From an optimization exercise on the open Yosys and OpenROAD flow, aimed at small area; shortcuts taken in it are not production practice.
RTL that was checked went through simulation tests only; none was proved equivalent to the original.
Some runs may be left out. An edit can pass the tests and still lose a function that they never use.
Only the layout flow was run in runs 2 to 6 and 9; the RTL was not checked for function there.

<file path="design.v">
module router_top (
    input clock,
    input resetn,
    input packet_valid,
    input [7:0] data_in,
    input read_enb_0, read_enb_1, read_enb_2,
    output [7:0] data_out_0, data_out_1, data_out_2,
    output vld_out_0, vld_out_1, vld_out_2,
    output err,
    output busy
);
    wire [7:0] dout;
    wire [2:0] write_enb;
    wire [2:0] soft_reset;
    wire write_enb_reg;
    wire [2:0] read_enb;
    wire [2:0] empty;
    wire [2:0] full;
    wire lfd_state;
    wire detect_add;
    wire ld_state;
    wire laf_state;
    wire full_state;
    wire fifo_full;
    wire rst_int_reg;
    wire parity_done;
    wire low_packet_valid;
    assign read_enb = {read_enb_2, read_enb_1, read_enb_0};
    router_fsm FSM (.clock(clock), .resetn(resetn), .packet_valid(packet_valid), .data_in(data_in), .parity_done(parity_done), .soft_reset_0(soft_reset[0]), .soft_reset_1(soft_reset[1]), .soft_reset_2(soft_reset[2]), .fifo_full(fifo_full), .low_packet_valid(low_packet_valid), .fifo_empty_0(empty[0]), .fifo_empty_1(empty[1]), .fifo_empty_2(empty[2]), .detect_add(detect_add), .ld_state(ld_state), .laf_state(laf_state), .lfd_state(lfd_state), .full_state(full_state), .write_enb_reg(write_enb_reg), .rst_int_reg(rst_int_reg), .busy(busy));
    router_register REG (.clock(clock), .resetn(resetn), .packet_valid(packet_valid), .data_in(data_in), .fifo_full(fifo_full), .detect_add(detect_add), .ld_state(ld_state), .laf_state(laf_state), .full_state(full_state), .lfd_state(lfd_state), .rst_int_reg(rst_int_reg), .err(err), .parity_done(parity_done), .low_packet_valid(low_packet_valid), .dout(dout));
    router_sync SYNC (.clock(clock), .resetn(resetn), .data_in(data_in), .detect_add(detect_add), .write_enb_reg(write_enb_reg), .read_enb_0(read_enb_0), .read_enb_1(read_enb_1), .read_enb_2(read_enb_2), .write_enb(write_enb), .fifo_full(fifo_full), .full_0(full[0]), .full_1(full[1]), .full_2(full[2]), .empty_0(empty[0]), .empty_1(empty[1]), .empty_2(empty[2]), .soft_reset_0(soft_reset[0]), .soft_reset_1(soft_reset[1]), .soft_reset_2(soft_reset[2]), .vld_out_0(vld_out_0), .vld_out_1(vld_out_1), .vld_out_2(vld_out_2));
    router_fifo FIFO0 (.clock(clock), .resetn(resetn), .soft_reset(soft_reset[0]), .write_enb(write_enb[0]), .read_enb(read_enb[0]), .data_in({lfd_state, dout}), .lfd_state(lfd_state), .full(full[0]), .empty(empty[0]), .data_out(data_out_0));
    router_fifo FIFO1 (.clock(clock), .resetn(resetn), .soft_reset(soft_reset[1]), .write_enb(write_enb[1]), .read_enb(read_enb[1]), .data_in({lfd_state, dout}), .lfd_state(lfd_state), .full(full[1]), .empty(empty[1]), .data_out(data_out_1));
    router_fifo FIFO2 (.clock(clock), .resetn(resetn), .soft_reset(soft_reset[2]), .write_enb(write_enb[2]), .read_enb(read_enb[2]), .data_in({lfd_state, dout}), .lfd_state(lfd_state), .full(full[2]), .empty(empty[2]), .data_out(data_out_2));
endmodule
module router_fsm (
    input clock, resetn,
    input packet_valid,
    input [7:0] data_in,
    input fifo_full, fifo_empty_0, fifo_empty_1, fifo_empty_2,
    input soft_reset_0, soft_reset_1, soft_reset_2,
    input parity_done, low_packet_valid,
    output reg detect_add, ld_state, laf_state, lfd_state, full_state,
    output reg write_enb_reg, rst_int_reg, busy
);
    parameter DECODE_ADDRESS = 3'b000,
              LOAD_FIRST_DATA = 3'b001,
              LOAD_DATA = 3'b010,
              LOAD_PARITY = 3'b011,
              FIFO_FULL_STATE = 3'b100,
              LOAD_AFTER_FULL = 3'b101,
              DECODE_ADDRESS_WAIT = 3'b110,
              CHECK_PARITY_ERROR = 3'b111;
    reg [2:0] state, next_state;
    reg [1:0] addr;
    always @(posedge clock) begin
        if (~resetn)
            state <= DECODE_ADDRESS;
        else if ((soft_reset_0 && addr == 2'b00) ||
                 (soft_reset_1 && addr == 2'b01) ||
                 (soft_reset_2 && addr == 2'b10))
            state <= DECODE_ADDRESS;
        else
            state <= next_state;
    end
    always @(posedge clock) begin
        if (~resetn)
            addr <= 2'b00;
        else if (detect_add)
            addr <= data_in[1:0];
    end
    always @(*) begin
        next_state = state;
        case (state)
            DECODE_ADDRESS: begin
                if ((packet_valid && (data_in[1:0] == 2'b00) && fifo_empty_0) ||
                    (packet_valid && (data_in[1:0] == 2'b01) && fifo_empty_1) ||
                    (packet_valid && (data_in[1:0] == 2'b10) && fifo_empty_2))
                    next_state = LOAD_FIRST_DATA;
                else if ((packet_valid && (data_in[1:0] == 2'b00) && ~fifo_empty_0) ||
                         (packet_valid && (data_in[1:0] == 2'b01) && ~fifo_empty_1) ||
                         (packet_valid && (data_in[1:0] == 2'b10) && ~fifo_empty_2))
                    next_state = DECODE_ADDRESS_WAIT;
            end
            DECODE_ADDRESS_WAIT: begin
                if ((addr == 2'b00 && fifo_empty_0) ||
                    (addr == 2'b01 && fifo_empty_1) ||
                    (addr == 2'b10 && fifo_empty_2))
                    next_state = LOAD_FIRST_DATA;
            end
            LOAD_FIRST_DATA: begin
                if (fifo_full)
                    next_state = FIFO_FULL_STATE;
                else
                    next_state = LOAD_DATA;
            end
            LOAD_DATA: begin
                if (fifo_full)
                    next_state = FIFO_FULL_STATE;
                else if (~packet_valid)
                    next_state = LOAD_PARITY;
            end
            LOAD_PARITY: begin
                next_state = CHECK_PARITY_ERROR;
            end
            FIFO_FULL_STATE: begin
                if (~fifo_full)
                    next_state = LOAD_AFTER_FULL;
            end
            LOAD_AFTER_FULL: begin
                if (~parity_done && low_packet_valid)
                    next_state = LOAD_PARITY;
                else if (~parity_done && ~low_packet_valid)
                    next_state = LOAD_DATA;
                else if (parity_done)
                    next_state = DECODE_ADDRESS;
            end
            CHECK_PARITY_ERROR: begin
                if (~fifo_full)
                    next_state = DECODE_ADDRESS;
                else
                    next_state = FIFO_FULL_STATE;
            end
        endcase
    end
    always @(*) begin
        detect_add = 0;
        ld_state = 0;
        laf_state = 0;
        lfd_state = 0;
        full_state = 0;
        write_enb_reg = 0;
        rst_int_reg = 0;
        busy = 0;
        case (state)
            DECODE_ADDRESS: begin
                detect_add = 1;
            end
            DECODE_ADDRESS_WAIT: begin
                detect_add = 1;
            end
            LOAD_FIRST_DATA: begin
                lfd_state = 1;
                busy = 1;
            end
            LOAD_DATA: begin
                ld_state = 1;
                write_enb_reg = 1;
                busy = 1;
            end
            LOAD_PARITY: begin
                busy = 1;
            end
            FIFO_FULL_STATE: begin
                full_state = 1;
                busy = 1;
            end
            LOAD_AFTER_FULL: begin
                laf_state = 1;
                busy = 1;
            end
            CHECK_PARITY_ERROR: begin
                rst_int_reg = 1;
                busy = 1;
            end
        endcase
    end
endmodule
module router_register (
    input clock, resetn, packet_valid,
    input [7:0] data_in,
    input fifo_full, detect_add, ld_state, laf_state, full_state, lfd_state, rst_int_reg,
    output reg err, parity_done, low_packet_valid,
    output reg [7:0] dout
);
    reg [7:0] hold_header_byte, fifo_full_header_byte, internal_parity, packet_parity_byte;
    reg [7:0] fifo_full_data_reg;  
    reg [5:0] count;  
    always @(posedge clock) begin
        if (~resetn)
            hold_header_byte <= 8'b0;
        else if (detect_add && packet_valid)
            hold_header_byte <= data_in;
    end
    always @(posedge clock) begin
        if (~resetn)
            fifo_full_header_byte <= 8'b0;
        else if (detect_add && packet_valid)
            fifo_full_header_byte <= data_in;
    end
    always @(posedge clock) begin
        if (~resetn)
            fifo_full_data_reg <= 8'b0;
        else if (ld_state && fifo_full)
            fifo_full_data_reg <= data_in;
    end
    always @(*) begin
        if (lfd_state)
            dout = hold_header_byte;
        else if (ld_state && ~fifo_full)
            dout = data_in;
        else if (ld_state && fifo_full)
            dout = fifo_full_data_reg;
        else if (laf_state)
            dout = fifo_full_header_byte;
        else
            dout = 8'b0;
    end
    always @(posedge clock) begin
        if (~resetn)
            internal_parity <= 8'b0;
        else if (detect_add)
            internal_parity <= 8'b0;
        else if (lfd_state && packet_valid)
            internal_parity <= internal_parity ^ hold_header_byte;
        else if (ld_state && packet_valid && ~full_state)
            internal_parity <= internal_parity ^ data_in;
    end
    always @(posedge clock) begin
        if (~resetn)
            packet_parity_byte <= 8'b0;
        else if (detect_add && packet_valid)
            packet_parity_byte <= 8'b0;
        else if ((ld_state && ~packet_valid) || (laf_state && ~packet_valid && ~parity_done))
            packet_parity_byte <= data_in;
    end
    always @(posedge clock) begin
        if (~resetn)
            count <= 6'b0;
        else if (detect_add)
            count <= data_in[7:2];  
        else if (ld_state && packet_valid)
            count <= count - 1;
    end
    always @(posedge clock) begin
        if (~resetn)
            low_packet_valid <= 0;
        else
            low_packet_valid <= ~packet_valid;
    end
    always @(posedge clock) begin
        if (~resetn)
            parity_done <= 0;
        else if (detect_add)
            parity_done <= 0;
        else if ((count == 0) && (ld_state || laf_state) && (~packet_valid))
            parity_done <= 1;
    end
    always @(posedge clock) begin
        if (~resetn)
            err <= 0;
        else if (rst_int_reg)
            err <= 0;
        else if (parity_done)
            err <= (internal_parity != packet_parity_byte);
    end
endmodule
module router_sync (
    input clock, resetn,
    input [7:0] data_in,
    input detect_add, write_enb_reg,
    input read_enb_0, read_enb_1, read_enb_2,
    input empty_0, empty_1, empty_2,
    input full_0, full_1, full_2,
    output reg [2:0] write_enb,
    output reg fifo_full,
    output reg vld_out_0, vld_out_1, vld_out_2,
    output reg soft_reset_0, soft_reset_1, soft_reset_2
);
    reg [1:0] internal_addr;
    reg [4:0] timer_0, timer_1, timer_2;  
    always @(posedge clock) begin
        if (~resetn)
            internal_addr <= 2'b0;
        else if (detect_add)
            internal_addr <= data_in[1:0];
    end
    always @(*) begin
        case (internal_addr)
            2'b00: write_enb = {2'b0, write_enb_reg};
            2'b01: write_enb = {1'b0, write_enb_reg, 1'b0};
            2'b10: write_enb = {write_enb_reg, 2'b0};
            default: write_enb = 3'b0;
        endcase
    end
    always @(*) begin
        case (internal_addr)
            2'b00: fifo_full = full_0;
            2'b01: fifo_full = full_1;
            2'b10: fifo_full = full_2;
            default: fifo_full = 0;
        endcase
    end
    always @(posedge clock) begin
        if (~resetn) begin
            vld_out_0 <= 0;
            timer_0 <= 0;
            soft_reset_0 <= 0;
        end else begin
            if (~empty_0)
                vld_out_0 <= 1;
            else
                vld_out_0 <= 0;
            if (vld_out_0 && ~read_enb_0)
                timer_0 <= timer_0 + 1;
            else
                timer_0 <= 0;
            if (timer_0 == 29) begin
                soft_reset_0 <= 1;
                vld_out_0 <= 0;
                timer_0 <= 0;
            end else
                soft_reset_0 <= 0;
        end
    end
    always @(posedge clock) begin
        if (~resetn) begin
            vld_out_1 <= 0;
            timer_1 <= 0;
            soft_reset_1 <= 0;
        end else begin
            if (~empty_1)
                vld_out_1 <= 1;
            else
                vld_out_1 <= 0;
            if (vld_out_1 && ~read_enb_1)
                timer_1 <= timer_1 + 1;
            else
                timer_1 <= 0;
            if (timer_1 == 29) begin
                soft_reset_1 <= 1;
                vld_out_1 <= 0;
                timer_1 <= 0;
            end else
                soft_reset_1 <= 0;
        end
    end
    always @(posedge clock) begin
        if (~resetn) begin
            vld_out_2 <= 0;
            timer_2 <= 0;
            soft_reset_2 <= 0;
        end else begin
            if (~empty_2)
                vld_out_2 <= 1;
            else
                vld_out_2 <= 0;
            if (vld_out_2 && ~read_enb_2)
                timer_2 <= timer_2 + 1;
            else
                timer_2 <= 0;
            if (timer_2 == 29) begin
                soft_reset_2 <= 1;
                vld_out_2 <= 0;
                timer_2 <= 0;
            end else
                soft_reset_2 <= 0;
        end
    end
endmodule
module router_fifo (
    input clock, resetn, soft_reset,
    input write_enb, read_enb, lfd_state,
    input [8:0] data_in,  
    output reg [7:0] data_out,  
    output reg full, empty
);
    reg [8:0] mem [15:0];  
    reg [3:0] wr_ptr, rd_ptr;  
    reg [4:0] count;  
    always @(posedge clock) begin
        if (~resetn || soft_reset)
            wr_ptr <= 0;
        else if (write_enb && ~full)
            wr_ptr <= wr_ptr + 1;
    end
    always @(posedge clock) begin
        if (~resetn || soft_reset)
            rd_ptr <= 0;
        else if (read_enb && ~empty)
            rd_ptr <= rd_ptr + 1;
    end
    always @(posedge clock) begin
        if (~resetn || soft_reset)
            count <= 0;
        else begin
            case ({write_enb & ~full, read_enb & ~empty})
                2'b10: count <= count + 1;
                2'b01: count <= count - 1;
                default: count <= count;
            endcase
        end
    end
    always @(*) begin
        full = (count == 16);
        empty = (count == 0);
    end
    always @(posedge clock) begin
        if (write_enb && ~full)
            mem[wr_ptr] <= data_in;
    end
    always @(posedge clock) begin
        if (~resetn)
            data_out <= 8'b0;
        else if (soft_reset)
            data_out <= 8'b0;
        else if (read_enb && ~empty)
            data_out <= mem[rd_ptr][7:0];
        else if (empty)
            data_out <= 8'b0;
    end
endmodule
</file>
<file path="run.sh">
#!/bin/bash
# synth_recipe.tcl (not shown) runs the flow's synth.tcl, then flattens the netlist and writes it again
# the make line also repeats each setting of config.mk as NAME=value (left out here)
make -C /OpenROAD-flow-scripts/flow DESIGN_CONFIG=/design/flow/config.mk WORK_HOME=/design/flow/orfs CLKGATE_MAP_FILE= SYNTH_SCRIPT=/design/flow/synth_recipe.tcl finish
</file>
<file path="config.mk">
export PLATFORM = sky130hd
export DESIGN_NAME = router_top
export DESIGN_NICKNAME = router_top
export VERILOG_FILES = /design/flow/design.v
export SDC_FILE = /design/flow/constraint.sdc
export NUM_CORES = 4
export LEC_CHECK = 0
export CAP_MARGIN = 20
export CORE_MARGIN = 2
export CORE_UTILIZATION = 40
export SLEW_MARGIN = 20
</file>
<file path="constraint.sdc">
create_clock -name core_clock -period 5.0 [get_ports {clock}]
set_input_delay 1.0000 -clock core_clock [delete_from_list [all_inputs] [get_ports {clock}]]
set_output_delay 1.0000 -clock core_clock [all_outputs]
set_load 0.01 [all_outputs]
</file>
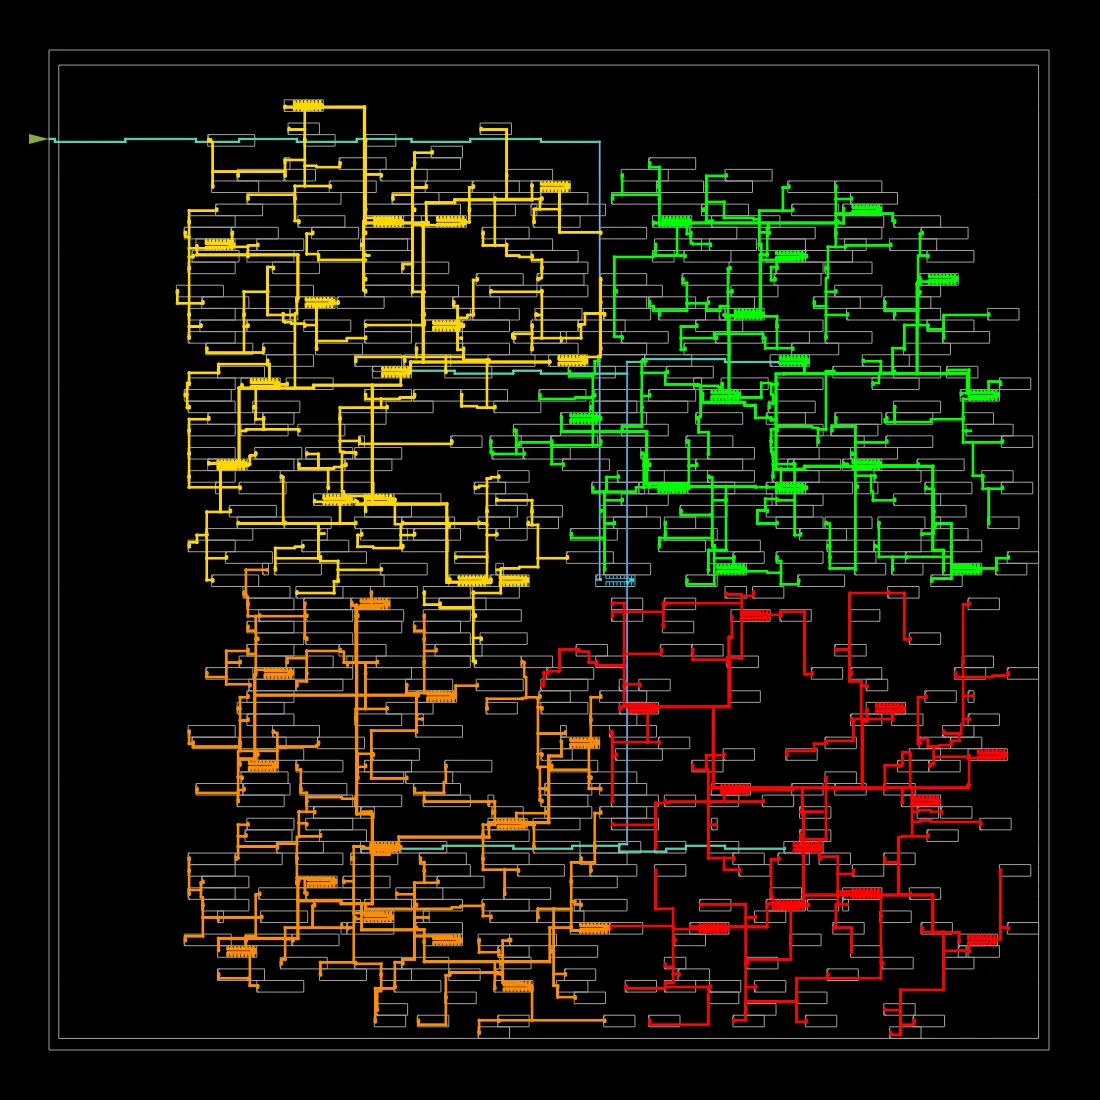
Figure 1: run 1, CTS result over the die.
root buf cell: clkbuf_16
CTS Buf Count: 54
clock sink total: 533
CTS H-tree depth: 2

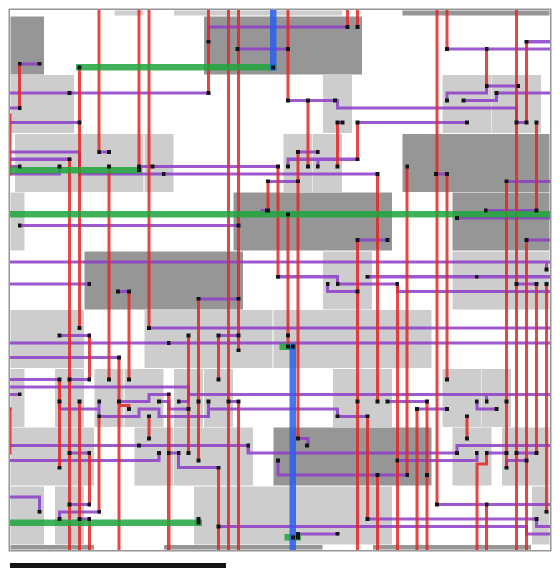
Figure 2: run 1, layout detail.
Bar = 10 um. Region (164, 46) to (189, 71) um. Cells in grey, sequential cells in the stronger grey; small squares are vias.
blue -> M4
purple -> M1
red -> M2
green -> M3
cells with their middle in the window = 35
most frequent = nand2_1 (7), dfxtp_1 (6), o21ai_4 (5)
netlist names of flops here include = REG.fifo_full_data_reg (2)
sequential cells in the window = 6

==> summary.txt, run 1 <==
routed vias 11210; pin count of the biggest net entering global routing 34; global-route usage over all layers 0.163; ANT cells 0; commonest non-fill, non-tap cells in the layout edfxtp_1, nor2_1, dfxtp_1, mux4_2, clkbuf_16; synth warn 4; Port Buf Inserts 42; routed vias/inst 5.29; hold path cells 1; final worst path period share 0.696; Worst slew margin 0.297; Post-synth EDFFs 384; worst r2r path cells 6; share of layout cells above drive strength 1 0.180; 1st-iter DRT viols 927; die area 55100 um^2; minimum clock period 3.48 ns; DRC 0; largest family of logic cells by synthesized area multiplexers; Pre-antenna DRT Iters 5; clock-pin slew on the worst setup and hold paths 0.06 ns; Crit Path Max Fanout 29; actual slew at the worst max-slew pin 1.05 ns; slowest cell delay on critical path 0.78 ns; post-synthesis instance area 21300 um^2; #FFs+latches synth 533; final setup violation count 0; Hold Crit Class flop to flop; routability congestion estimate 0.793; first-pass GRT wire length 69.2 mm; Final #Nets 1439; I/O pins 43; Net Count, Synth 1373; WP data required 5.41 ns; CP max stage cell o21ai_4; CTS max path bufs 3; hold_ws 0.437 ns; # resized after CTS 0; Adder-Cell Fraction of Synth Area 0.0228; crit start category flop; row cnt 84; Clock Skew 0.0262 ns; chip width 235 um; simple-gate share of the synthesized area 0.0752; vias in the first global route 11423; max-cap viol count 0; post-synth cell types 54; status no timing/DRC/antenna violations; core area 52600 um^2; Routed Wire Length 44.8 mm; initial antenna violation count 2; Setup Buffers After CTS 0; commonest non-fill, non-tap cell in the layout edfxtp_1; hpwl dp 28.4 mm; Worst EP arrival 3.89 ns; synthesized area per cell 16.1 um^2; CP endpoint kind flop; Fin. Hold Viols 0; residual overflow from global routing 0; post-synthesis compound-gate area fraction 0.0277; Primary FF master, synth edfxtp_1; mux share of post-synthesis cell area 0.150; Layout area overhead 14.6%; Die Y 235 um; Hold Buf Count CTS 0; Routed Antenna Nets 0; critical path class flop to flop; CP Cell Sequence nor4_2 -> a32oi_1 -> nand2_1 -> mux2i_1 -> o21ai_4 -> buf_4; Initial Util 0.405; f_max 0.287 GHz; RSZ-0062 raised after global routing false; post-layout util 0.464; setup tns final 0 ns; Routed WL per cell 21.1 um; CTS tree built; async set-or-reset flop fraction in the synthesized netlist 0; synthesized instance count 1322; Slew Limit Fails 0; Seq/Total Area, Yosys 0.682; XOR/XNOR share of the synthesized area 0.0247
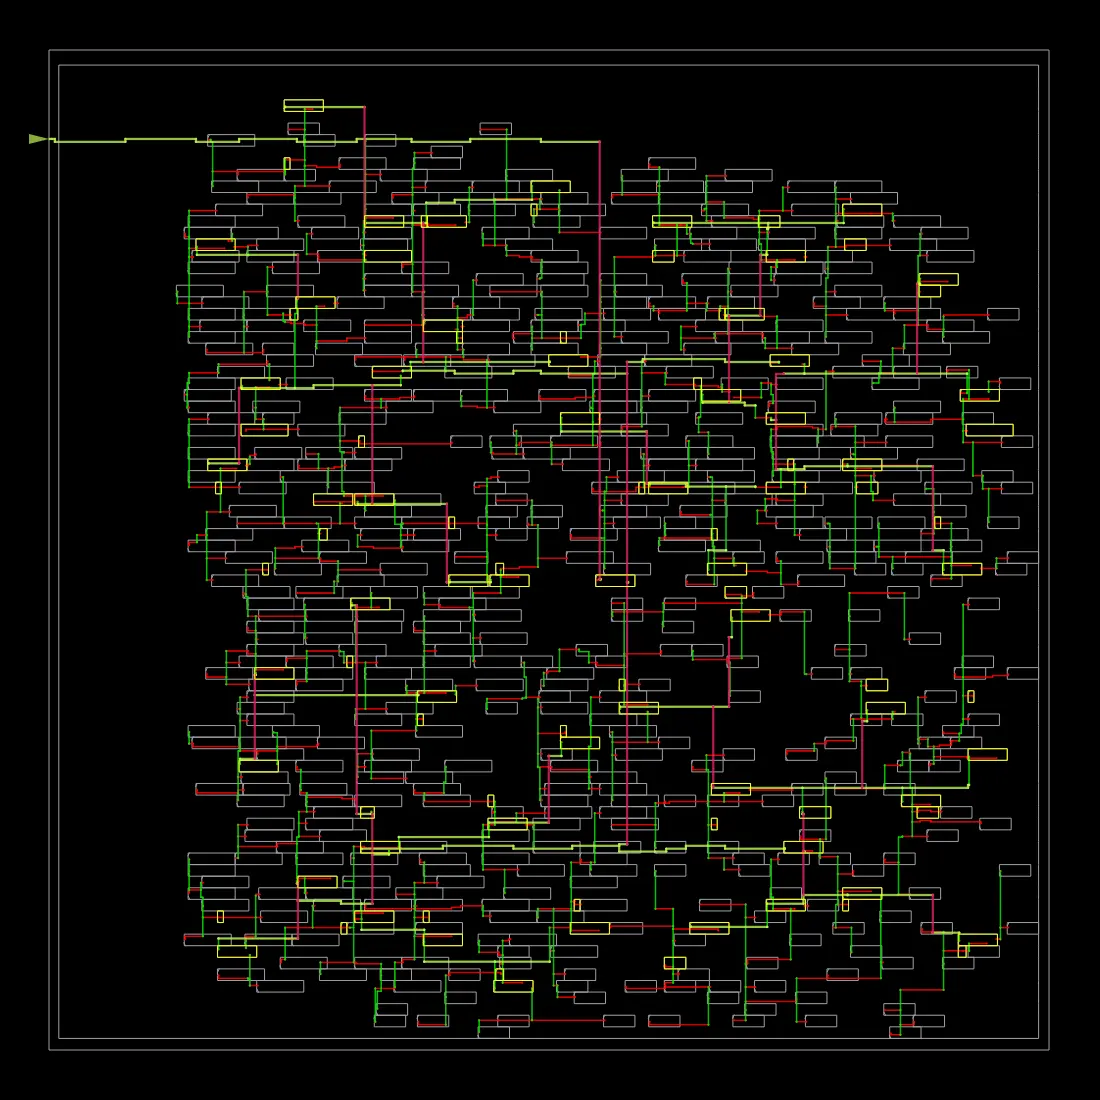
Figure 3: run 1, clock wiring as the flow saved it.
Clk Latency, worst-skew pair: 0.61 ns

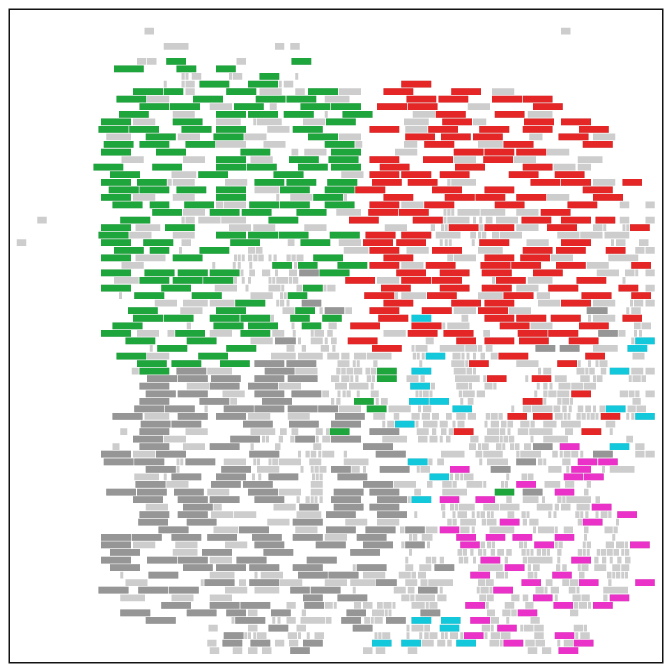
Figure 4: run 1, flops by top-level scope.
Other sequential cells in the stronger grey, the rest of the logic in the fainter grey.
red -> FIFO2  # placed flops 149
magenta -> REG  # placed flops 45, where lower right
green -> FIFO0  # placed flops 150
cyan -> SYNC  # placed flops 23
not coloured = 166

==> run 1: cell families (layout without fill, tap and decap cells) <==
family	Yosys count	in the layout
buffers and inverters	95	206
adder cells (fa/ha/maj)	37	37
flip-flops	533	533
multiplexers	169	169
XOR/XNOR	60	60
AO/OA/AOI/OAI	91	91
AND/OR/NAND/NOR	337	337
==> run 1: layout make-up <==
type	count	area, um^2
sequential	533	14500
timing repair buffer	77	683
tap	688	861
fill	4515	28200
clock buffer	78	1550
multi-input combinational	694	6480
clock inverter	23	194
inverter	28	105
==> run 1: synth_stat cells, types with 2 or more instances <==
cell | n | area, um^2
a31oi_1 | 2 | 12.5
nand2b_1 | 15 | 93.8
nor2b_1 | 6 | 37.5
xnor2_1 | 23 | 201
clkbuf_1 | 45 | 169
nand3_1 | 27 | 135
or2_2 | 2 | 12.5
ha_1 | 34 | 425
nor4b_4 | 2 | 47.6
and3_1 | 2 | 12.5
mux4_2 | 120 | 2700
o311ai_1 | 2 | 17.5
a21o_1 | 8 | 60.1
or4_1 | 2 | 15.0
inv_1 | 28 | 105
nor4_1 | 5 | 31.3
or3_1 | 4 | 25.0
dfxtp_1 | 149 | 2980
nand2_1 | 54 | 203
buf_6 | 2 | 22.5
nand3b_1 | 3 | 22.5
buf_1 | 7 | 26.3
o21ai_0 | 14 | 70.1
edfxtp_1 | 384 | 11500
a22oi_1 | 8 | 60.1
buf_2 | 12 | 60.1
nor3_1 | 16 | 80.1
nand4b_1 | 3 | 26.3
and2_1 | 2 | 12.5
fa_1 | 3 | 60.1
nor2_1 | 172 | 646
nand4_1 | 11 | 68.8
a21oi_1 | 47 | 235
xor2_1 | 37 | 324
mux2i_1 | 49 | 490
a32oi_1 | 2 | 17.5
nor4_2 | 3 | 37.5
==> run 1: through the flow <==
stage	instance area, um^2	cells	setup WS, ns
floorplan	21300	1322	1.00
global placement	22700	2020	1.13
detailed placement	22700	2020	1.09
CTS	24400	2121	1.47
global route	24400	2121	1.21
finish	24400	2121	1.52
==> run 1: worst max-delay path, delay by kind of cell, from the launching register on <==
family / cells / cell delay (ns)
simple gates: 2 / 1.21
compound gates: 2 / 1.06
buf+inv: 1 / 0.39
flops: 1 / 0.37
mux: 1 / 0.24
==> run 1: path summary, 6_finish.rpt <==
path,endpoint,slack (ns),start
setup / recovery,FIFO1.mem[0][7],1.52,FIFO1.count[0]
hold / removal,REG.err,0.44,FSM.rst_int_reg
setup reg to reg,FIFO1.mem[0][7],1.52,FIFO1.count[0]
hold reg to reg,REG.err,0.44,FSM.rst_int_reg
==> run 1: metal layers <==
| layer | wire, um | track usage | vias to the layer above |
|---|---|---|---|
| li1 | - | - | 5158 |
| met1 | 19900 | 0.224 | 5695 |
| met2 | 21600 | 0.266 | 281 |
| met3 | 2280 | 0.0322 | 74 |
| met4 | 940 | 0.0443 | 2 |
| met5 | 13 | 0 | - |
==> run 2: a larger rewrite; changed files in full <==
==> design.v <==
module router_top (
    input clock,
    input resetn,
    input packet_valid,
    input [7:0] data_in,
    input read_enb_0, read_enb_1, read_enb_2,
    output [7:0] data_out_0, data_out_1, data_out_2,
    output vld_out_0, vld_out_1, vld_out_2,
    output err,
    output busy
);
    localparam [2:0] DA  = 3'b000,    
                     DAW = 3'b001,    
                     LFD = 3'b100,    
                     LD  = 3'b101,    
                     LP  = 3'b110,    
                     FFS = 3'b011,    
                     LAF = 3'b111,    
                     CPE = 3'b010;    
    reg [2:0] state, next_state;
    reg [1:0] addr;
    wire [2:0] empty, full, soft_reset;
    wire st_da  = (state == DA);
    wire st_daw = (state == DAW);
    wire st_lfd = (state == LFD);
    wire st_ld  = (state == LD);
    wire st_laf = (state == LAF);
    wire st_cpe = (state == CPE);
    wire detect = st_da | st_daw;
    assign busy = ~detect;
    wire fifo_full = (addr == 2'd0) ? full[0] :
                     (addr == 2'd1) ? full[1] :
                     (addr == 2'd2) ? full[2] : 1'b0;
    wire din_empty  = (data_in[1:0] == 2'd0) ? empty[0] :
                      (data_in[1:0] == 2'd1) ? empty[1] :
                      (data_in[1:0] == 2'd2) ? empty[2] : 1'b0;
    wire addr_empty = (addr == 2'd0) ? empty[0] :
                      (addr == 2'd1) ? empty[1] :
                      (addr == 2'd2) ? empty[2] : 1'b0;
    wire soft_match = (addr == 2'd0) ? soft_reset[0] :
                      (addr == 2'd1) ? soft_reset[1] :
                      (addr == 2'd2) ? soft_reset[2] : 1'b0;
    reg parity_done, low_packet_valid;
    always @(*) begin
        next_state = state;
        case (state)
            DA:  if (packet_valid && data_in[1:0] != 2'd3)
                     next_state = din_empty ? LFD : DAW;
            DAW: if (addr_empty) next_state = LFD;
            LFD: next_state = fifo_full ? FFS : LD;
            LD:  if (fifo_full) next_state = FFS;
                 else if (~packet_valid) next_state = LP;
            LP:  next_state = CPE;
            FFS: if (~fifo_full) next_state = LAF;
            LAF: if (parity_done) next_state = DA;
                 else next_state = low_packet_valid ? LP : LD;
            CPE: next_state = fifo_full ? FFS : DA;
        endcase
    end
    always @(posedge clock) begin
        if (~resetn || soft_match)
            state <= DA;
        else
            state <= next_state;
    end
    always @(posedge clock)
        if (detect) addr <= data_in[1:0];
    reg [7:0] parity;
    reg [7:0] packet_parity;
    reg [5:0] count;
    reg       err_r;
    always @(posedge clock) begin
        if (detect) begin
            if (packet_valid) parity <= data_in;
        end else if (st_lfd) begin
            if (~packet_valid) parity <= 8'd0;
        end else if (st_ld && packet_valid)
            parity <= parity ^ data_in;
    end
    always @(posedge clock)
        if (~packet_valid && (st_ld || (st_laf && ~parity_done)))
            packet_parity <= data_in;
    always @(posedge clock) begin
        if (detect)
            count <= data_in[7:2];
        else if (st_ld && packet_valid)
            count <= count - 6'd1;
    end
    always @(posedge clock)
        low_packet_valid <= ~packet_valid;
    always @(posedge clock) begin
        if (~resetn || detect)
            parity_done <= 1'b0;
        else if (count == 6'd0 && (st_ld || st_laf) && ~packet_valid)
            parity_done <= 1'b1;
    end
    always @(posedge clock) begin
        if (~resetn || st_cpe)
            err_r <= 1'b0;
        else if (parity_done)
            err_r <= (parity != packet_parity);
    end
    assign err = err_r;
    wire [2:0] rd = {read_enb_2, read_enb_1, read_enb_0};
    wire [23:0] dout;
    wire [2:0] vld;
    genvar i;
    generate
        for (i = 0; i < 3; i = i + 1) begin : q
            router_queue Q (
                .clock(clock), .resetn(resetn),
                .write(st_ld && addr == i), .read(rd[i]),
                .data_in(data_in),
                .data_out(dout[8*i +: 8]), .vld_out(vld[i]),
                .full(full[i]), .empty(empty[i]), .soft_reset(soft_reset[i]));
        end
    endgenerate
    assign data_out_0 = dout[7:0];
    assign data_out_1 = dout[15:8];
    assign data_out_2 = dout[23:16];
    assign vld_out_0 = vld[0];
    assign vld_out_1 = vld[1];
    assign vld_out_2 = vld[2];
endmodule
module router_queue (
    input clock, resetn,
    input write, read,
    input [7:0] data_in,
    output reg [7:0] data_out,
    output reg vld_out,
    output full, empty, soft_reset
);
    reg [7:0] mem [0:15];
    reg [4:0] wr_ptr, rd_ptr;
    reg [4:0] timer;
    assign empty = (wr_ptr == rd_ptr);
    assign full = (wr_ptr[3:0] == rd_ptr[3:0]) && (wr_ptr[4] != rd_ptr[4]);
    assign soft_reset = (timer[4:1] == 4'b1111);
    wire timeout = (timer == 5'd29);
    wire do_write = write && ~full;
    wire do_read = read && ~empty;
    always @(posedge clock) begin
        if (~resetn || soft_reset)
            wr_ptr <= 5'd0;
        else if (do_write)
            wr_ptr <= wr_ptr + 5'd1;
    end
    always @(posedge clock) begin
        if (~resetn || soft_reset)
            rd_ptr <= 5'd0;
        else if (do_read)
            rd_ptr <= rd_ptr + 5'd1;
    end
    always @(posedge clock)
        if (do_write)
            mem[wr_ptr[3:0]] <= data_in;
    always @(posedge clock) begin
        if (~resetn || soft_reset || empty)
            data_out <= 8'd0;
        else if (read)
            data_out <= mem[rd_ptr[3:0]];
    end
    always @(posedge clock) begin
        if (~resetn)
            timer <= 5'd0;
        else if (timeout || (vld_out && ~read))
            timer <= timer + 5'd1;
        else
            timer <= 5'd0;
    end
    always @(posedge clock) begin
        if (~resetn || timeout)
            vld_out <= 1'b0;
        else
            vld_out <= ~empty;
    end
endmodule
==> run 2 against run 1 <==
Against the previous run: clock skew increased by 0.0038 ns; synthesized cell count decreased by 17%; worst setup slack got worse by 0.31 ns; area after synthesis down 8.2%; fmax down 8.3%; wire length down 9.5%.
==> summary.txt, run 2 <==
CTS tree built; hold path cells 1 (unchanged); actual slew at the worst max-slew pin 0.932 ns (-0.118 ns); setup tns final 0 ns (unchanged); Slew Limit Fails 0 (unchanged); hpwl dp 24.9 mm (-12%); core area 48600 um^2 (-7.4%); post-synth cell types 57 (+5.6%); I/O pins 43 (unchanged); Seq/Total Area, Yosys 0.706 (+0.0247); final setup violation count 0 (unchanged); Die Y 225 um (-4.1%); global-route usage over all layers 0.165 (+0.00138); 1st-iter DRT viols 731 (-21%); Routed WL per cell 22.1 um (+4.9%); CTS max path bufs 3 (unchanged); async set-or-reset flop fraction in the synthesized netlist 0 (unchanged); count leader, synth edfxtp_1; die area 50700 um^2 (-8.0%); RSZ-0062 raised after global routing false; WP buf/inv 3 (+2); Primary FF master, synth edfxtp_1; CP max stage cell nor2_1; met1 Track Usage GR 0.226 (+0.00156); met3 Use GR 0.0254 (-0.00677); residual overflow from global routing 0 (unchanged); vias in the first global route 10019 (-12%); synth warn 2 (-2); minimum clock period 3.79 ns (+0.313 ns); crit start category flop; Top delay family on crit path buffers and inverters; Fin. Hold Viols 0 (unchanged); Hold Crit Class flop to flop; Initial Util 0.402 (-0.00320); status no timing/DRC/antenna violations; chip width 225 um (-4.1%); synthesized instance count 1094 (-17%); synthesized area per cell 17.9 um^2 (+11%); commonest non-fill, non-tap cells in the layout edfxtp_1, mux4_2, nor2_1, dfxtp_1, clkbuf_16; cell taking the most area after synthesis edfxtp_1; WP data required 4.00 ns (-1.41 ns); Setup Buffers After CTS 0 (unchanged); grt met2 use 0.272 (+0.00566); first-pass GRT wire length 62.1 mm (-10%); placed insts 1731 (-14%); routability congestion estimate 0.743 (-6.3%); Clk Latency, worst-skew pair 0.60 ns (about the same); pin count of the biggest net entering global routing 58 (+71%); Routed Antenna Nets 0 (unchanged); Net Count, Synth 1130 (-18%); commonest non-fill, non-tap cell in the layout edfxtp_1; Worst slew margin 0.376 (+0.0790); Area contributors post-synth edfxtp_1, mux4_2, dfxtp_1; post-synth top area share 0.626 (+0.0850); Hold Buf Count CTS 0 (unchanged); row cnt 81 (-3.6%); initial antenna violation count 1 (-1); share of layout cells above drive strength 1 0.211 (+0.0312); DRC 0 (unchanged); clock-pin slew on the worst setup and hold paths 0.06 ns (about the same); CTS H-tree depth 2 (unchanged); fin cells 1829 (-14%); f_max 0.264 GHz (-8.3%); Pre-antenna DRT Iters 5 (unchanged); Crit Path Max Fanout 20 (-31%)
-- run 2: worst paths after layout --
kind                            to            start  slack (ns)
setup / recovery              busy         state[1]        1.21
hold / removal     q[0].Q.timer[0]  q[0].Q.timer[0]        0.47
setup reg to reg  q[1].Q.mem[8][7]         state[2]        1.84
hold reg to reg    q[0].Q.timer[0]  q[0].Q.timer[0]        0.47
-- run 2: cells by family after synthesis --
logic type / share of synthesized area
mux: 0.151
xor+xnor: 0.0285
compound gates: 0.0253
fa+ha+maj: 0.0141
flops: 0.706
buf+inv: 0.0147
simple gates: 0.0596
-- run 2: cell type report --
| cell class | count | area [um^2] |
|---|---|---|
| Multi-Input combinational cell | 544 | 5490 |
| Inverter | 18 | 67.6 |
| Clock buffer | 70 | 1450 |
| Clock inverter | 26 | 328 |
| Sequential cell | 486 | 13800 |
| Timing Repair Buffer | 63 | 561 |
| Fill cell | 4131 | 26200 |
| Tap cell | 622 | 778 |
-- run 2: metrics by stage --
stage	worst slack [ns]	cell area [um^2]	util	hold WS, ns
after detailed placement	1.63	20600	0.424	0.462
after CTS	1.14	22400	0.461	0.478
after global placement	1.78	20600	0.424	0.449
after floorplan	2.51	19600	-	0.433
after global routing	1.00	22500	0.462	0.483
final	1.21	22500	0.462	0.472
-- run 2: routing by layer --
metal,part of all wire,routed length (um)
met5,0.00030,12
met2,0.49,19900
met3,0.044,1770
met4,0.021,839
met1,0.44,17900
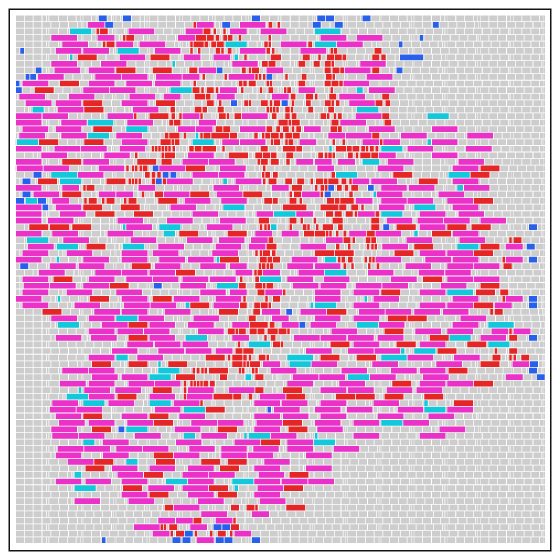
Figure 5: run 2, placement by cell class.
Fill, decap, tap and diode cells in grey.
cyan -> clock drivers and dummy loads  # cells 96, share of their area 8.2%
red -> remaining logic cells  # cells 562, share of their area 26%
blue -> remaining buffers and delay cells  # cells 63, share of their area 2.6%
magenta -> registers  # cells 486, share of their area 64%

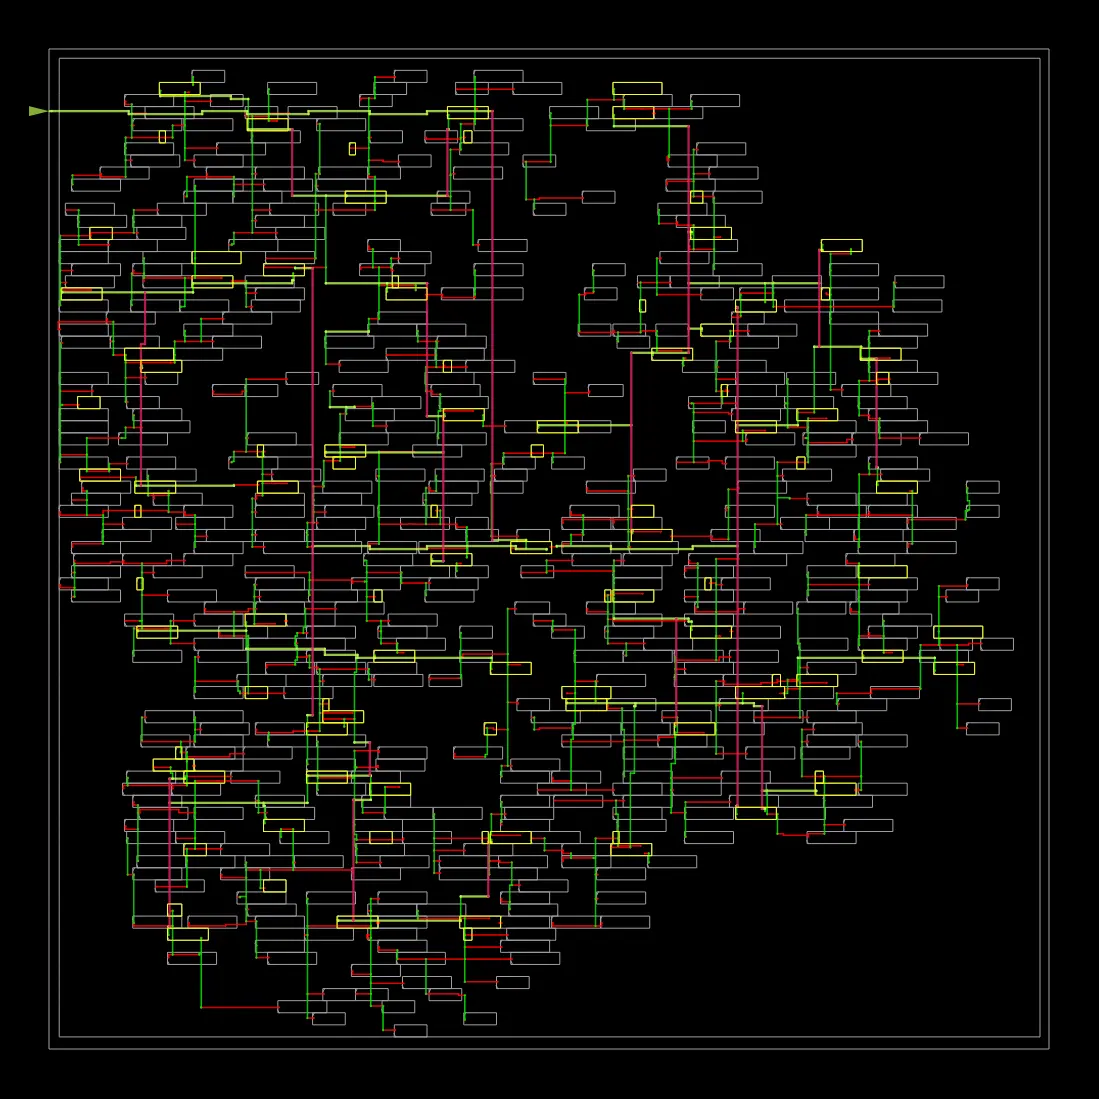
Figure 6: run 2, clock wiring as the flow saved it.
CTS Buf Count: 51
clock buffers: 70
sequential cell count: 486
Clock Skew: 0.0300 ns

==> inputs of run 3 (changes only) <==
--- a/config.mk
+++ b/config.mk
@@ -10,2 +10,3 @@
 export CORE_UTILIZATION = 40
+export CTS_BUF_LIST = sky130_fd_sc_hd__clkbuf_4
 export SLEW_MARGIN = 20
==> run 3 against run 2 <==
Against the previous run: register-to-register slack got worse by 0.04 ns; highest routed layer unchanged; global-route usage increased by 0.26 points; sequential share of layout area increased by 0.52 points; hold slack improved by 0.00071 ns; final cell count increased by 7.0%; synthesized cell count unchanged; non-clock buffer count unchanged.
==> summary.txt, run 3 <==
status no timing/DRC/antenna violations; CTS Buf Count 121 (+140%); Slew Limit Fails 0 (unchanged); hpwl dp 24.9 mm (unchanged); RR Startpoint state[2]; count leader, synth edfxtp_1; Net Count, Synth 1130 (unchanged); Largest register FFs 384; final setup violation count 0 (unchanged); share of layout cells above drive strength 1 0.275 (+0.0638); total of fill cells in the finished design 4260 (+3.1%); Clock Skew 0.0852 ns (+0.0552 ns); RSZ-0062 raised after global routing false; Hold Crit Class flop to flop; vias in the first global route 10623 (+6.0%); CTS tree built; cell taking the most area after synthesis edfxtp_1; DRC 0 (unchanged); Initial Util 0.402 (unchanged); CP startpoint state[1]; CTS H-tree depth 3 (+1); WP data required 4.00 ns (about the same); Primary FF master, synth edfxtp_1; core area 48600 um^2 (unchanged); Setup Buffers After CTS 0 (unchanged); Worst slew margin 0.381 (+0.00533); setup tns final 0 ns (unchanged); synth warn 2 (unchanged); Die Y 225 um (unchanged); Clk Latency, worst-skew pair 0.85 ns (+0.25 ns); actual slew at the worst max-slew pin 0.924 ns (-0.00796 ns); Fin. Hold Viols 0 (unchanged); Area contributors post-synth edfxtp_1, mux4_2, dfxtp_1; I/O pins 43 (unchanged); hold_ws 0.473 ns (+0.000713 ns); post-synth cell types 57 (unchanged); chip width 225 um (unchanged); f_max 0.250 GHz (-5.0%); commonest non-fill, non-tap cell in the layout edfxtp_1; Crit Path Max Fanout 20 (unchanged); async set-or-reset flop fraction in the synthesized netlist 0 (unchanged); post-synth top area share 0.626 (unchanged); Hold Buf Count CTS 0 (unchanged); Routed Antenna Nets 0 (unchanged); global-route usage over all layers 0.167 (+0.00263); pin count of the biggest net entering global routing 58 (unchanged); initial antenna violation count 2 (+1); routability congestion estimate 0.743 (unchanged); synthesized instance count 1094 (unchanged); clock-pin slew on the worst setup and hold paths 0.07 ns (about the same); Layout area overhead 14.0%; # resized after CTS 0; minimum clock period 3.99 ns (+0.200 ns); crit start category flop; synthesized area per cell 17.9 um^2 (unchanged); Pre-antenna DRT Iters 5 (unchanged); min-delay src q[0].Q.timer[0]; Seq/Total Area, Yosys 0.706 (unchanged); Routed WL per cell 20.9 um (-5.6%); first-pass GRT wire length 63.0 mm (+1.6%); 1st-iter DRT viols 687 (-6.0%); row cnt 81 (unchanged)
## run 3: critical path: stages, from the launching register on
cell and delay [ns]:
dfxtp_1 0.55, nor2_1 0.76, clkinv_1 0.15, buf_4 0.24, clkdlybuf4s50_1 0.49
## run 3: final cells by class
cell class	count	area, um^2	area share
sequential	486	13800	0.620
multi-input combinational	544	5490	0.246
clock buffer	178	1340	0.0599
tap	622	778	0.0349
timing repair buffer	63	561	0.0251
clock inverter	45	249	0.0112
inverter	18	67.6	0.00303
antenna	1	2.50	0.000112
## run 3: kinds of logic after synthesis
logic type,Yosys count,share of synthesized area
AO/OA/AOI/OAI,68,0.0253
XOR/XNOR,62,0.0285
adder cells (fa/ha/maj),22,0.0141
buffers and inverters,64,0.0147
flip-flops,486,0.706
multiplexers,146,0.151
AND/OR/NAND/NOR,246,0.0596
## run 3: stage by stage
stage,worst slack [ns],instances,cell area (um^2),utilization
finish,1.01,1957,22300,0.458
global placement,1.78,1731,20600,0.424
CTS,0.888,1954,22200,0.457
floorplan,2.51,1094,19600,-
global route,0.750,1957,22300,0.458
detailed placement,1.63,1731,20600,0.424
## run 3: per-layer routing
layer	routed length, um	part of all wire	vias to the layer above	GRT usage
met1	17900	0.44	5210	0.221
met4	638	0.016	2	0.0592
met5	13	0.00032	-	0
met3	2060	0.050	45	0.0382
li1	-	-	4698	-
met2	20300	0.50	251	0.273
## run 3: worst paths after layout
path	endpoint	slack, ns	cells past startpoint
max	busy	1.01	4
min	q[0].Q.timer[0]	0.47	1
max reg2reg	q[1].Q.mem[8][0]	1.80	5
min reg2reg	q[0].Q.timer[0]	0.47	1
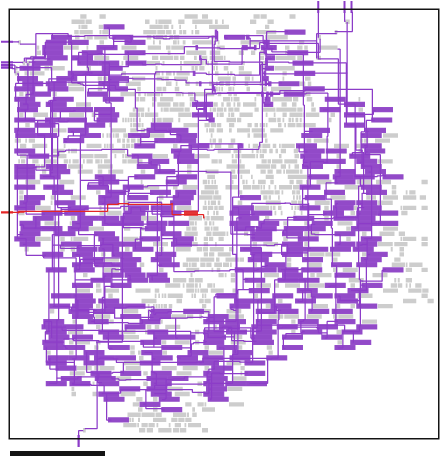
Figure 7: run 3, I/O nets highlighted.
Bar = 50 um.
purple -> data_in  # bits 8, direction input, end cells 428, buffers 14, wire 7520 um
red -> vld_out_1  # bits 1, direction output, end cells 1, buffers 1, wire 119 um

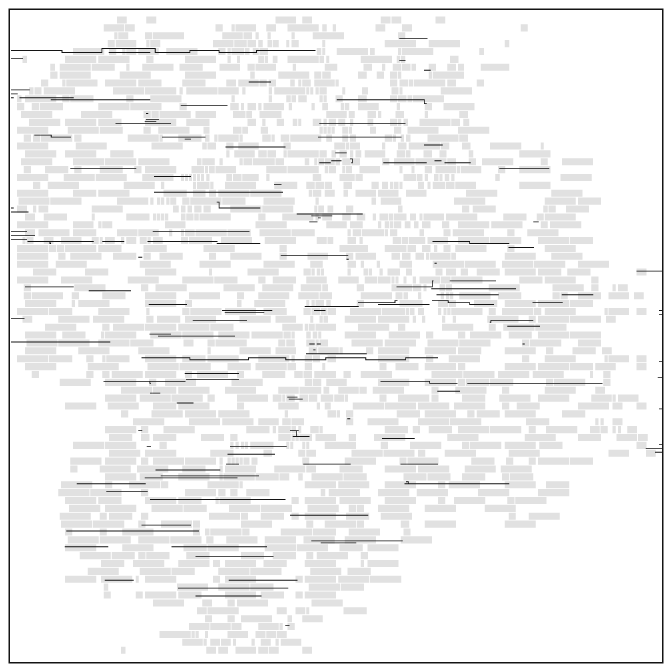
Figure 8: run 3, M3 wires.
Cells faint in the background.
nets with wire on the layer = 76
share of all routed wire = 5.0%
wire length on this layer = 2060 um
main direction = horizontal

==> inputs of run 4 (changes only) <==
--- a/config.mk
+++ b/config.mk
@@ -9,4 +9,4 @@
 export CORE_MARGIN = 2
-export CORE_UTILIZATION = 40
-export CTS_BUF_LIST = sky130_fd_sc_hd__clkbuf_4
+export CORE_UTILIZATION = 60
+export CTS_BUF_LIST = sky130_fd_sc_hd__clkbuf_8
 export SLEW_MARGIN = 20
==> run 4 against run 3 <==
Against the previous run: largest cell class unchanged; fmax down 4.4%; hold slack worse by 0.0051 ns; non-clock buffer count up 1; critical endpoint unchanged; highest routed layer is now met4; area after synthesis stayed put.
==> summary.txt, run 4 <==
CTS tree built; min-delay src q[2].Q.timer[0]; Layout area overhead 12.4%; Initial Util 0.606 (+0.204); vias in the first global route 10046 (-5.4%); async set-or-reset flop fraction in the synthesized netlist 0 (unchanged); minimum clock period 4.18 ns (+0.184 ns); synthesized instance count 1094 (unchanged); Clock Skew 0.0324 ns (-0.0527 ns); # resized after CTS 0 (unchanged); Routed Antenna Nets 0 (unchanged); worst r2r path cells 6 (+1); placed insts 1552 (-10%); worst reg-to-reg setup slack 1.69 ns (-0.11 ns); post-synth top area share 0.626 (unchanged); Crit Path Max Fanout 20 (unchanged); crit start category flop; share of layout cells above drive strength 1 0.217 (-0.0577); Pre-antenna DRT Iters 5 (unchanged); RR Endpoint q[2].Q.mem[2][5]; Hold Buf Count CTS 0 (unchanged); hold path cells 1 (unchanged); WP buf/inv 2 (-1); Fin. Hold Viols 0 (unchanged); status no timing/DRC/antenna violations; chip width 185 um (-18%); setup tns final 0 ns (unchanged); Primary FF master, synth edfxtp_1; Top delay family on crit path buffers and inverters; Seq/Total Area, Yosys 0.706 (unchanged); core area 32300 um^2 (-34%); CTS H-tree depth 3 (unchanged); mux share of post-synthesis cell area 0.151 (unchanged); fin cells 1702 (-13%); largest family of logic cells by synthesized area multiplexers; Clk Latency, worst-skew pair 0.63 ns (-0.22 ns); simple-gate share of the synthesized area 0.0596 (unchanged); Worst slew margin 0.276 (-0.105); DRC 0 (unchanged); Adder-Cell Fraction of Synth Area 0.0141 (unchanged)
-- run 4: cell counts after synthesis --
No cell type changed its count.
-- run 4: through the flow --
step / setup WS (ns) / hold WS, ns / utilization / instance area (um^2)
after floorplan: 2.51 / 0.433 / - / 19600
after global placement: 1.57 / 0.451 / 0.632 / 20400
after detailed placement: 1.45 / 0.458 / 0.633 / 20400
after CTS: 0.782 / 0.471 / 0.679 / 21900
after global routing: 0.509 / 0.492 / 0.681 / 22000
final: 0.824 / 0.467 / 0.681 / 22000
-- run 4: logic make-up (layout without fill, tap and decap cells) --
group                    count (synthesis)  count (layout)
buffers and inverters                   64             230
XOR/XNOR                                62              62
AO/OA/AOI/OAI                           68              68
multiplexers                           146             146
adder cells (fa/ha/maj)                 22              22
flip-flops                             486             486
AND/OR/NAND/NOR                        246             246
-- run 4: how the worst max path moves through the flow --
| stage | startpoint | endpoint | slack [ns] | cells past startpoint |
|---|---|---|---|---|
| floorplan | state[0] | q[1].Q.mem[3][0] | 2.51 | 5 |
| global placement | state[1] | busy | 1.57 | 3 |
| detailed placement | state[1] | busy | 1.45 | 3 |
| CTS | state[1] | busy | 0.78 | 3 |
| global route | state[1] | busy | 0.51 | 3 |
| finish | state[1] | busy | 0.82 | 3 |
-- run 4: worst register-to-register path, stage by stage (launching register included) --
cell,delay (ns)
dfxtp_1,0.80
xor2_1,0.30
nor4_4,0.11
a2111oi_4,0.60
nand2_1,0.25
nor3_1,0.68
buf_2,0.29
-- run 4: cell type report --
class | instances | area, um^2
Timing Repair Buffer | 64 | 556
Inverter | 18 | 67.6
Clock inverter | 59 | 285
Fill cell | 2164 | 10300
Multi-Input combinational cell | 544 | 5470
Clock buffer | 89 | 1220
Tap cell | 442 | 553
Sequential cell | 486 | 13800
-- run 4: routing by layer --
metal,global-route usage,share of wire,vias up
met3,0.0492,0.061,30
met5,0,0,-
li1,-,-,4522
met4,0.0637,0.011,0
met2,0.383,0.49,264
met1,0.340,0.44,5071
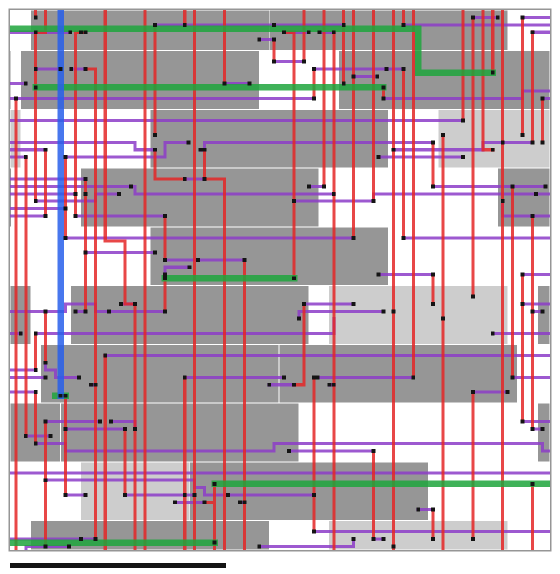
Figure 9: run 4, layout detail.
Bar = 10 um. Region (126, 34) to (151, 59) um. Cells in grey, sequential cells in the stronger grey; small squares are vias.
green -> M3
blue -> M4
red -> M2
purple -> M1
most frequent = edfxtp_1 (13), mux4_2 (3), clkbuf_8 (1)
sequential cells in the window = 13
netlist names of flops here include = q.Q.mem (13)
cells with their middle in the window = 17

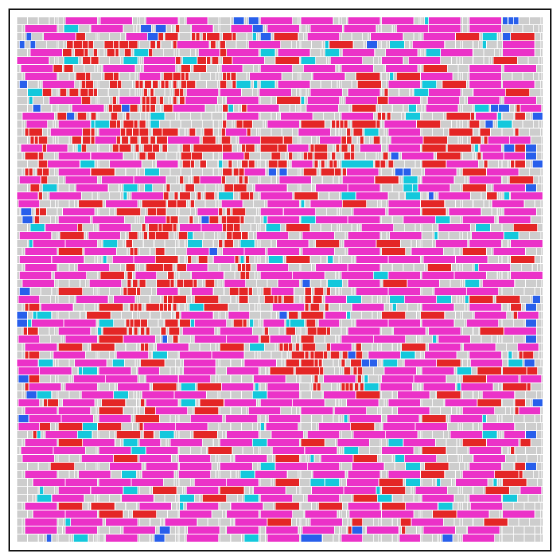
Figure 10: run 4, placement by cell class.
Fill, decap, tap and diode cells in grey.
cyan -> clock drivers and dummy loads  # cells 148, share of their area 7.0%
blue -> remaining buffers and delay cells  # cells 64, share of their area 2.6%
red -> remaining logic cells  # cells 562, share of their area 26%
magenta -> registers  # cells 486, share of their area 64%

==> inputs of run 5 (changes only) <==
--- a/design.v
+++ b/design.v
@@ -134,7 +134,9 @@
     reg [4:0] wr_ptr, rd_ptr;
+    localparam [4:0] TIMEOUT = 5'b11000, FLUSH = 5'b10000;
     reg [4:0] timer;
+    wire [4:0] timer_step = {timer[3:0], ~(timer[4] ^ timer[2])};
     assign empty = (wr_ptr == rd_ptr);
     assign full = (wr_ptr[3:0] == rd_ptr[3:0]) && (wr_ptr[4] != rd_ptr[4]);
-    assign soft_reset = (timer[4:1] == 4'b1111);
-    wire timeout = (timer == 5'd29);
+    assign soft_reset = (timer == FLUSH);
+    wire timeout = (timer == TIMEOUT);
     wire do_write = write && ~full;
@@ -166,3 +168,3 @@
         else if (timeout || (vld_out && ~read))
-            timer <= timer + 5'd1;
+            timer <= timer_step;
         else
--- a/config.mk
+++ b/config.mk
@@ -11,2 +11,4 @@
 export CTS_BUF_LIST = sky130_fd_sc_hd__clkbuf_8
+export CTS_CLUSTER_DIAMETER = 60
+export CTS_CLUSTER_SIZE = 14
 export SLEW_MARGIN = 20
==> run 5 against run 4 <==
Against the previous run: fmax is 13% higher; hold slack worse by 0.0068 ns; global-route usage is 0.26 points lower; via count is 2.6% lower; first-iteration DRC count is 5.3% lower; wire length is 0.59% lower; critical endpoint unchanged; largest cell class unchanged.
==> summary.txt, run 5 <==
post-synth top area share 0.627 (+0.000843); Port Buf Inserts 42; post-layout util 0.654 (-0.0262); Slew Limit Fails 0; hpwl dp 24.5 mm; Routed Wire Length 38.9 mm; setup tns final 0 ns (unchanged); hold path cells 1 (unchanged); min-delay src q[1].Q.timer[0]; RSZ-0062 raised after global routing false; final setup violation count 0; Largest register FFs 384; slack of the critical path 1.31 ns (+0.481 ns); synth warn 2; RR Startpoint state[2]; CTS H-tree depth 2 (-1); Initial Util 0.605 (-0.000814); status no timing/DRC/antenna violations; routed vias/inst 5.95; placed cell areas 20300 um^2 (-0.40%); Clock Skew 0.0345 ns (+0.00207 ns); count leader, synth edfxtp_1; synthesized area per cell 17.9 um^2; post-synthesis instance area 19500 um^2; worst r2r path cells 5 (-1); max-cap viol count 0; Clk Latency, worst-skew pair 0.58 ns (-0.05 ns); Final #Nets 1175; 1st-iter DRT viols 719; Area contributors post-synth edfxtp_1, mux4_2, dfxtp_1; initial antenna violation count 1; crit start category flop; commonest non-fill, non-tap cells in the layout edfxtp_1, mux4_2, nor2_1, dfxtp_1, nand2_1; routability congestion estimate 0.809; Fin. Hold Viols 0 (unchanged); commonest non-fill, non-tap cell in the layout edfxtp_1; Seq/Total Area, Yosys 0.707 (+0.000950); Pre-antenna DRT Iters 5 (unchanged); Hold Buf Count CTS 0 (unchanged); Post-synth EDFFs 408; DRC 0 (unchanged); CTS tree built; cell taking the most area after synthesis edfxtp_1; global-route usage over all layers 0.236; # resized after CTS 0 (unchanged); synthesized instance count 1092 (-0.18%); post-synth cell types 56; clock-pin slew on the worst setup and hold paths 0.09 ns; Layout area overhead 8.19%; vias in the first global route 9686 (-3.6%); Place WS 1.52 ns (+0.0728 ns); Worst EP arrival 2.69 ns; residual overflow from global routing 0; Routed WL per cell 24.0 um; share of layout cells above drive strength 1 0.188 (-0.0290); ANT cells 0; Setup Buffers After CTS 0; Hold Crit Class flop to flop; Min-Delay Endpoint q[1].Q.timer[1]; CTS max path bufs 3; Worst slew margin 0.322 (+0.0458); core area 32300 um^2 (unchanged); worst reg-to-reg setup slack 1.75 ns (+0.06 ns); Net Count, Synth 1122; Die Y 184 um; commonest cells in the synthesized netlist edfxtp_1, mux4_2, nor2_1; die area 34000 um^2; #FFs+latches synth 486; Primary FF master, synth edfxtp_1; CP endpoint kind output pin; minimum clock period 3.69 ns (-0.481 ns); async set-or-reset flop fraction in the synthesized netlist 0 (unchanged); final worst path period share 0.739; f_max 0.271 GHz; RR Endpoint q[0].Q.mem[11][1]; row cnt 66; Final Cell Area 21100 um^2 (-3.8%); Crit Path Max Fanout 20 (unchanged); WP data required 4.00 ns; pin count of the biggest net entering global routing 57; first-pass GRT wire length 59.0 mm; routed vias 9631; Routed Antenna Nets 0 (unchanged); chip width 184 um (about the same); I/O pins 43
## run 5: critical path: stages, from the launching register on
cell and delay (ns):
dfxtp_1 0.54, nor2_1 0.72, clkinv_1 0.15, buf_4 0.23, clkdlybuf4s50_1 0.49
## run 5: metal layers
layer	vias up	share of wire	GRT usage
met5	-	0	0
met4	0	0.020	0.0582
met3	58	0.052	0.0314
met2	279	0.48	0.371
met1	4952	0.44	0.358
li1	4342	-	-
## run 5: cell type report
cell class,count,area (um^2)
flip-flops and latches,486,13800
fillers,2245,11200
multi-input cells,541,5440
clock buffers,45,619
well taps,442,553
repair buffers,60,518
clock inverters,32,134
inverters,14,52.6
## run 5: logic make-up after synthesis
kind of cell,Yosys count,share of synthesized area
flip-flops,486,0.707
AND/OR/NAND/NOR,254,0.0638
adder cells (fa/ha/maj),16,0.0102
multiplexers,147,0.152
buffers and inverters,65,0.0162
XOR/XNOR,58,0.0272
AO/OA/AOI/OAI,66,0.0232
## run 5: how the worst max path moves through the flow
stage                          start               end  cells after the start
global route                state[2]              busy                      4
floorplan           q[2].Q.wr_ptr[3]  q[2].Q.mem[3][0]                      6
global placement            state[2]  q[0].Q.mem[1][5]                      5
detailed placement          state[2]  q[0].Q.mem[0][7]                      5
CTS                         state[2]              busy                      4
finish                      state[2]              busy                      4
## run 5: through the flow
stage | instances | hold WS (ns)
floorplan | 1092 | 0.431
global placement | 1543 | 0.437
detailed placement | 1543 | 0.448
CTS | 1620 | 0.463
global route | 1620 | 0.482
finish | 1620 | 0.461
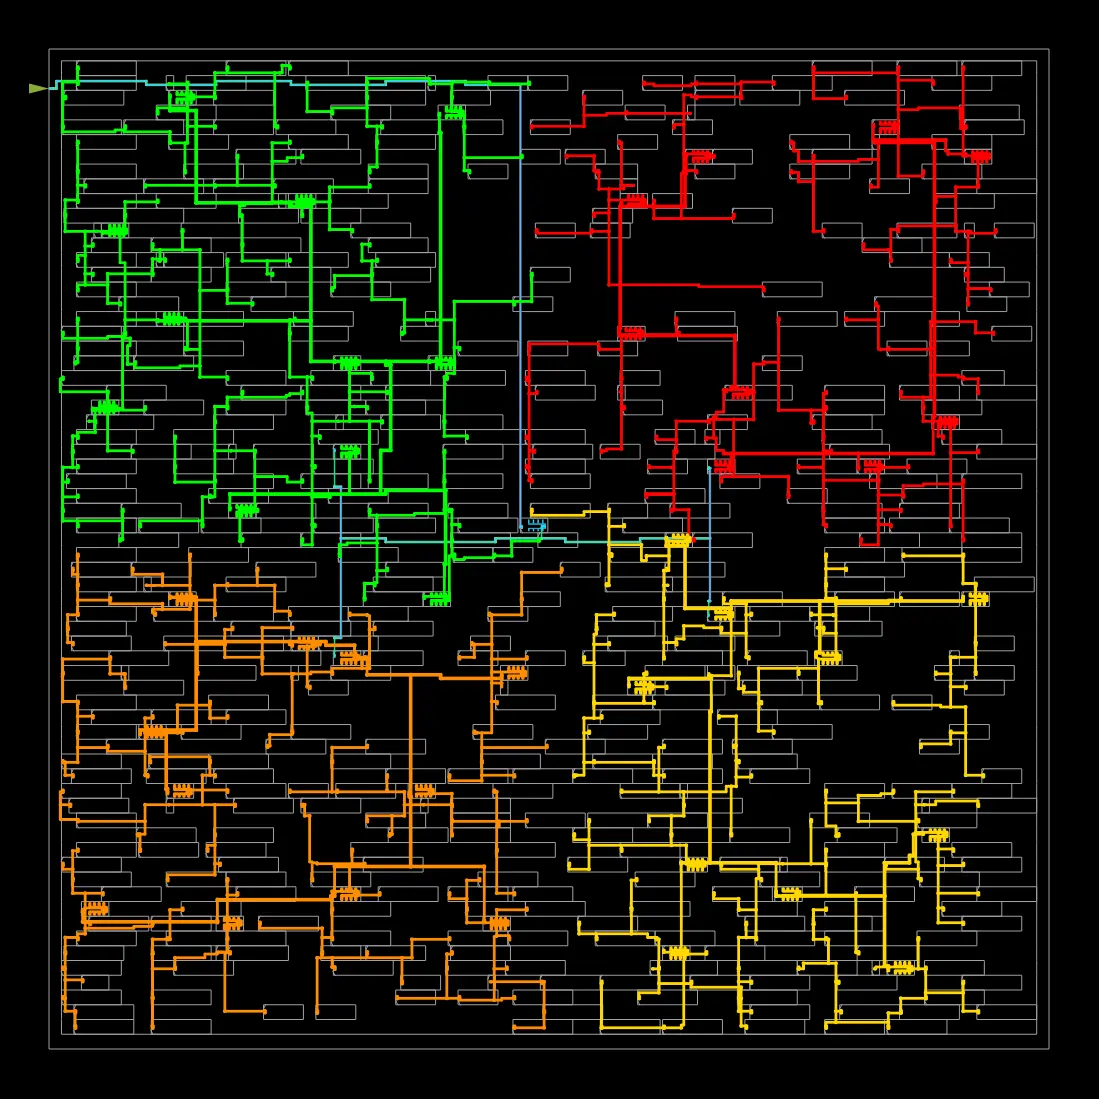
Figure 11: run 5, CTS result over the die.
clock sink total: 486
CTS Buf Count: 42
root buf cell: clkbuf_8

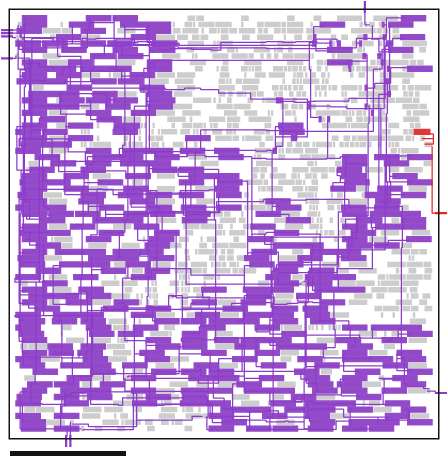
Figure 12: run 5, I/O nets highlighted.
Bar = 50 um.
red -> vld_out_1  # bits 1, direction output, end cells 1, buffers 1, wire 45.1 um
purple -> data_in  # bits 8, direction input, end cells 420, buffers 15, wire 7820 um

==> inputs of run 6 (changes only) <==
--- a/config.mk
+++ b/config.mk
@@ -10,5 +10,5 @@
 export CORE_UTILIZATION = 60
-export CTS_BUF_LIST = sky130_fd_sc_hd__clkbuf_8
-export CTS_CLUSTER_DIAMETER = 60
-export CTS_CLUSTER_SIZE = 14
+export CTS_BUF_LIST = sky130_fd_sc_hd__clkbuf_16
+export CTS_CLUSTER_DIAMETER = 80
+export CTS_CLUSTER_SIZE = 24
 export SLEW_MARGIN = 20
==> run 6 against run 5 <==
Against the previous run: register-to-register slack is essentially flat; die area is the same; cell area is essentially flat; clock-buffer cell count shrank 19.
==> summary.txt, run 6 <==
async set-or-reset flop fraction in the synthesized netlist 0 (unchanged); Hold Buf Count CTS 0 (unchanged); pin count of the biggest net entering global routing 57 (unchanged); status no timing/DRC/antenna violations; CTS max path bufs 3 (unchanged); share of layout cells above drive strength 1 0.176 (-0.0123); Post-synth EDFFs 408 (unchanged); crit start category flop; met3 Use GR 0.0257 (-0.00573); 1st-iter DRT viols 757 (+5.3%); vias in the first global route 9513 (-1.8%); Net Count, Synth 1122 (unchanged); total of fill cells in the finished design 2220 (-1.1%); Area contributors post-synth edfxtp_1, mux4_2, dfxtp_1; Routed WL per cell 24.3 um (+1.2%); f_max 0.270 GHz (-0.32%); WP data required 4.00 ns (about the same); post-synth top area share 0.627 (unchanged); initial antenna violation count 1 (unchanged); post-synthesis instance area 19500 um^2 (unchanged); commonest non-fill, non-tap cells in the layout edfxtp_1, mux4_2, nor2_1, dfxtp_1, nand2_1; Largest register FFs 384 (unchanged); Primary FF master, synth edfxtp_1; count leader, synth edfxtp_1; ANT cells 0 (unchanged); setup tns final 0 ns (unchanged); Worst EP arrival 2.71 ns (+0.02 ns); Worst slew margin 0.312 (-0.00958); hpwl dp 24.5 mm (unchanged); Crit Path Max Fanout 20 (unchanged); Routed Wire Length 38.6 mm (-0.78%); chip width 184 um (unchanged); RSZ-0062 raised after global routing false; Pre-antenna DRT Iters 5 (unchanged); Initial Util 0.605 (unchanged); residual overflow from global routing 0 (unchanged); # resized after CTS 0 (unchanged); Layout area overhead 8.22% (about the same); grt met2 use 0.374 (+0.00256); commonest cells in the synthesized netlist edfxtp_1, mux4_2, nor2_1; final worst path period share 0.741 (+0.00235); row cnt 66 (unchanged); clock-pin slew on the worst setup and hold paths 0.10 ns (about the same); routability congestion estimate 0.809 (unchanged); Port Buf Inserts 42 (unchanged); Die Y 184 um (unchanged); DRC 0 (unchanged)
## run 6: cell counts after synthesis
Identical to the previous run, type by type.
## run 6: area by class of cell
class                      count  area, um^2  share of cell area
clock buffer                  26         651              0.0308
clock inverter                20         109             0.00515
inverter                      14        52.6             0.00249
multi-input combinational    541        5440               0.257
sequential                   486       13800               0.654
tap                          442         553              0.0262
timing repair buffer          60         518              0.0245
## run 6: final timing paths
kind,start,endpoint,slack [ns],depth (start not counted)
worst min register to register,q[0].Q.timer[1],q[0].Q.timer[2],0.46,1
worst min-delay path,q[0].Q.timer[1],q[0].Q.timer[2],0.46,1
worst max-delay path,state[2],busy,1.29,4
worst max register to register,q[2].Q.rd_ptr[2],q[2].Q.mem[0][2],1.74,5
## run 6: cell families after synthesis
family                   after synthesis  synth area share
adder cells (fa/ha/maj)               16            0.0102
flip-flops                           486             0.707
buffers and inverters                 65            0.0162
multiplexers                         147             0.152
XOR/XNOR                              58            0.0272
AND/OR/NAND/NOR                      254            0.0638
AO/OA/AOI/OAI                         66            0.0232
## run 6: metal layers
| layer | vias to the layer above | share of wire |
|---|---|---|
| li1 | 4305 | - |
| met1 | 4961 | 0.45 |
| met2 | 217 | 0.49 |
| met3 | 47 | 0.042 |
| met4 | 0 | 0.019 |
| met5 | - | 0 |
## run 6: worst max-delay path, cell delays in order, from the launching register on
cell             delay [ns]
dfxtp_1                0.54
nor2_1                 0.73
clkinv_1               0.15
buf_4                  0.23
clkdlybuf4s50_1        0.49
## run 6: stage by stage
step,setup WS [ns],utilization,std cells,instance area [um^2],hold WS [ns]
2_1_floorplan,2.52,-,1092,19500,0.431
3_3_place_gp,1.62,0.630,1543,20300,0.437
3_5_place_dp,1.52,0.630,1543,20300,0.448
4_1_cts,1.29,0.653,1589,21100,0.464
5_1_grt,1.08,0.655,1589,21100,0.483
6_report,1.29,0.655,1589,21100,0.461
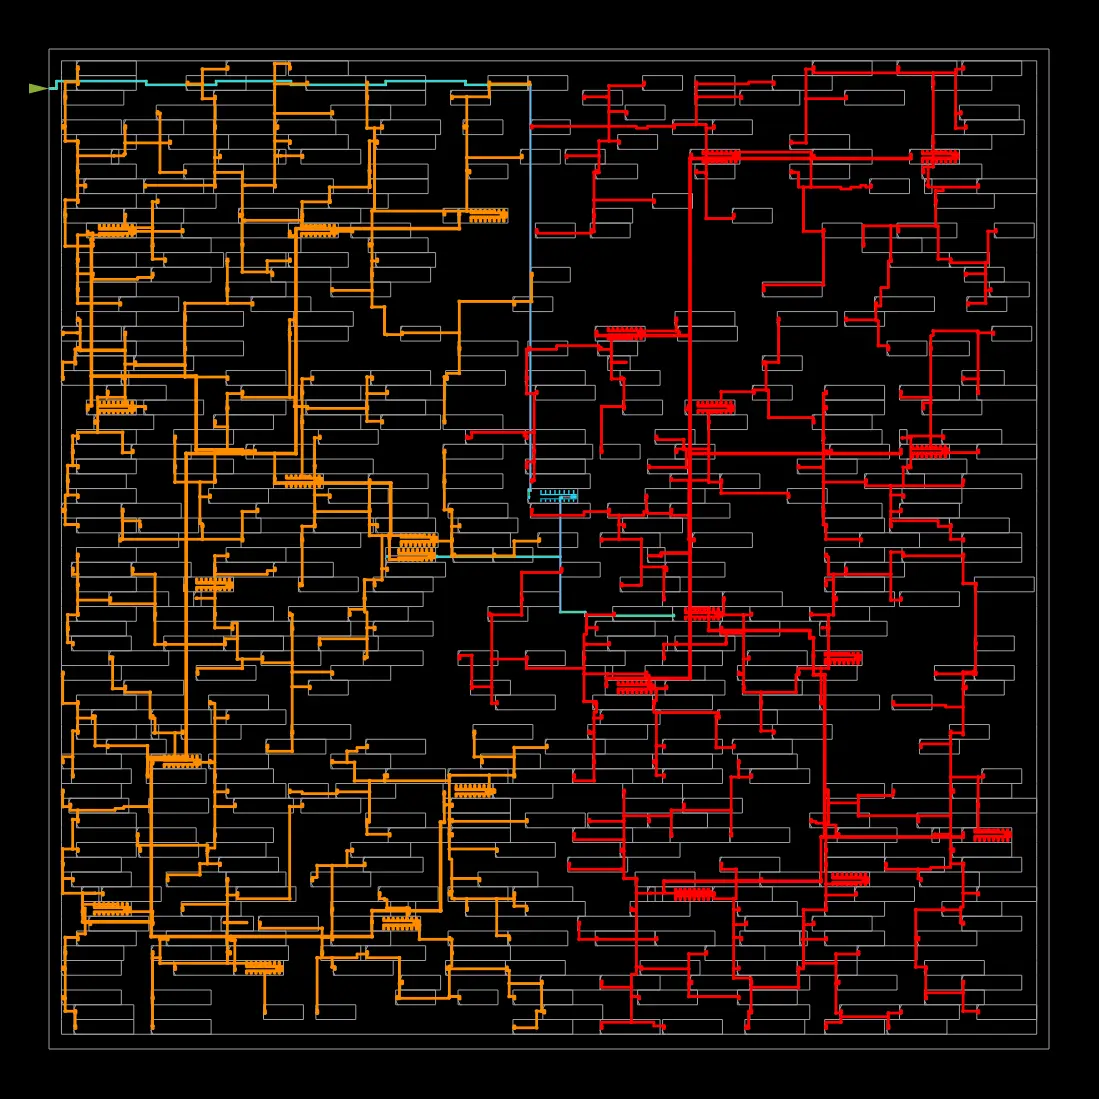
Figure 13: run 6, CTS result over the die.
CTS Buf Count: 25
root buf cell: clkbuf_16

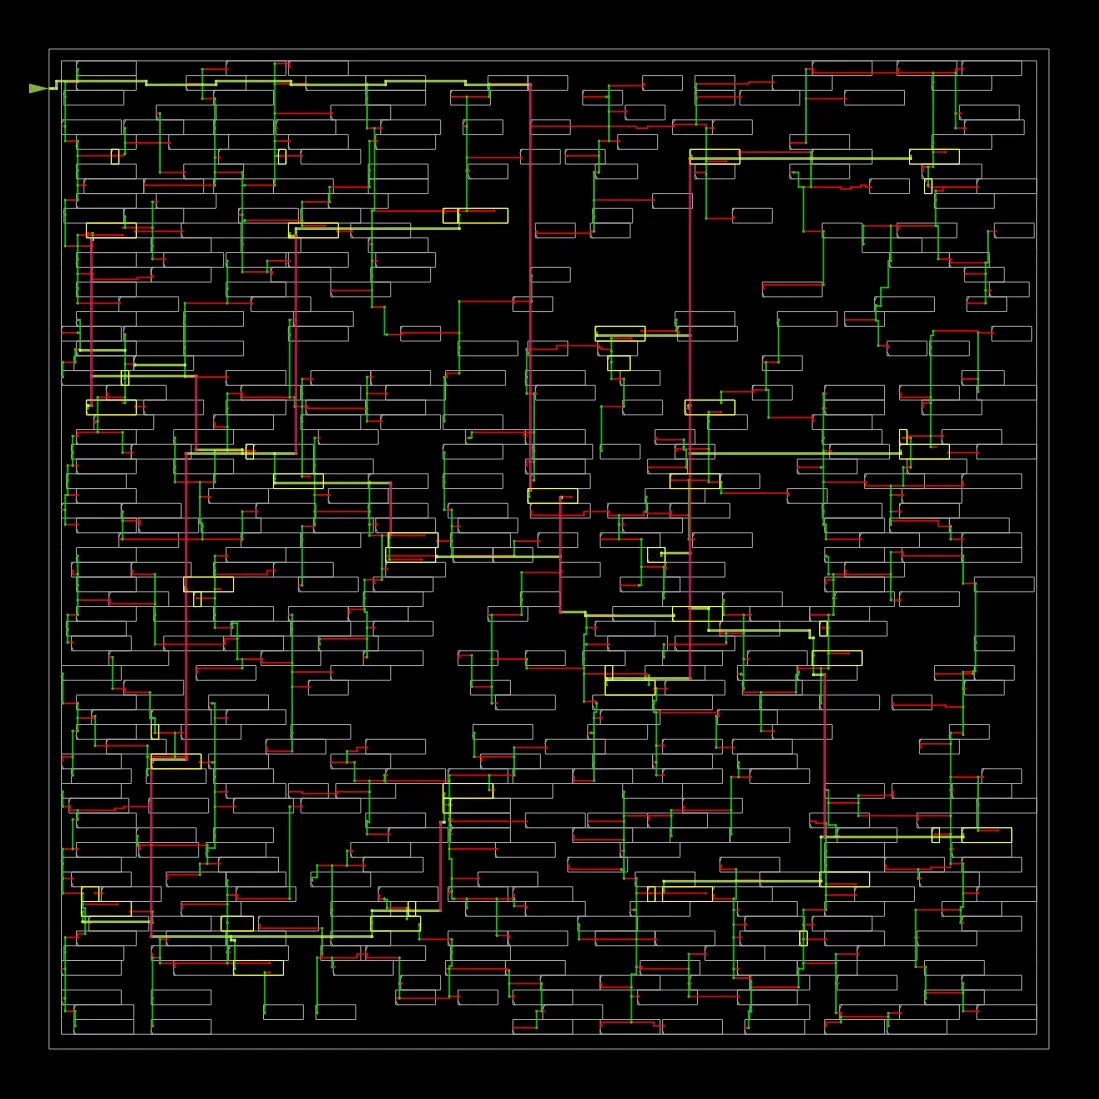
Figure 14: run 6, clock wiring as the flow saved it.
clock buffers: 26
Clk Latency, worst-skew pair: 0.56 ns

==> inputs of run 7 (changes only) <==
--- a/design.v
+++ b/design.v
@@ -68,3 +68,3 @@
     reg [7:0] parity;
-    reg [7:0] packet_parity;
+    reg       mismatch;
     reg [5:0] count;
@@ -79,5 +79,6 @@
     end
+    wire parity_set = count == 6'd0 && (st_ld || st_laf) && ~packet_valid;
     always @(posedge clock)
-        if (~packet_valid && (st_ld || (st_laf && ~parity_done)))
-            packet_parity <= data_in;
+        if (parity_set && ~parity_done)
+            mismatch <= (parity != data_in);
     always @(posedge clock) begin
@@ -93,3 +94,3 @@
             parity_done <= 1'b0;
-        else if (count == 6'd0 && (st_ld || st_laf) && ~packet_valid)
+        else if (parity_set)
             parity_done <= 1'b1;
@@ -100,3 +101,3 @@
         else if (parity_done)
-            err_r <= (parity != packet_parity);
+            err_r <= mismatch;
     end
--- a/config.mk
+++ b/config.mk
@@ -9,6 +9,6 @@
 export CORE_MARGIN = 2
-export CORE_UTILIZATION = 60
-export CTS_BUF_LIST = sky130_fd_sc_hd__clkbuf_16
-export CTS_CLUSTER_DIAMETER = 80
-export CTS_CLUSTER_SIZE = 24
+export CORE_UTILIZATION = 70
+export CTS_BUF_LIST = sky130_fd_sc_hd__clkbuf_8
+export CTS_CLUSTER_DIAMETER = 70
+export CTS_CLUSTER_SIZE = 18
 export SLEW_MARGIN = 20
==> run 7 against run 6 <==
Against the previous run: wire length is 3.0% lower; cell area down 3.0%; area after synthesis decreased by 1.5%; flip-flop and latch count down 7; fmax is 6.4% lower; clock-buffer cell count up 6; clock skew up 0.0018 ns; global-route usage rose by 3.7 points; critical path type unchanged; critical endpoint unchanged; largest cell class unchanged; highest routed layer unchanged.
==> summary.txt, run 7 <==
status no timing/DRC/antenna violations; Fin. Hold Viols 0; post-synthesis instance area 19200 um^2 (-1.5%); minimum clock period 3.96 ns; Routed WL per cell 25.4 um (+4.8%); residual overflow from global routing 0 (unchanged); crit start category flop; die area 28800 um^2; row cnt 60 (-9.1%); Pre-antenna DRT Iters 5 (unchanged); setup tns final 0 ns (unchanged); Largest register FFs 384 (unchanged); Post-synth EDFFs 401 (-1.7%); Seq/Total Area, Yosys 0.707; RR Endpoint q[1].Q.mem[3][2]; Place WS 1.55 ns (+0.0256 ns); synthesized instance count 1069; hold_ws 0.476 ns (+0.0153 ns); I/O pins 43; Min-Delay Endpoint q[2].Q.timer[1]; Crit Path Max Fanout 18 (-10%); min-delay src q[2].Q.timer[0]; critical path class flop to output pin; clock-pin slew on the worst setup and hold paths 0.11 ns (about the same); async set-or-reset flop fraction in the synthesized netlist 0 (unchanged); ANT cells 0 (unchanged); CTS tree built; Die Y 170 um (-8.0%); hold path cells 1 (unchanged); Setup Buffers After CTS 0; #FFs+latches synth 479; worst r2r path cells 7 (+2); Layout area overhead 6.60%; Port Buf Inserts 42 (unchanged); slowest cell delay on critical path 0.82 ns (+0.09 ns); 1st-iter DRT viols 1144 (+51%); routability congestion estimate 0.784 (-3.0%); # resized after CTS 0 (unchanged); chip width 170 um (-8.0%); RSZ-0062 raised after global routing false; slack of the critical path 1.04 ns (-0.252 ns); clock sink total 479; Initial Util 0.714 (+0.109); RR Startpoint q[1].Q.rd_ptr[1]; Final #Nets 1134; commonest non-fill, non-tap cells in the layout edfxtp_1, mux4_2, nor2_1, dfxtp_1; f_max 0.253 GHz (-6.4%); synthesized area per cell 18.0 um^2; share of layout cells above drive strength 1 0.182 (+0.00547); actual slew at the worst max-slew pin 0.990 ns; CP max stage cell dfxtp_1; post-layout util 0.761 (+0.106); Worst EP arrival 2.96 ns (+0.25 ns); DRC 0 (unchanged); core area 27000 um^2; pin count of the biggest net entering global routing 53 (-7.0%); CP Cell Sequence nor2_1 -> inv_1 -> clkdlybuf4s50_1; vias in the first global route 9203 (-3.3%); count leader, synth edfxtp_1; Net Count, Synth 1099 (-2.0%); routed vias/inst 6.46; max-cap viol count 0; first-pass GRT wire length 56.6 mm; hpwl dp 23.7 mm (-3.3%); final worst path period share 0.792 (+0.0504); Area contributors post-synth edfxtp_1, mux4_2, dfxtp_1; initial antenna violation count 0 (-1); Hold Crit Class flop to flop; cell taking the most area after synthesis edfxtp_1; CTS H-tree depth 1; worst reg-to-reg setup slack 1.75 ns (about the same); total of fill cells in the finished design 1547 (-30%); routed vias 9493; CP endpoint kind output pin; commonest cells in the synthesized netlist edfxtp_1, mux4_2, nor2_1; global-route usage over all layers 0.269; final setup violation count 0; root buf cell clkbuf_8; Worst slew margin 0.335 (+0.0228); synth warn 2; Clk Latency, worst-skew pair 0.63 ns (+0.07 ns); Hold Buf Count CTS 0 (unchanged); Routed Wire Length 37.4 mm (-3.0%); post-synth cell types 50; Primary FF master, synth edfxtp_1; Routed Antenna Nets 0; post-synth top area share 0.626 (-0.00118); WP data required 4.00 ns (about the same); commonest non-fill, non-tap cell in the layout edfxtp_1; Slew Limit Fails 0; CTS max path bufs 3 (unchanged)
run 7: cell types whose count changed after synthesis, sizes merged, moves of 5 or more:
cell,previous run,this run
a21oi,28,19
o22ai,0,5
nor2,102,109
edfxtp,408,401
a211oi,3,11
xnor2,21,14
and2,18,28
buf,30,25
nand2,58,35
clkbuf,21,31
run 7: routing by layer:
metal / part of all wire / global-route usage / wire length [um] / vias to the layer above
li1: - / - / - / 4219
met1: 0.44 / 0.416 / 16500 / 4899
met2: 0.48 / 0.432 / 18100 / 340
met3: 0.061 / 0.0373 / 2280 / 35
met4: 0.014 / 0.0431 / 525 / 0
met5: 0 / 0 / 0 / -
run 7: logic make-up after synthesis:
logic type	count (synthesis)	share of synthesized area
simple gates	239	0.0613
mux	149	0.156
xor+xnor	47	0.0230
compound gates	69	0.0252
flops	479	0.707
fa+ha+maj	16	0.0104
buf+inv	70	0.0171
run 7: final cells by class:
cell class,instances,area [um^2],area share
repair buffers,58,495,0.0242
clock inverters,26,140,0.00683
flip-flops and latches,479,13600,0.664
inverters,14,52.6,0.00256
well taps,341,427,0.0208
multi-input cells,520,5340,0.261
clock buffers,32,440,0.0215
run 7: worst max-delay path by stage:
stage / startpoint / to / slack [ns] / cells past startpoint
after global routing: state[1] / busy / 0.83 / 3
after CTS: state[1] / busy / 1.06 / 3
after floorplan: q[0].Q.rd_ptr[0] / q[0].Q.mem[3][0] / 2.42 / 8
after detailed placement: q[0].Q.rd_ptr[2] / q[0].Q.mem[0][2] / 1.55 / 6
final: state[1] / busy / 1.04 / 3
after global placement: q[2].Q.rd_ptr[2] / q[2].Q.mem[1][1] / 1.73 / 5
run 7: through the flow:
step	instances	area, um^2
floorplan	1069	19200
global placement	1410	19900
detailed placement	1411	19900
CTS	1469	20500
global route	1470	20500
finish	1470	20500
run 7: worst max-delay path: cells and delay by family, from the launching register on:
kind          cells  cell delay, ns
buf+inv           2            1.13
flops             1            0.82
simple gates      1            0.37
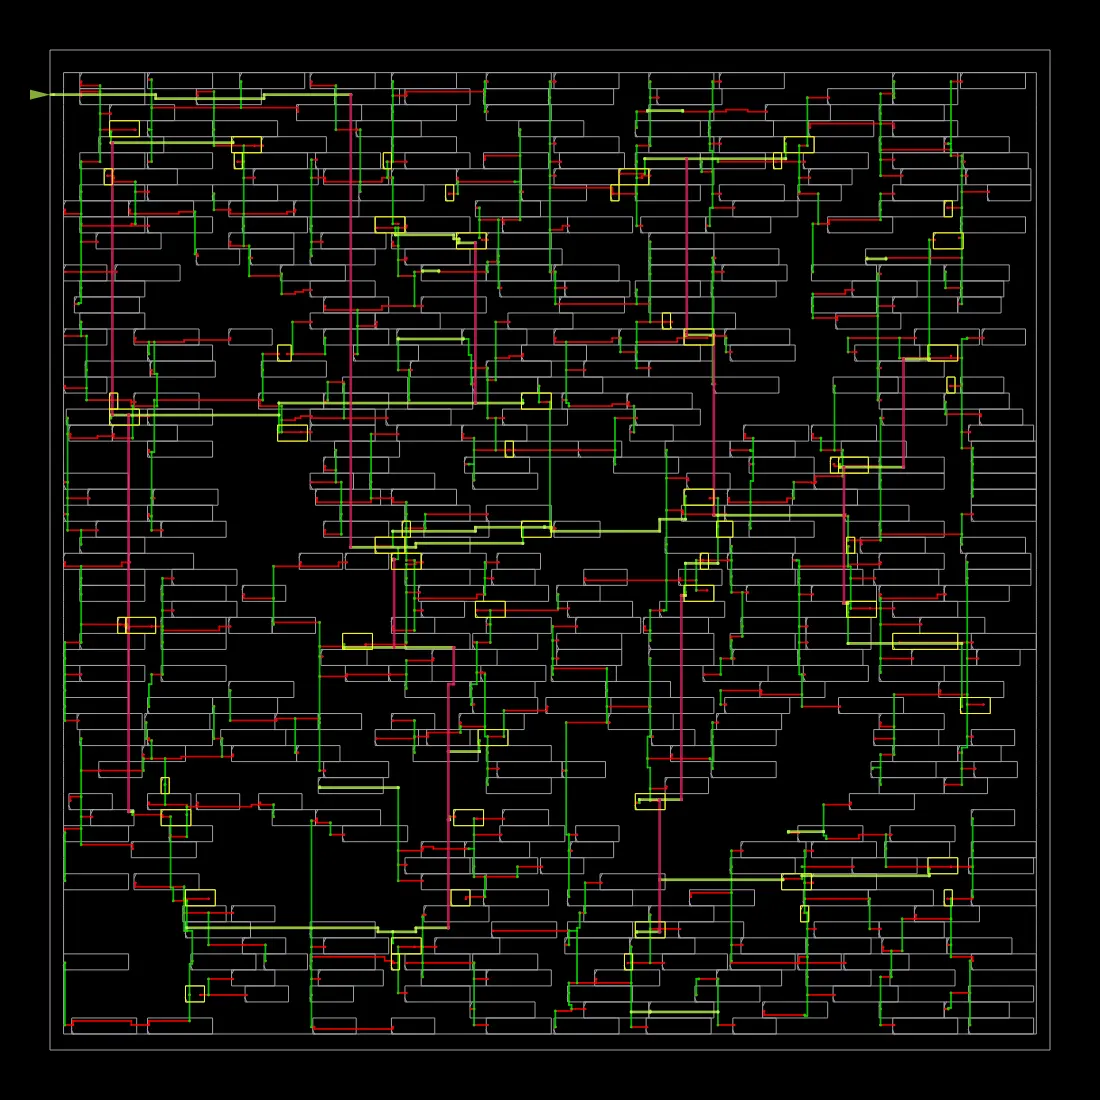
Figure 15: run 7, clock wiring as the flow saved it.
Clock Skew: 0.0284 ns
clock buffers: 32
CTS Buf Count: 31
sequential cell count: 479

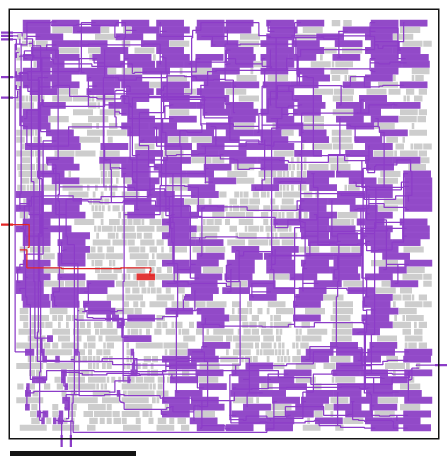
Figure 16: run 7, I/O nets highlighted.
Bar = 50 um.
red -> vld_out_1  # bits 1, direction output, end cells 1, buffers 1, wire 81.8 um
purple -> data_in  # bits 8, direction input, end cells 420, buffers 16, wire 7370 um

==> inputs of run 8 (changes only) <==
--- a/config.mk
+++ b/config.mk
@@ -10,5 +10,5 @@
 export CORE_UTILIZATION = 70
-export CTS_BUF_LIST = sky130_fd_sc_hd__clkbuf_8
-export CTS_CLUSTER_DIAMETER = 70
-export CTS_CLUSTER_SIZE = 18
+export CTS_BUF_LIST = sky130_fd_sc_hd__clkbuf_16
+export CTS_CLUSTER_DIAMETER = 90
+export CTS_CLUSTER_SIZE = 30
 export SLEW_MARGIN = 20
==> run 8 against run 7 <==
Against the previous run: still clean; area after synthesis stayed put; flip-flop and latch count unchanged; synthesized cell count is the same; fmax up 3.3%; non-clock buffer count is the same; global-route usage shrank 0.17 points; die area did not move; largest cell class unchanged.
==> summary.txt, run 8 <==
CP endpoint kind output pin; Primary FF master, synth edfxtp_1; crit start category flop; critical path class flop to output pin; residual overflow from global routing 0 (unchanged); Routed Wire Length 37.4 mm (about the same); share of layout cells above drive strength 1 0.171 (-0.0110); Worst EP arrival 2.83 ns (-0.13 ns); synth warn 2 (unchanged); final worst path period share 0.767 (-0.0250); Fin. Hold Viols 0 (unchanged); status no timing/DRC/antenna violations; post-synth cell types 50 (unchanged); Seq/Total Area, Yosys 0.707 (unchanged); root buf cell clkbuf_16; count leader, synth edfxtp_1; commonest non-fill, non-tap cells in the layout edfxtp_1, mux4_2, nor2_1, dfxtp_1, nand2_1; Slew Limit Fails 0 (unchanged); post-synth top area share 0.626 (unchanged); synthesized area per cell 18.0 um^2 (unchanged); Hold Crit Class flop to flop; # resized after CTS 0 (unchanged); Setup Buffers After CTS 0 (unchanged); Hold Buf Count CTS 0 (unchanged); Crit Path Max Fanout 18 (unchanged); WP data required 4.00 ns (about the same); Port Buf Inserts 42 (unchanged); Post-synth EDFFs 401 (unchanged); RSZ-0062 raised after global routing false; routed vias 9430 (-0.66%); routability congestion estimate 0.784 (unchanged); row cnt 60 (unchanged); die area 28800 um^2 (unchanged); post-synthesis instance area 19200 um^2 (unchanged); CTS Buf Count 19 (-39%); I/O pins 43 (unchanged); synthesized instance count 1069 (unchanged); 1st-iter DRT viols 1001 (-13%); fin cells 1443 (-1.8%); async set-or-reset flop fraction in the synthesized netlist 0 (unchanged); final setup violation count 0 (unchanged); minimum clock period 3.83 ns (-0.125 ns); routed vias/inst 6.53 (+1.2%); CTS tree built; Worst slew margin 0.352 (+0.0169); hold_ws 0.476 ns (-0.000516 ns); Routed WL per cell 25.9 um (+1.8%); actual slew at the worst max-slew pin 0.964 ns (-0.0251 ns); Net Count, Synth 1099 (unchanged); Clock Skew 0.0119 ns (-0.0166 ns); vias in the first global route 9102 (-1.1%); setup tns final 0 ns (unchanged); commonest non-fill, non-tap cell in the layout edfxtp_1; Routed Antenna Nets 0 (unchanged); CTS max path bufs 3 (unchanged); pin count of the biggest net entering global routing 53 (unchanged); max-cap viol count 0 (unchanged); commonest cells in the synthesized netlist edfxtp_1, mux4_2, nor2_1; global-route usage over all layers 0.268 (-0.00173); chip width 170 um (unchanged); CTS H-tree depth 1 (unchanged); Die Y 170 um (unchanged); #FFs+latches synth 479 (unchanged); Initial Util 0.714 (unchanged); Final #Nets 1122 (-1.1%); hpwl dp 23.7 mm (unchanged); Clk Latency, worst-skew pair 0.53 ns (-0.10 ns); Area contributors post-synth edfxtp_1, mux4_2, dfxtp_1; clock-pin slew on the worst setup and hold paths 0.11 ns (about the same); initial antenna violation count 0 (unchanged); Largest register FFs 384 (unchanged); ANT cells 0 (unchanged); cell taking the most area after synthesis edfxtp_1; Pre-antenna DRT Iters 5 (unchanged); placed insts 1411 (unchanged); f_max 0.261 GHz (+3.3%); core area 27000 um^2 (unchanged); first-pass GRT wire length 56.4 mm (-0.34%); DRC 0 (unchanged); Layout area overhead 6.32%
-- run 8: cell counts after synthesis --
No cell type changed its count.
-- run 8: final timing paths --
kind,slack [ns],depth (start not counted),endpoint,startpoint
max,1.17,3,busy,state[1]
min,0.48,1,q[2].Q.timer[1],q[2].Q.timer[0]
max reg2reg,1.76,6,q[1].Q.mem[3][3],q[1].Q.rd_ptr[2]
min reg2reg,0.48,1,q[2].Q.timer[1],q[2].Q.timer[0]
-- run 8: critical path, cell delays in order (launching register included) --
cell             delay (ns)
dfxtp_1                0.81
nor2_1                 0.37
inv_1                  0.48
clkdlybuf4s50_1        0.63
-- run 8: layer usage --
layer,share of wire,vias up,global-route usage,wire length (um)
li1,-,4191,-,-
met1,0.43,4845,0.407,16000
met2,0.49,358,0.434,18200
met3,0.071,36,0.0387,2670
met4,0.015,0,0.0446,549
met5,0,-,0,0
-- run 8: cells by family (layout without fill, tap and decap cells) --
group,Yosys count,in the layout,synth area share
DFF,479,479,0.707
and+or+nand+nor,239,239,0.0613
muxes,149,149,0.156
buffers and inverters,70,103,0.0171
AOI/OAI and AO/OA,69,69,0.0252
xor gates and xnor gates,47,47,0.0230
adders and majority gates,16,16,0.0104
-- run 8: per-stage QoR --
stage	utilization	setup slack [ns]	area [um^2]
global route	0.759	0.945	20400
CTS	0.757	1.16	20400
global placement	0.737	1.73	19900
detailed placement	0.738	1.55	19900
finish	0.759	1.17	20400
floorplan	-	2.42	19200
-- run 8: final cells by class --
class                      instances  area (um^2)
clock inverter                    12         45.0
clock buffer                      19          475
inverter                          14         52.6
fill                            1550         6500
multi-input combinational        520         5350
tap                              341          427
timing repair buffer              58          495
sequential                       479        13600
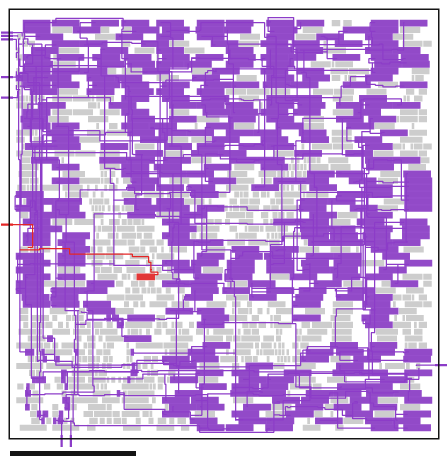
Figure 17: run 8, I/O nets highlighted.
Bar = 50 um.
purple -> data_in  # bits 8, direction input, end cells 420, buffers 16, wire 7350 um
red -> vld_out_1  # bits 1, direction output, end cells 1, buffers 1, wire 86.4 um

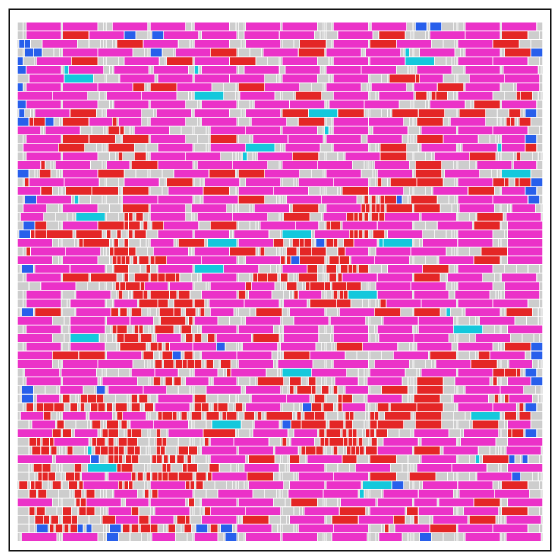
Figure 18: run 8, placement by cell class.
Fill, decap, tap and diode cells in grey.
red -> remaining logic cells  # cells 534, share of their area 27%
blue -> remaining buffers and delay cells  # cells 58, share of their area 2.5%
magenta -> registers  # cells 479, share of their area 68%
cyan -> clock drivers and dummy loads  # cells 31, share of their area 2.6%

==> inputs of run 9 (changes only) <==
--- a/design.v
+++ b/design.v
@@ -134,3 +134,3 @@
     reg [7:0] mem [0:15];
-    reg [4:0] wr_ptr, rd_ptr;
+    reg [4:0] count;
     localparam [4:0] TIMEOUT = 5'b11000, FLUSH = 5'b10000;
@@ -138,4 +138,4 @@
     wire [4:0] timer_step = {timer[3:0], ~(timer[4] ^ timer[2])};
-    assign empty = (wr_ptr == rd_ptr);
-    assign full = (wr_ptr[3:0] == rd_ptr[3:0]) && (wr_ptr[4] != rd_ptr[4]);
+    assign empty = (count == 5'd0);
+    assign full = count[4];
     assign soft_reset = (timer == FLUSH);
@@ -146,15 +146,32 @@
         if (~resetn || soft_reset)
-            wr_ptr <= 5'd0;
-        else if (do_write)
-            wr_ptr <= wr_ptr + 5'd1;
+            count <= 5'd0;
+        else if (do_write && ~do_read)
+            count <= count + 5'd1;
+        else if (do_read && ~do_write)
+            count <= count - 5'd1;
     end
-    always @(posedge clock) begin
-        if (~resetn || soft_reset)
-            rd_ptr <= 5'd0;
-        else if (do_read)
-            rd_ptr <= rd_ptr + 5'd1;
-    end
+    integer k;
     always @(posedge clock)
-        if (do_write)
-            mem[wr_ptr[3:0]] <= data_in;
+        if (do_write) begin
+            mem[0] <= data_in;
+            for (k = 1; k < 16; k = k + 1)
+                mem[k] <= mem[k-1];
+        end
+    wire [3:0] c = count[3:0];
+    wire [7:0] l1 [0:7];
+    wire [7:0] l2 [0:3];
+    wire [7:0] l3 [0:1];
+    genvar j;
+    generate
+        for (j = 0; j < 8; j = j + 1) begin : m1
+            assign l1[j] = c[0] ? mem[(2*j + 16) % 16] : mem[(2*j + 15) % 16];
+        end
+        for (j = 0; j < 4; j = j + 1) begin : m2
+            assign l2[j] = c[1] ? l1[2*j+1] : l1[2*j];
+        end
+        for (j = 0; j < 2; j = j + 1) begin : m3
+            assign l3[j] = c[2] ? l2[2*j+1] : l2[2*j];
+        end
+    endgenerate
+    wire [7:0] head_data = c[3] ? l3[1] : l3[0];
     always @(posedge clock) begin
@@ -163,3 +180,3 @@
         else if (read)
-            data_out <= mem[rd_ptr[3:0]];
+            data_out <= head_data;
     end
==> run 9 against run 8 <==
Against the previous run: still clean on timing, DRC and antenna; non-clock buffer count decreased by 1; flip-flop and latch count decreased by 15; clock-buffer cell count unchanged; wire length decreased by 18%; sequential share of layout area increased by 0.38 points; critical path depth decreased by 1; worst setup slack improved by 0.38 ns; largest cell class unchanged; highest routed layer unchanged.
==> summary.txt, run 9 <==
CP endpoint kind output pin; I/O pins 43 (unchanged); die area 27900 um^2 (-3.1%); # resized after CTS 0 (unchanged); Adder-Cell Fraction of Synth Area 0.0126 (+0.00223); Seq/Total Area, Yosys 0.714 (+0.00721); WP data required 4.00 ns (about the same); Worst slew margin 0.364 (+0.0118); commonest cells in the synthesized netlist edfxtp_1, mux4_2, dfxtp_1; Largest register FFs 384 (unchanged); critical path class flop to output pin; routed vias/inst 6.43 (-1.7%); area of the multi-input gates 5020 um^2 (-6.1%); Hold Crit Class flop to flop; Clk Latency, worst-skew pair 0.55 ns (+0.02 ns); CP startpoint state[1]; Final Cell Area 19900 um^2 (-2.8%); status no timing/DRC/antenna violations; 1st-iter DRT viols 937 (-6.4%); post-synthesis instance area 18600 um^2 (-3.2%); worst r2r path cells 11 (+5); commonest non-fill, non-tap cell in the layout edfxtp_1; total of fill cells in the finished design 1507 (-2.8%); Hold Buf Count CTS 0 (unchanged); initial antenna violation count 0 (unchanged); final setup violation count 0 (unchanged); Routed Antenna Nets 0 (unchanged); global-route usage over all layers 0.225 (-0.0429); ANT cells 0 (unchanged); max-cap viol count 0 (unchanged); chip width 167 um (-1.6%); CTS tree built; largest family of logic cells by synthesized area multiplexers; routability congestion estimate 0.775 (-1.3%); CP endpoint busy; Worst EP arrival 2.46 ns (-0.37 ns); Slew Limit Fails 0 (unchanged); actual slew at the worst max-slew pin 0.954 ns (-0.0102 ns)
==> run 9: area by class of cell <==
class                   instances  share of cell area
multi-input cells             480               0.253
inverters                      14             0.00264
repair buffers                 57              0.0268
well taps                     335              0.0211
clock buffers                  19              0.0239
flip-flops and latches        464               0.669
clock inverters                15             0.00378
==> run 9: through the flow <==
step	utilization	worst slack [ns]	cells	setup TNS, ns
final	0.763	1.54	1384	0
after global routing	0.763	1.43	1384	0
after CTS	0.763	1.56	1384	0
after detailed placement	0.742	1.60	1350	0
after global placement	0.742	1.63	1350	0
after floorplan	-	-1.92	1009	-78.05
==> run 9: cells by family after synthesis <==
logic type | Yosys count
flip-flops | 464
AND/OR/NAND/NOR | 162
AO/OA/AOI/OAI | 152
multiplexers | 130
buffers and inverters | 65
XOR/XNOR | 19
adder cells (fa/ha/maj) | 17
==> run 9: worst min-delay path by stage <==
stage	slack [ns]	start	cells past startpoint	endpoint
floorplan	0.42	q[1].Q.mem[0][0]	0	q[1].Q.mem[1][0]
global placement	0.42	q[1].Q.mem[2][3]	0	q[1].Q.mem[3][3]
detailed placement	0.43	q[2].Q.mem[1][5]	0	q[2].Q.mem[2][5]
CTS	0.43	q[1].Q.mem[0][3]	0	q[1].Q.mem[1][3]
global route	0.44	q[1].Q.mem[0][3]	0	q[1].Q.mem[1][3]
finish	0.43	q[1].Q.mem[0][3]	0	q[1].Q.mem[1][3]
==> run 9: metal layers <==
metal  vias up  wire length [um]  global-route usage
li1       4079                 -                   -
met1      4599             14400               0.359
met2       189             14300               0.350
met3        28              1460              0.0279
met4         0               387              0.0412
met5         -                 0                   0
==> run 9: critical path, cell delays in order, from the launching register on <==
cell and delay, ns:
dfxtp_1 0.81, or2_2 0.48, clkdlybuf4s50_1 0.64
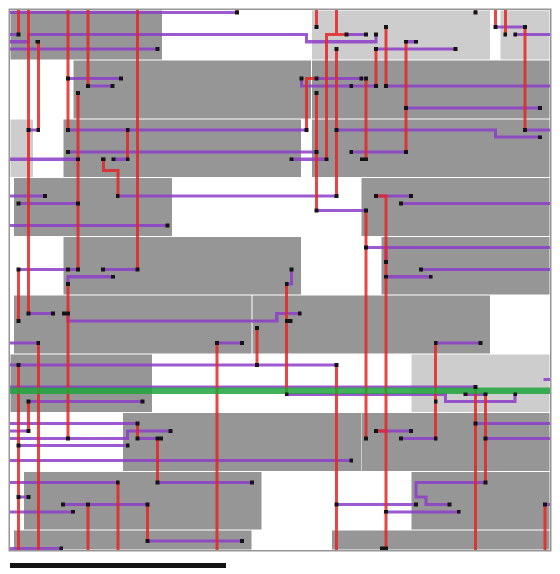
Figure 19: run 9, layout detail.
Bar = 10 um. Region (113, 29) to (138, 54) um. Cells in grey, sequential cells in the stronger grey; small squares are vias.
green -> M3
red -> M2
purple -> M1
most frequent = edfxtp_1 (14), mux4_2 (2), dfxtp_1 (2)
sequential cells in the window = 16
netlist names of flops here include = q.Q.mem (14), q.Q.timer (2)
cells with their middle in the window = 19

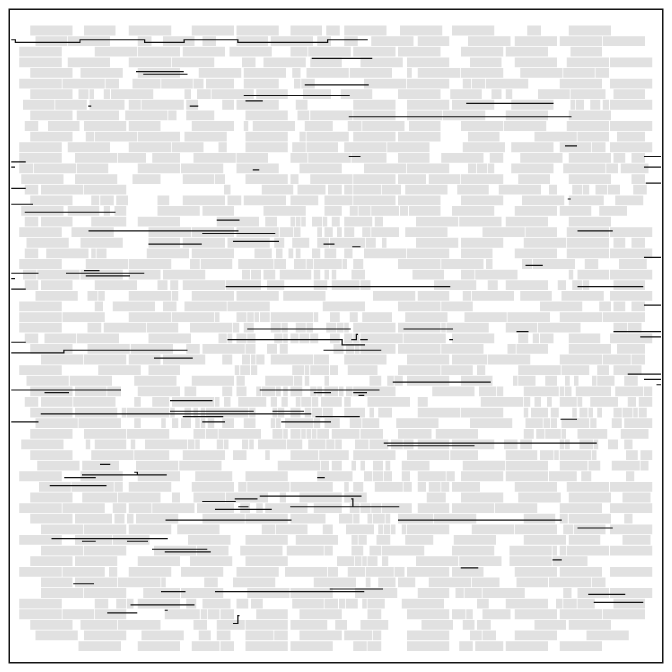
Figure 20: run 9, M3 wires.
Cells faint in the background.
wire length on this layer = 1460 um
nets with wire on the layer = 84
longest straight run = 69.0 um
main direction = horizontal
share of all routed wire = 4.8%

==> inputs of run 10 (changes only) <==
--- a/design.v
+++ b/design.v
@@ -68,3 +68,3 @@
     reg [7:0] parity;
-    reg       mismatch;
+    reg [7:0] packet_parity;
     reg [5:0] count;
@@ -81,4 +81,4 @@
     always @(posedge clock)
-        if (parity_set && ~parity_done)
-            mismatch <= (parity != data_in);
+        if (~packet_valid && (st_ld || (st_laf && ~parity_done)))
+            packet_parity <= data_in;
     always @(posedge clock) begin
@@ -101,3 +101,3 @@
         else if (parity_done)
-            err_r <= mismatch;
+            err_r <= (parity != packet_parity);
     end
@@ -135,3 +135,3 @@
     reg [4:0] count;
-    localparam [4:0] TIMEOUT = 5'b11000, FLUSH = 5'b10000;
+    localparam [4:0] IDLE = 5'b11101, TIMEOUT = 5'b01111, FLUSH = 5'b11110;
     reg [4:0] timer;
@@ -140,4 +140,4 @@
     assign full = count[4];
-    assign soft_reset = (timer == FLUSH);
-    wire timeout = (timer == TIMEOUT);
+    assign soft_reset = (timer[4:1] == FLUSH[4:1]);
+    wire timeout = (timer[3:0] == TIMEOUT[3:0]);
     wire do_write = write && ~full;
@@ -147,6 +147,4 @@
             count <= 5'd0;
-        else if (do_write && ~do_read)
-            count <= count + 5'd1;
-        else if (do_read && ~do_write)
-            count <= count - 5'd1;
+        else if (do_write != do_read)
+            count <= count + {{4{do_read}}, 1'b1};
     end
@@ -184,3 +182,3 @@
         if (~resetn)
-            timer <= 5'd0;
+            timer <= IDLE;
         else if (timeout || (vld_out && ~read))
@@ -188,3 +186,3 @@
         else
-            timer <= 5'd0;
+            timer <= IDLE;
     end
==> run 10 against run 9 <==
Against the previous run: die area is 0.73% lower; sequential share of layout area rose by 1.4 points; wire length grew 6.0%; hold slack improved by 0.021 ns; register-to-register slack hardly changed; area after synthesis fell by 0.75%; first-iteration DRC count increased by 15%.
==> summary.txt, run 10 <==
1st-iter DRT viols 1075 (+15%); Hold Buf Count CTS 0 (unchanged); CP endpoint kind output pin; Seq/Total Area, Yosys 0.731 (+0.0167); CTS tree built; area of the multi-input gates 4710 um^2 (-6.1%); largest family of logic cells by synthesized area multiplexers; max-cap viol count 0 (unchanged); setup tns final 0 ns (unchanged); ANT cells 0 (unchanged); Slew Limit Fails 0 (unchanged); I/O pins 43 (unchanged); initial antenna violation count 0 (unchanged); slack of the critical path 1.37 ns (-0.179 ns); Primary FF master, synth edfxtp_1; chip width 166 um (-0.37%); fin cells 1392 (+0.58%); Place WS 1.56 ns (-0.0451 ns); # resized after CTS 0 (unchanged); commonest non-fill, non-tap cell in the layout edfxtp_1; final setup violation count 0 (unchanged); WP buf/inv 3 (+2); Top delay family on crit path buffers and inverters; routed vias/inst 6.73 (+4.7%); slowest cell delay on critical path 0.83 ns (+0.02 ns); status no timing/DRC/antenna violations; routability congestion estimate 0.796 (+2.8%); Largest register FFs 384 (unchanged); Final Cell Area 19800 um^2 (-0.51%); post-synthesis instance area 18500 um^2 (-0.75%); placed insts 1360 (+0.74%); actual slew at the worst max-slew pin 1.07 ns (+0.111 ns); CP Cell Sequence nor2_1 -> inv_1 -> buf_4 -> clkdlybuf4s50_1; WP data required 4.00 ns (about the same); Routed Antenna Nets 0 (unchanged); Worst EP arrival 2.63 ns (+0.17 ns); CP max stage cell dfxtp_1; die area 27700 um^2 (-0.73%); commonest cells in the synthesized netlist edfxtp_1, mux4_2, dfxtp_1; async set-or-reset flop fraction in the synthesized netlist 0; post-layout util 0.761 (-0.00173); CP startpoint state[1]; critical path class flop to output pin
[run 10: metal layers]
layer,part of all wire,GRT usage,up-vias
met2,0.48,0.376,327
met3,0.060,0.0304,33
met4,0.013,0.0401,0
met5,0,0,-
li1,-,-,4183
met1,0.45,0.365,4822
[run 10: kinds of logic (layout without fill, tap and decap cells)]
| kind of cell | count (synthesis) | count (layout) |
|---|---|---|
| XOR/XNOR | 24 | 24 |
| AND/OR/NAND/NOR | 178 | 178 |
| adder cells (fa/ha/maj) | 4 | 4 |
| multiplexers | 106 | 106 |
| AO/OA/AOI/OAI | 175 | 175 |
| buffers and inverters | 68 | 99 |
| flip-flops | 471 | 471 |
[run 10: path summary, 6_finish.rpt]
path / slack [ns] / to / cells after the start
max: 1.37 / busy / 4
min: 0.45 / q[1].Q.mem[8][6] / 0
max reg2reg: 1.81 / q[0].Q.count[4] / 8
min reg2reg: 0.45 / q[1].Q.mem[8][6] / 0
[run 10: layout make-up]
cell class              instances  share of cell area
clock buffers                  19              0.0240
clock inverters                13             0.00285
inverters                      12             0.00228
multi-input cells             487               0.238
flip-flops and latches        471               0.683
well taps                     335              0.0212
repair buffers                 55              0.0281
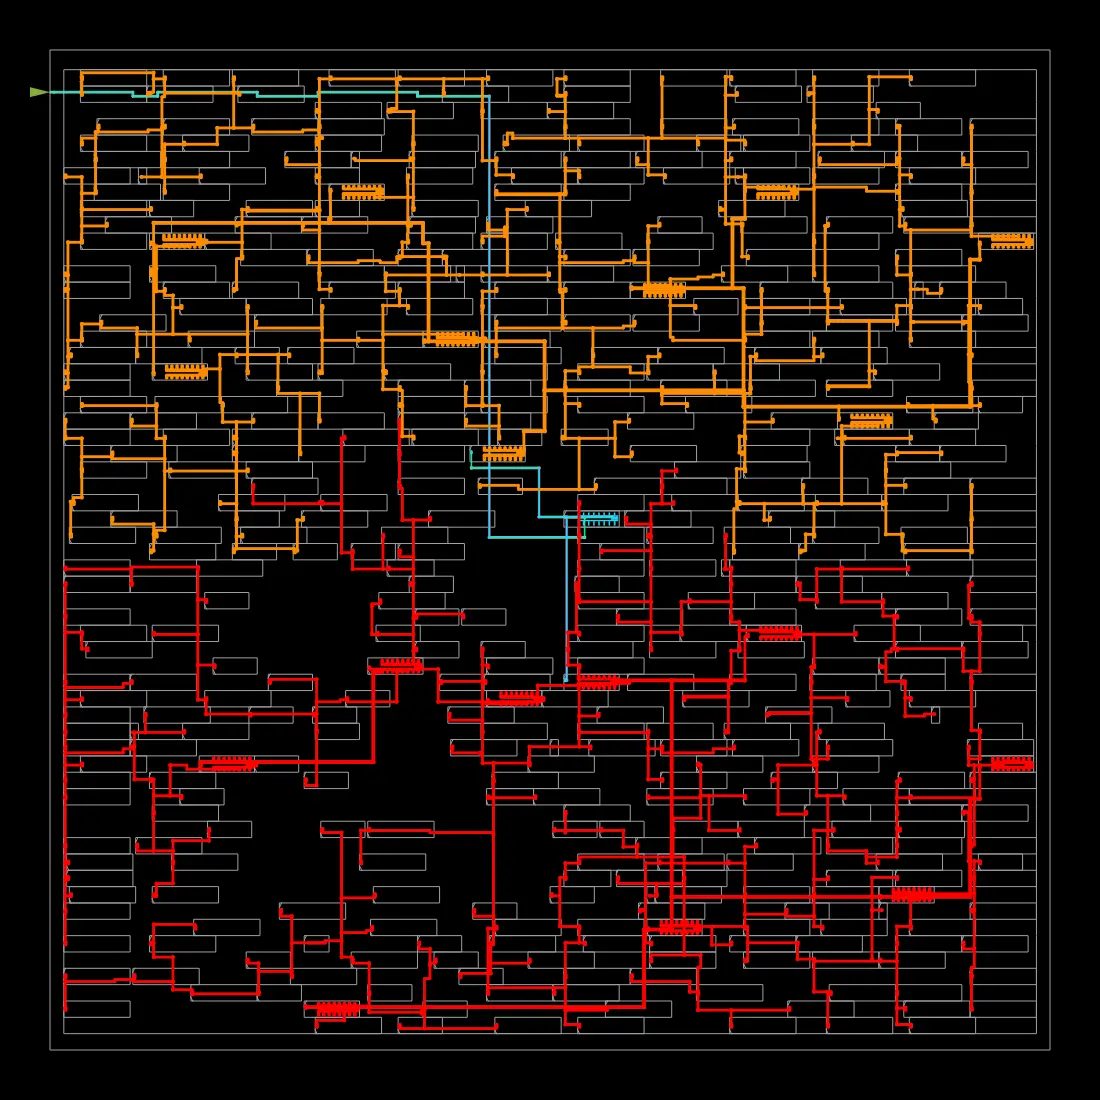
Figure 21: run 10, CTS result over the die.
sequential cell count: 471
CTS Buf Count: 19

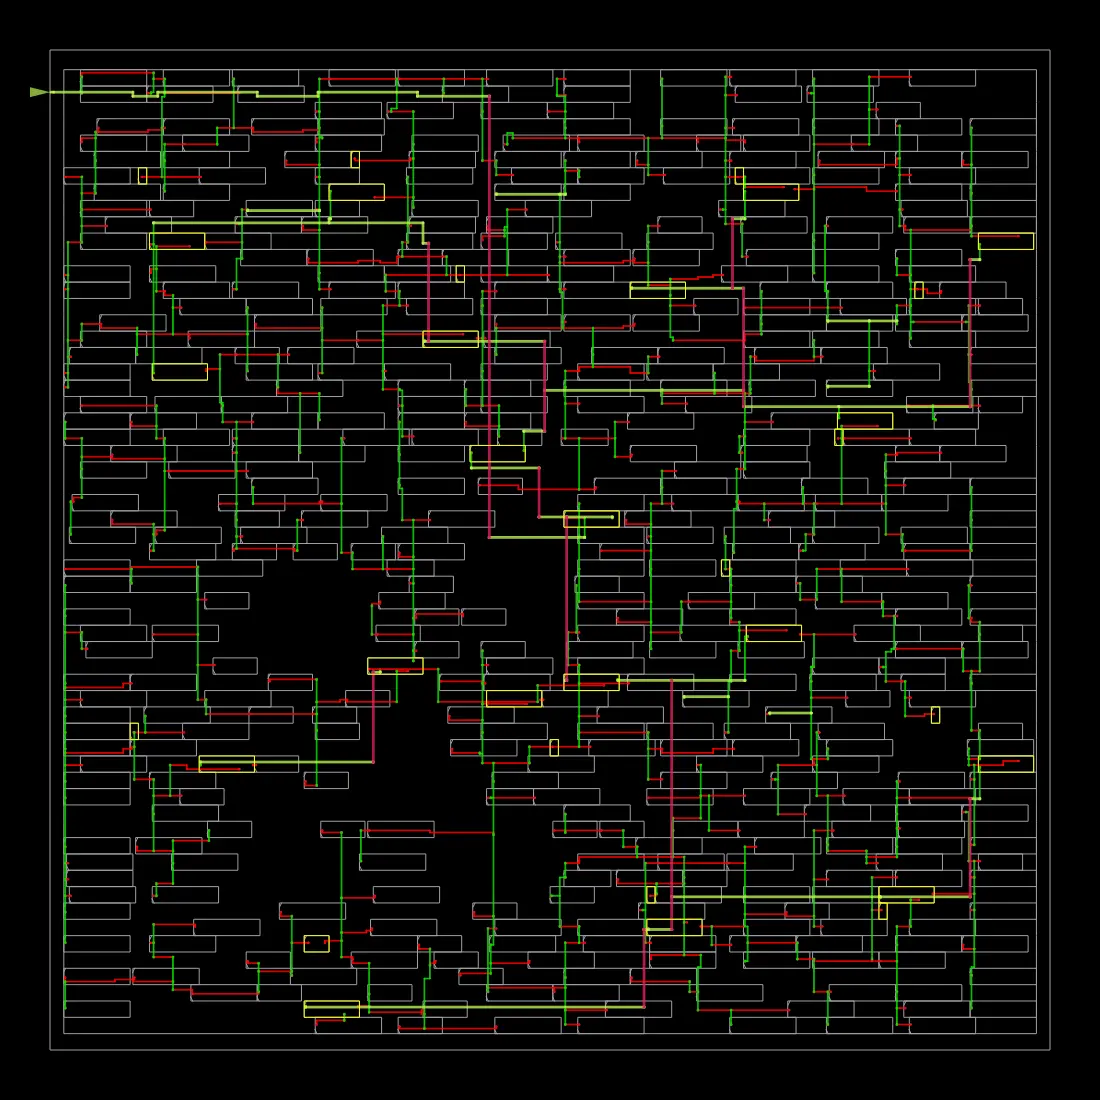
Figure 22: run 10, clock wiring as the flow saved it.
Clk Latency, worst-skew pair: 0.53 ns
clock buffers: 19
clock sink total: 471
Clock Skew: 0.0128 ns

==> inputs of run 11 (changes only) <==
--- a/design.v
+++ b/design.v
@@ -107,2 +107,9 @@
     wire [2:0] vld;
+    wire [23:0] tail;
+    reg [7:0] shared;
+    wire any_write = st_ld && ~fifo_full && addr != 2'd3;
+    always @(posedge clock)
+        if (any_write)
+            shared <= (addr == 2'd0) ? tail[7:0] :
+                      (addr == 2'd1) ? tail[15:8] : tail[23:16];
     genvar i;
@@ -113,3 +120,3 @@
                 .write(st_ld && addr == i), .read(rd[i]),
-                .data_in(data_in),
+                .data_in(data_in), .shared(shared), .tail(tail[8*i +: 8]),
                 .data_out(dout[8*i +: 8]), .vld_out(vld[i]),
@@ -129,2 +136,4 @@
     input [7:0] data_in,
+    input [7:0] shared,
+    output [7:0] tail,
     output reg [7:0] data_out,
@@ -133,3 +142,4 @@
 );
-    reg [7:0] mem [0:15];
+    reg [7:0] mem [0:14];
+    assign tail = mem[14];
     reg [4:0] count;
@@ -154,3 +164,3 @@
             mem[0] <= data_in;
-            for (k = 1; k < 16; k = k + 1)
+            for (k = 1; k < 15; k = k + 1)
                 mem[k] <= mem[k-1];
@@ -163,4 +173,5 @@
     generate
-        for (j = 0; j < 8; j = j + 1) begin : m1
-            assign l1[j] = c[0] ? mem[(2*j + 16) % 16] : mem[(2*j + 15) % 16];
+        assign l1[0] = c[0] ? mem[0] : shared;
+        for (j = 1; j < 8; j = j + 1) begin : m1
+            assign l1[j] = c[0] ? mem[2*j] : mem[2*j - 1];
         end
==> run 11 against run 10 <==
Against the previous run: still clean; clock skew is 0.0061 ns higher; core utilization is 0.60 points lower; fmax is 0.69% higher; flip-flop and latch count is 16 lower; die area is 1.2% lower; global-route usage is 2.4 points higher; non-clock buffer count is 3 higher; register-to-register slack better by 0.19 ns.
==> summary.txt, run 11 <==
commonest non-fill, non-tap cell in the layout edfxtp_1; commonest cells in the synthesized netlist edfxtp_1, mux4_2, nand2_1; clock-pin slew on the worst setup and hold paths 0.11 ns; largest family of logic cells by synthesized area multiplexers; status no timing/DRC/antenna violations; Hold Crit Class flop to flop; routed vias/inst 6.70 (-0.40%); WP data required 4.00 ns (about the same); ANT cells 0 (unchanged); Adder-Cell Fraction of Synth Area 0.00274; vias in the first global route 9170; total of fill cells in the finished design 1537; f_max 0.277 GHz; row cnt 59; max-cap viol count 0 (unchanged); Initial Util 0.706; post-synthesis compound-gate area fraction 0.0696; post-synthesis instance area 18200 um^2 (-1.3%); Worst slew margin 0.300; Crit Path Max Fanout 19; async set-or-reset flop fraction in the synthesized netlist 0 (unchanged); Final Cell Area 19500 um^2 (-1.4%); Final #Nets 1090; commonest non-fill, non-tap cells in the layout edfxtp_1, mux4_2, nand2_1, dfxtp_1, clkdlybuf4s50_1; Layout area overhead 6.97%; placed insts 1386 (+1.9%); final worst path period share 0.722; DRC 0; CTS tree built; Die Y 165 um; Routed WL per cell 24.3 um; chip width 165 um (-0.62%); CTS max path bufs 3; Clock Skew 0.0189 ns (+0.00612 ns); root buf cell clkbuf_16; 1st-iter DRT viols 1126 (+4.7%); CP max stage cell dfxtp_1; #FFs+latches synth 455; Area contributors post-synth edfxtp_1, mux4_2, dfxtp_1; die area 27400 um^2 (-1.2%); Routed Antenna Nets 0 (unchanged); Primary FF master, synth edfxtp_1; mux share of post-synthesis cell area 0.130; actual slew at the worst max-slew pin 1.04 ns (-0.0224 ns); RSZ-0062 raised after global routing false; fin cells 1419 (+1.9%); Setup Buffers After CTS 0; core area 25800 um^2; routed vias 9508; WP buf/inv 2 (-1); Pre-antenna DRT Iters 5; crit start category flop; Hold Buf Count CTS 0 (unchanged); Fin. Hold Viols 0; synth warn 3; Port Buf Inserts 42; Routed Wire Length 34.5 mm; CP Cell Sequence nor2_1 -> inv_2 -> clkdlybuf4s50_1; minimum clock period 3.61 ns; critical path class flop to output pin; post-synth cell types 62; Net Count, Synth 1070; Top delay family on crit path buffers and inverters; count leader, synth edfxtp_1; routability congestion estimate 0.841 (+5.6%); post-synth top area share 0.645; slack of the critical path 1.39 ns (+0.0248 ns); setup tns final 0 ns (unchanged); XOR/XNOR share of the synthesized area 0.0120; Clk Latency, worst-skew pair 0.54 ns (about the same); I/O pins 43 (unchanged); Largest register FFs 360 (-6.3%); synthesized area per cell 17.3 um^2; first-pass GRT wire length 52.9 mm; Place WS 1.57 ns (+0.0145 ns); # resized after CTS 0 (unchanged); final setup violation count 0 (unchanged); residual overflow from global routing 0; share of layout cells above drive strength 1 0.149; cell taking the most area after synthesis edfxtp_1; placed cell areas 19000 um^2; pin count of the biggest net entering global routing 113; CP endpoint kind output pin; Worst EP arrival 2.61 ns (-0.02 ns); Seq/Total Area, Yosys 0.714 (-0.0169); CTS Buf Count 19 (unchanged); synthesized instance count 1052; initial antenna violation count 1 (+1); Slew Limit Fails 0 (unchanged); hpwl dp 21.5 mm; Post-synth EDFFs 392; slowest cell delay on critical path 0.74 ns (-0.09 ns); global-route usage over all layers 0.259; simple-gate share of the synthesized area 0.0538
run 11: logic make-up after synthesis:
| logic type | after synthesis |
|---|---|
| buf+inv | 72 |
| xor+xnor | 25 |
| fa+ha+maj | 4 |
| compound gates | 184 |
| simple gates | 195 |
| mux | 117 |
| flops | 455 |
run 11: path summary, 6_finish.rpt:
path | cells after the start | slack [ns] | end | from
max | 3 | 1.39 | busy | state[2]
min | 0 | 0.45 | q[2].Q.mem[2][2] | q[2].Q.mem[1][2]
max reg2reg | 10 | 2.00 | q[2].Q.count[4] | q[2].Q.count[1]
min reg2reg | 0 | 0.45 | q[2].Q.mem[2][2] | q[2].Q.mem[1][2]
run 11: through the flow:
step           hold WS [ns]  utilization
6_report              0.449        0.755
5_1_grt               0.453        0.755
4_1_cts               0.454        0.755
3_5_place_dp          0.427        0.734
3_3_place_gp          0.424        0.734
2_1_floorplan         0.421            -
run 11: final cells by class:
type                       instances  area, um^2  area share
sequential                       455       13000       0.668
multi-input combinational        525        4910       0.251
timing repair buffer              58         553      0.0283
clock buffer                      19         475      0.0244
tap                              335         419      0.0215
clock inverter                    14        73.8     0.00378
inverter                          13        48.8     0.00250
run 11: layer usage:
| layer | global-route usage | part of all wire | up-vias |
|---|---|---|---|
| li1 | - | - | 4249 |
| met1 | 0.399 | 0.44 | 4882 |
| met2 | 0.412 | 0.48 | 342 |
| met3 | 0.0355 | 0.064 | 35 |
| met4 | 0.0431 | 0.015 | 0 |
| met5 | 0 | 0 | - |
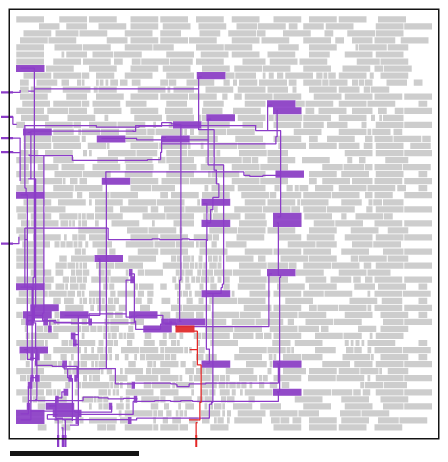
Figure 23: run 11, I/O nets highlighted.
Bar = 50 um.
red -> vld_out_1  # bits 1, direction output, end cells 1, buffers 1, wire 50.7 um
purple -> data_in  # bits 8, direction input, end cells 61, buffers 8, wire 2330 um

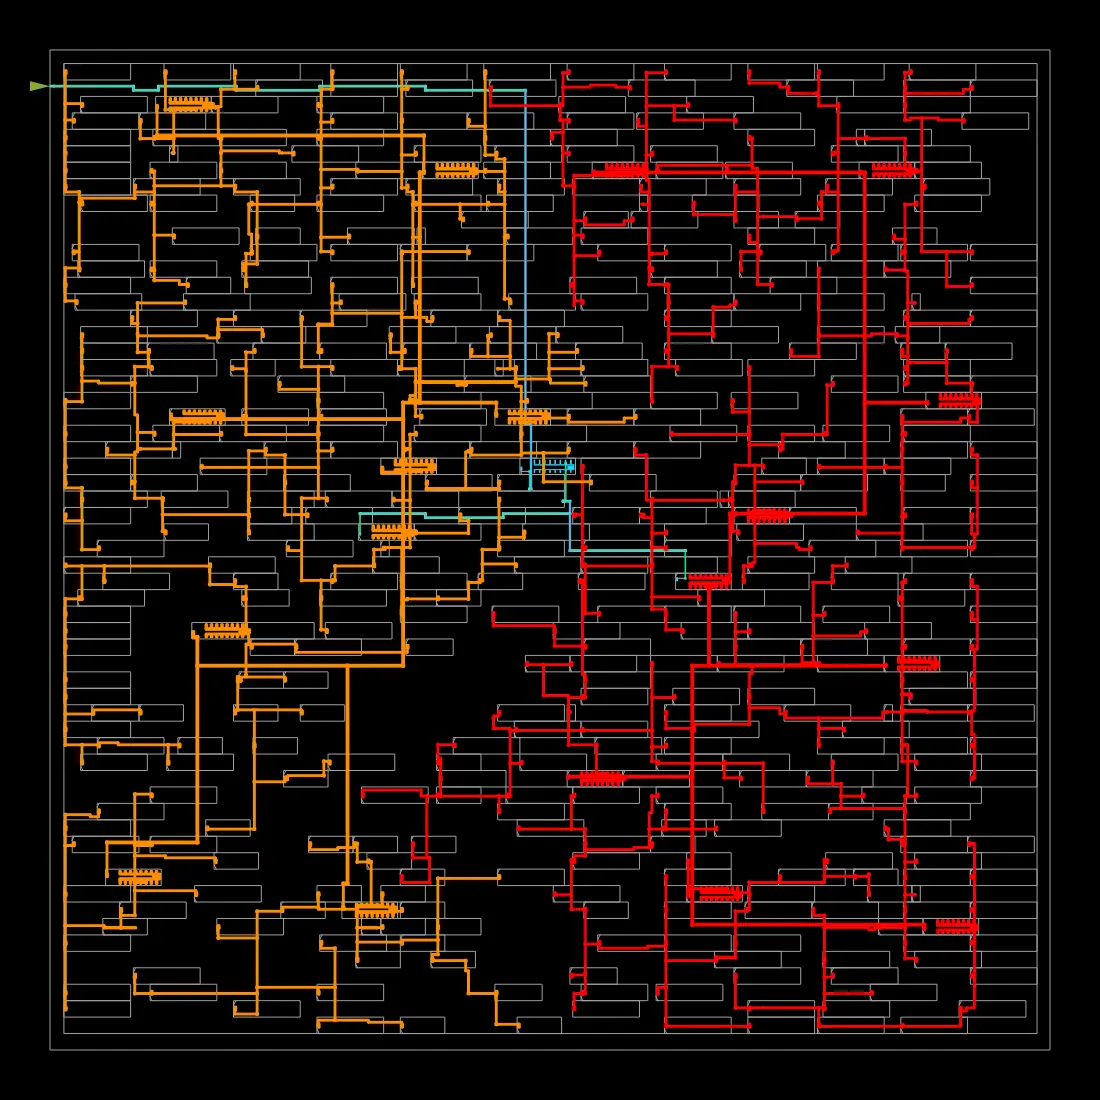
Figure 24: run 11, CTS result over the die.
CTS H-tree depth: 1
clock sink total: 455
sequential cell count: 455

[port drivers added, routing unchanged]
The flow's constraints put no driver on any port. The routed layouts listed below were extracted and timed again, unchanged, in two steps. Step 1, drivers: a clkbuf_16 drives clock and a buf_2 each remaining input, both assumed. Step 2 adds t to the input delays and takes it off the output delays; t is the mean of the earliest and latest rising clock arrival at the registers after step 1. Input paths then give back, and output paths get back, about the clock's delay inside the block. Three values: no drivers, after step 1, after step 2; two values: the first two.
| run | t (ns) | setup slack, ns | pins driven straight from the clock port |
|---|---|---|---|
| run 1 | 0.653 | 1.520 / 1.520 / 1.083 | 1 |
| run 2 | 0.650 | 1.208 / 1.149 / 1.799 | 1 |
| run 3 | 0.867 | 1.008 / 0.950 / 1.799 | 1 |
| run 4 | 0.662 | 0.824 / 0.776 / 1.438 | 1 |
| run 5 | 0.611 | 1.305 / 1.256 / 1.749 | 1 |
| run 6 | 0.601 | 1.294 / 1.242 / 1.742 | 1 |
| run 7 | 0.663 | 1.042 / 0.995 / 1.659 | 1 |
| run 8 | 0.577 | 1.167 / 1.119 / 1.696 | 1 |
| run 9 | 0.578 | 1.544 / 1.493 / 1.575 | 1 |
| run 10 | 0.579 | 1.366 / 1.314 / 1.475 | 1 |
| run 11 | 0.578 | 1.391 / 1.342 / 1.533 | 1 |
After both steps every run listed still meets setup and hold. For run 1, which loses most, drivers alone change the setup slack by 0.000 ns; drivers and shift together by -0.437 ns.
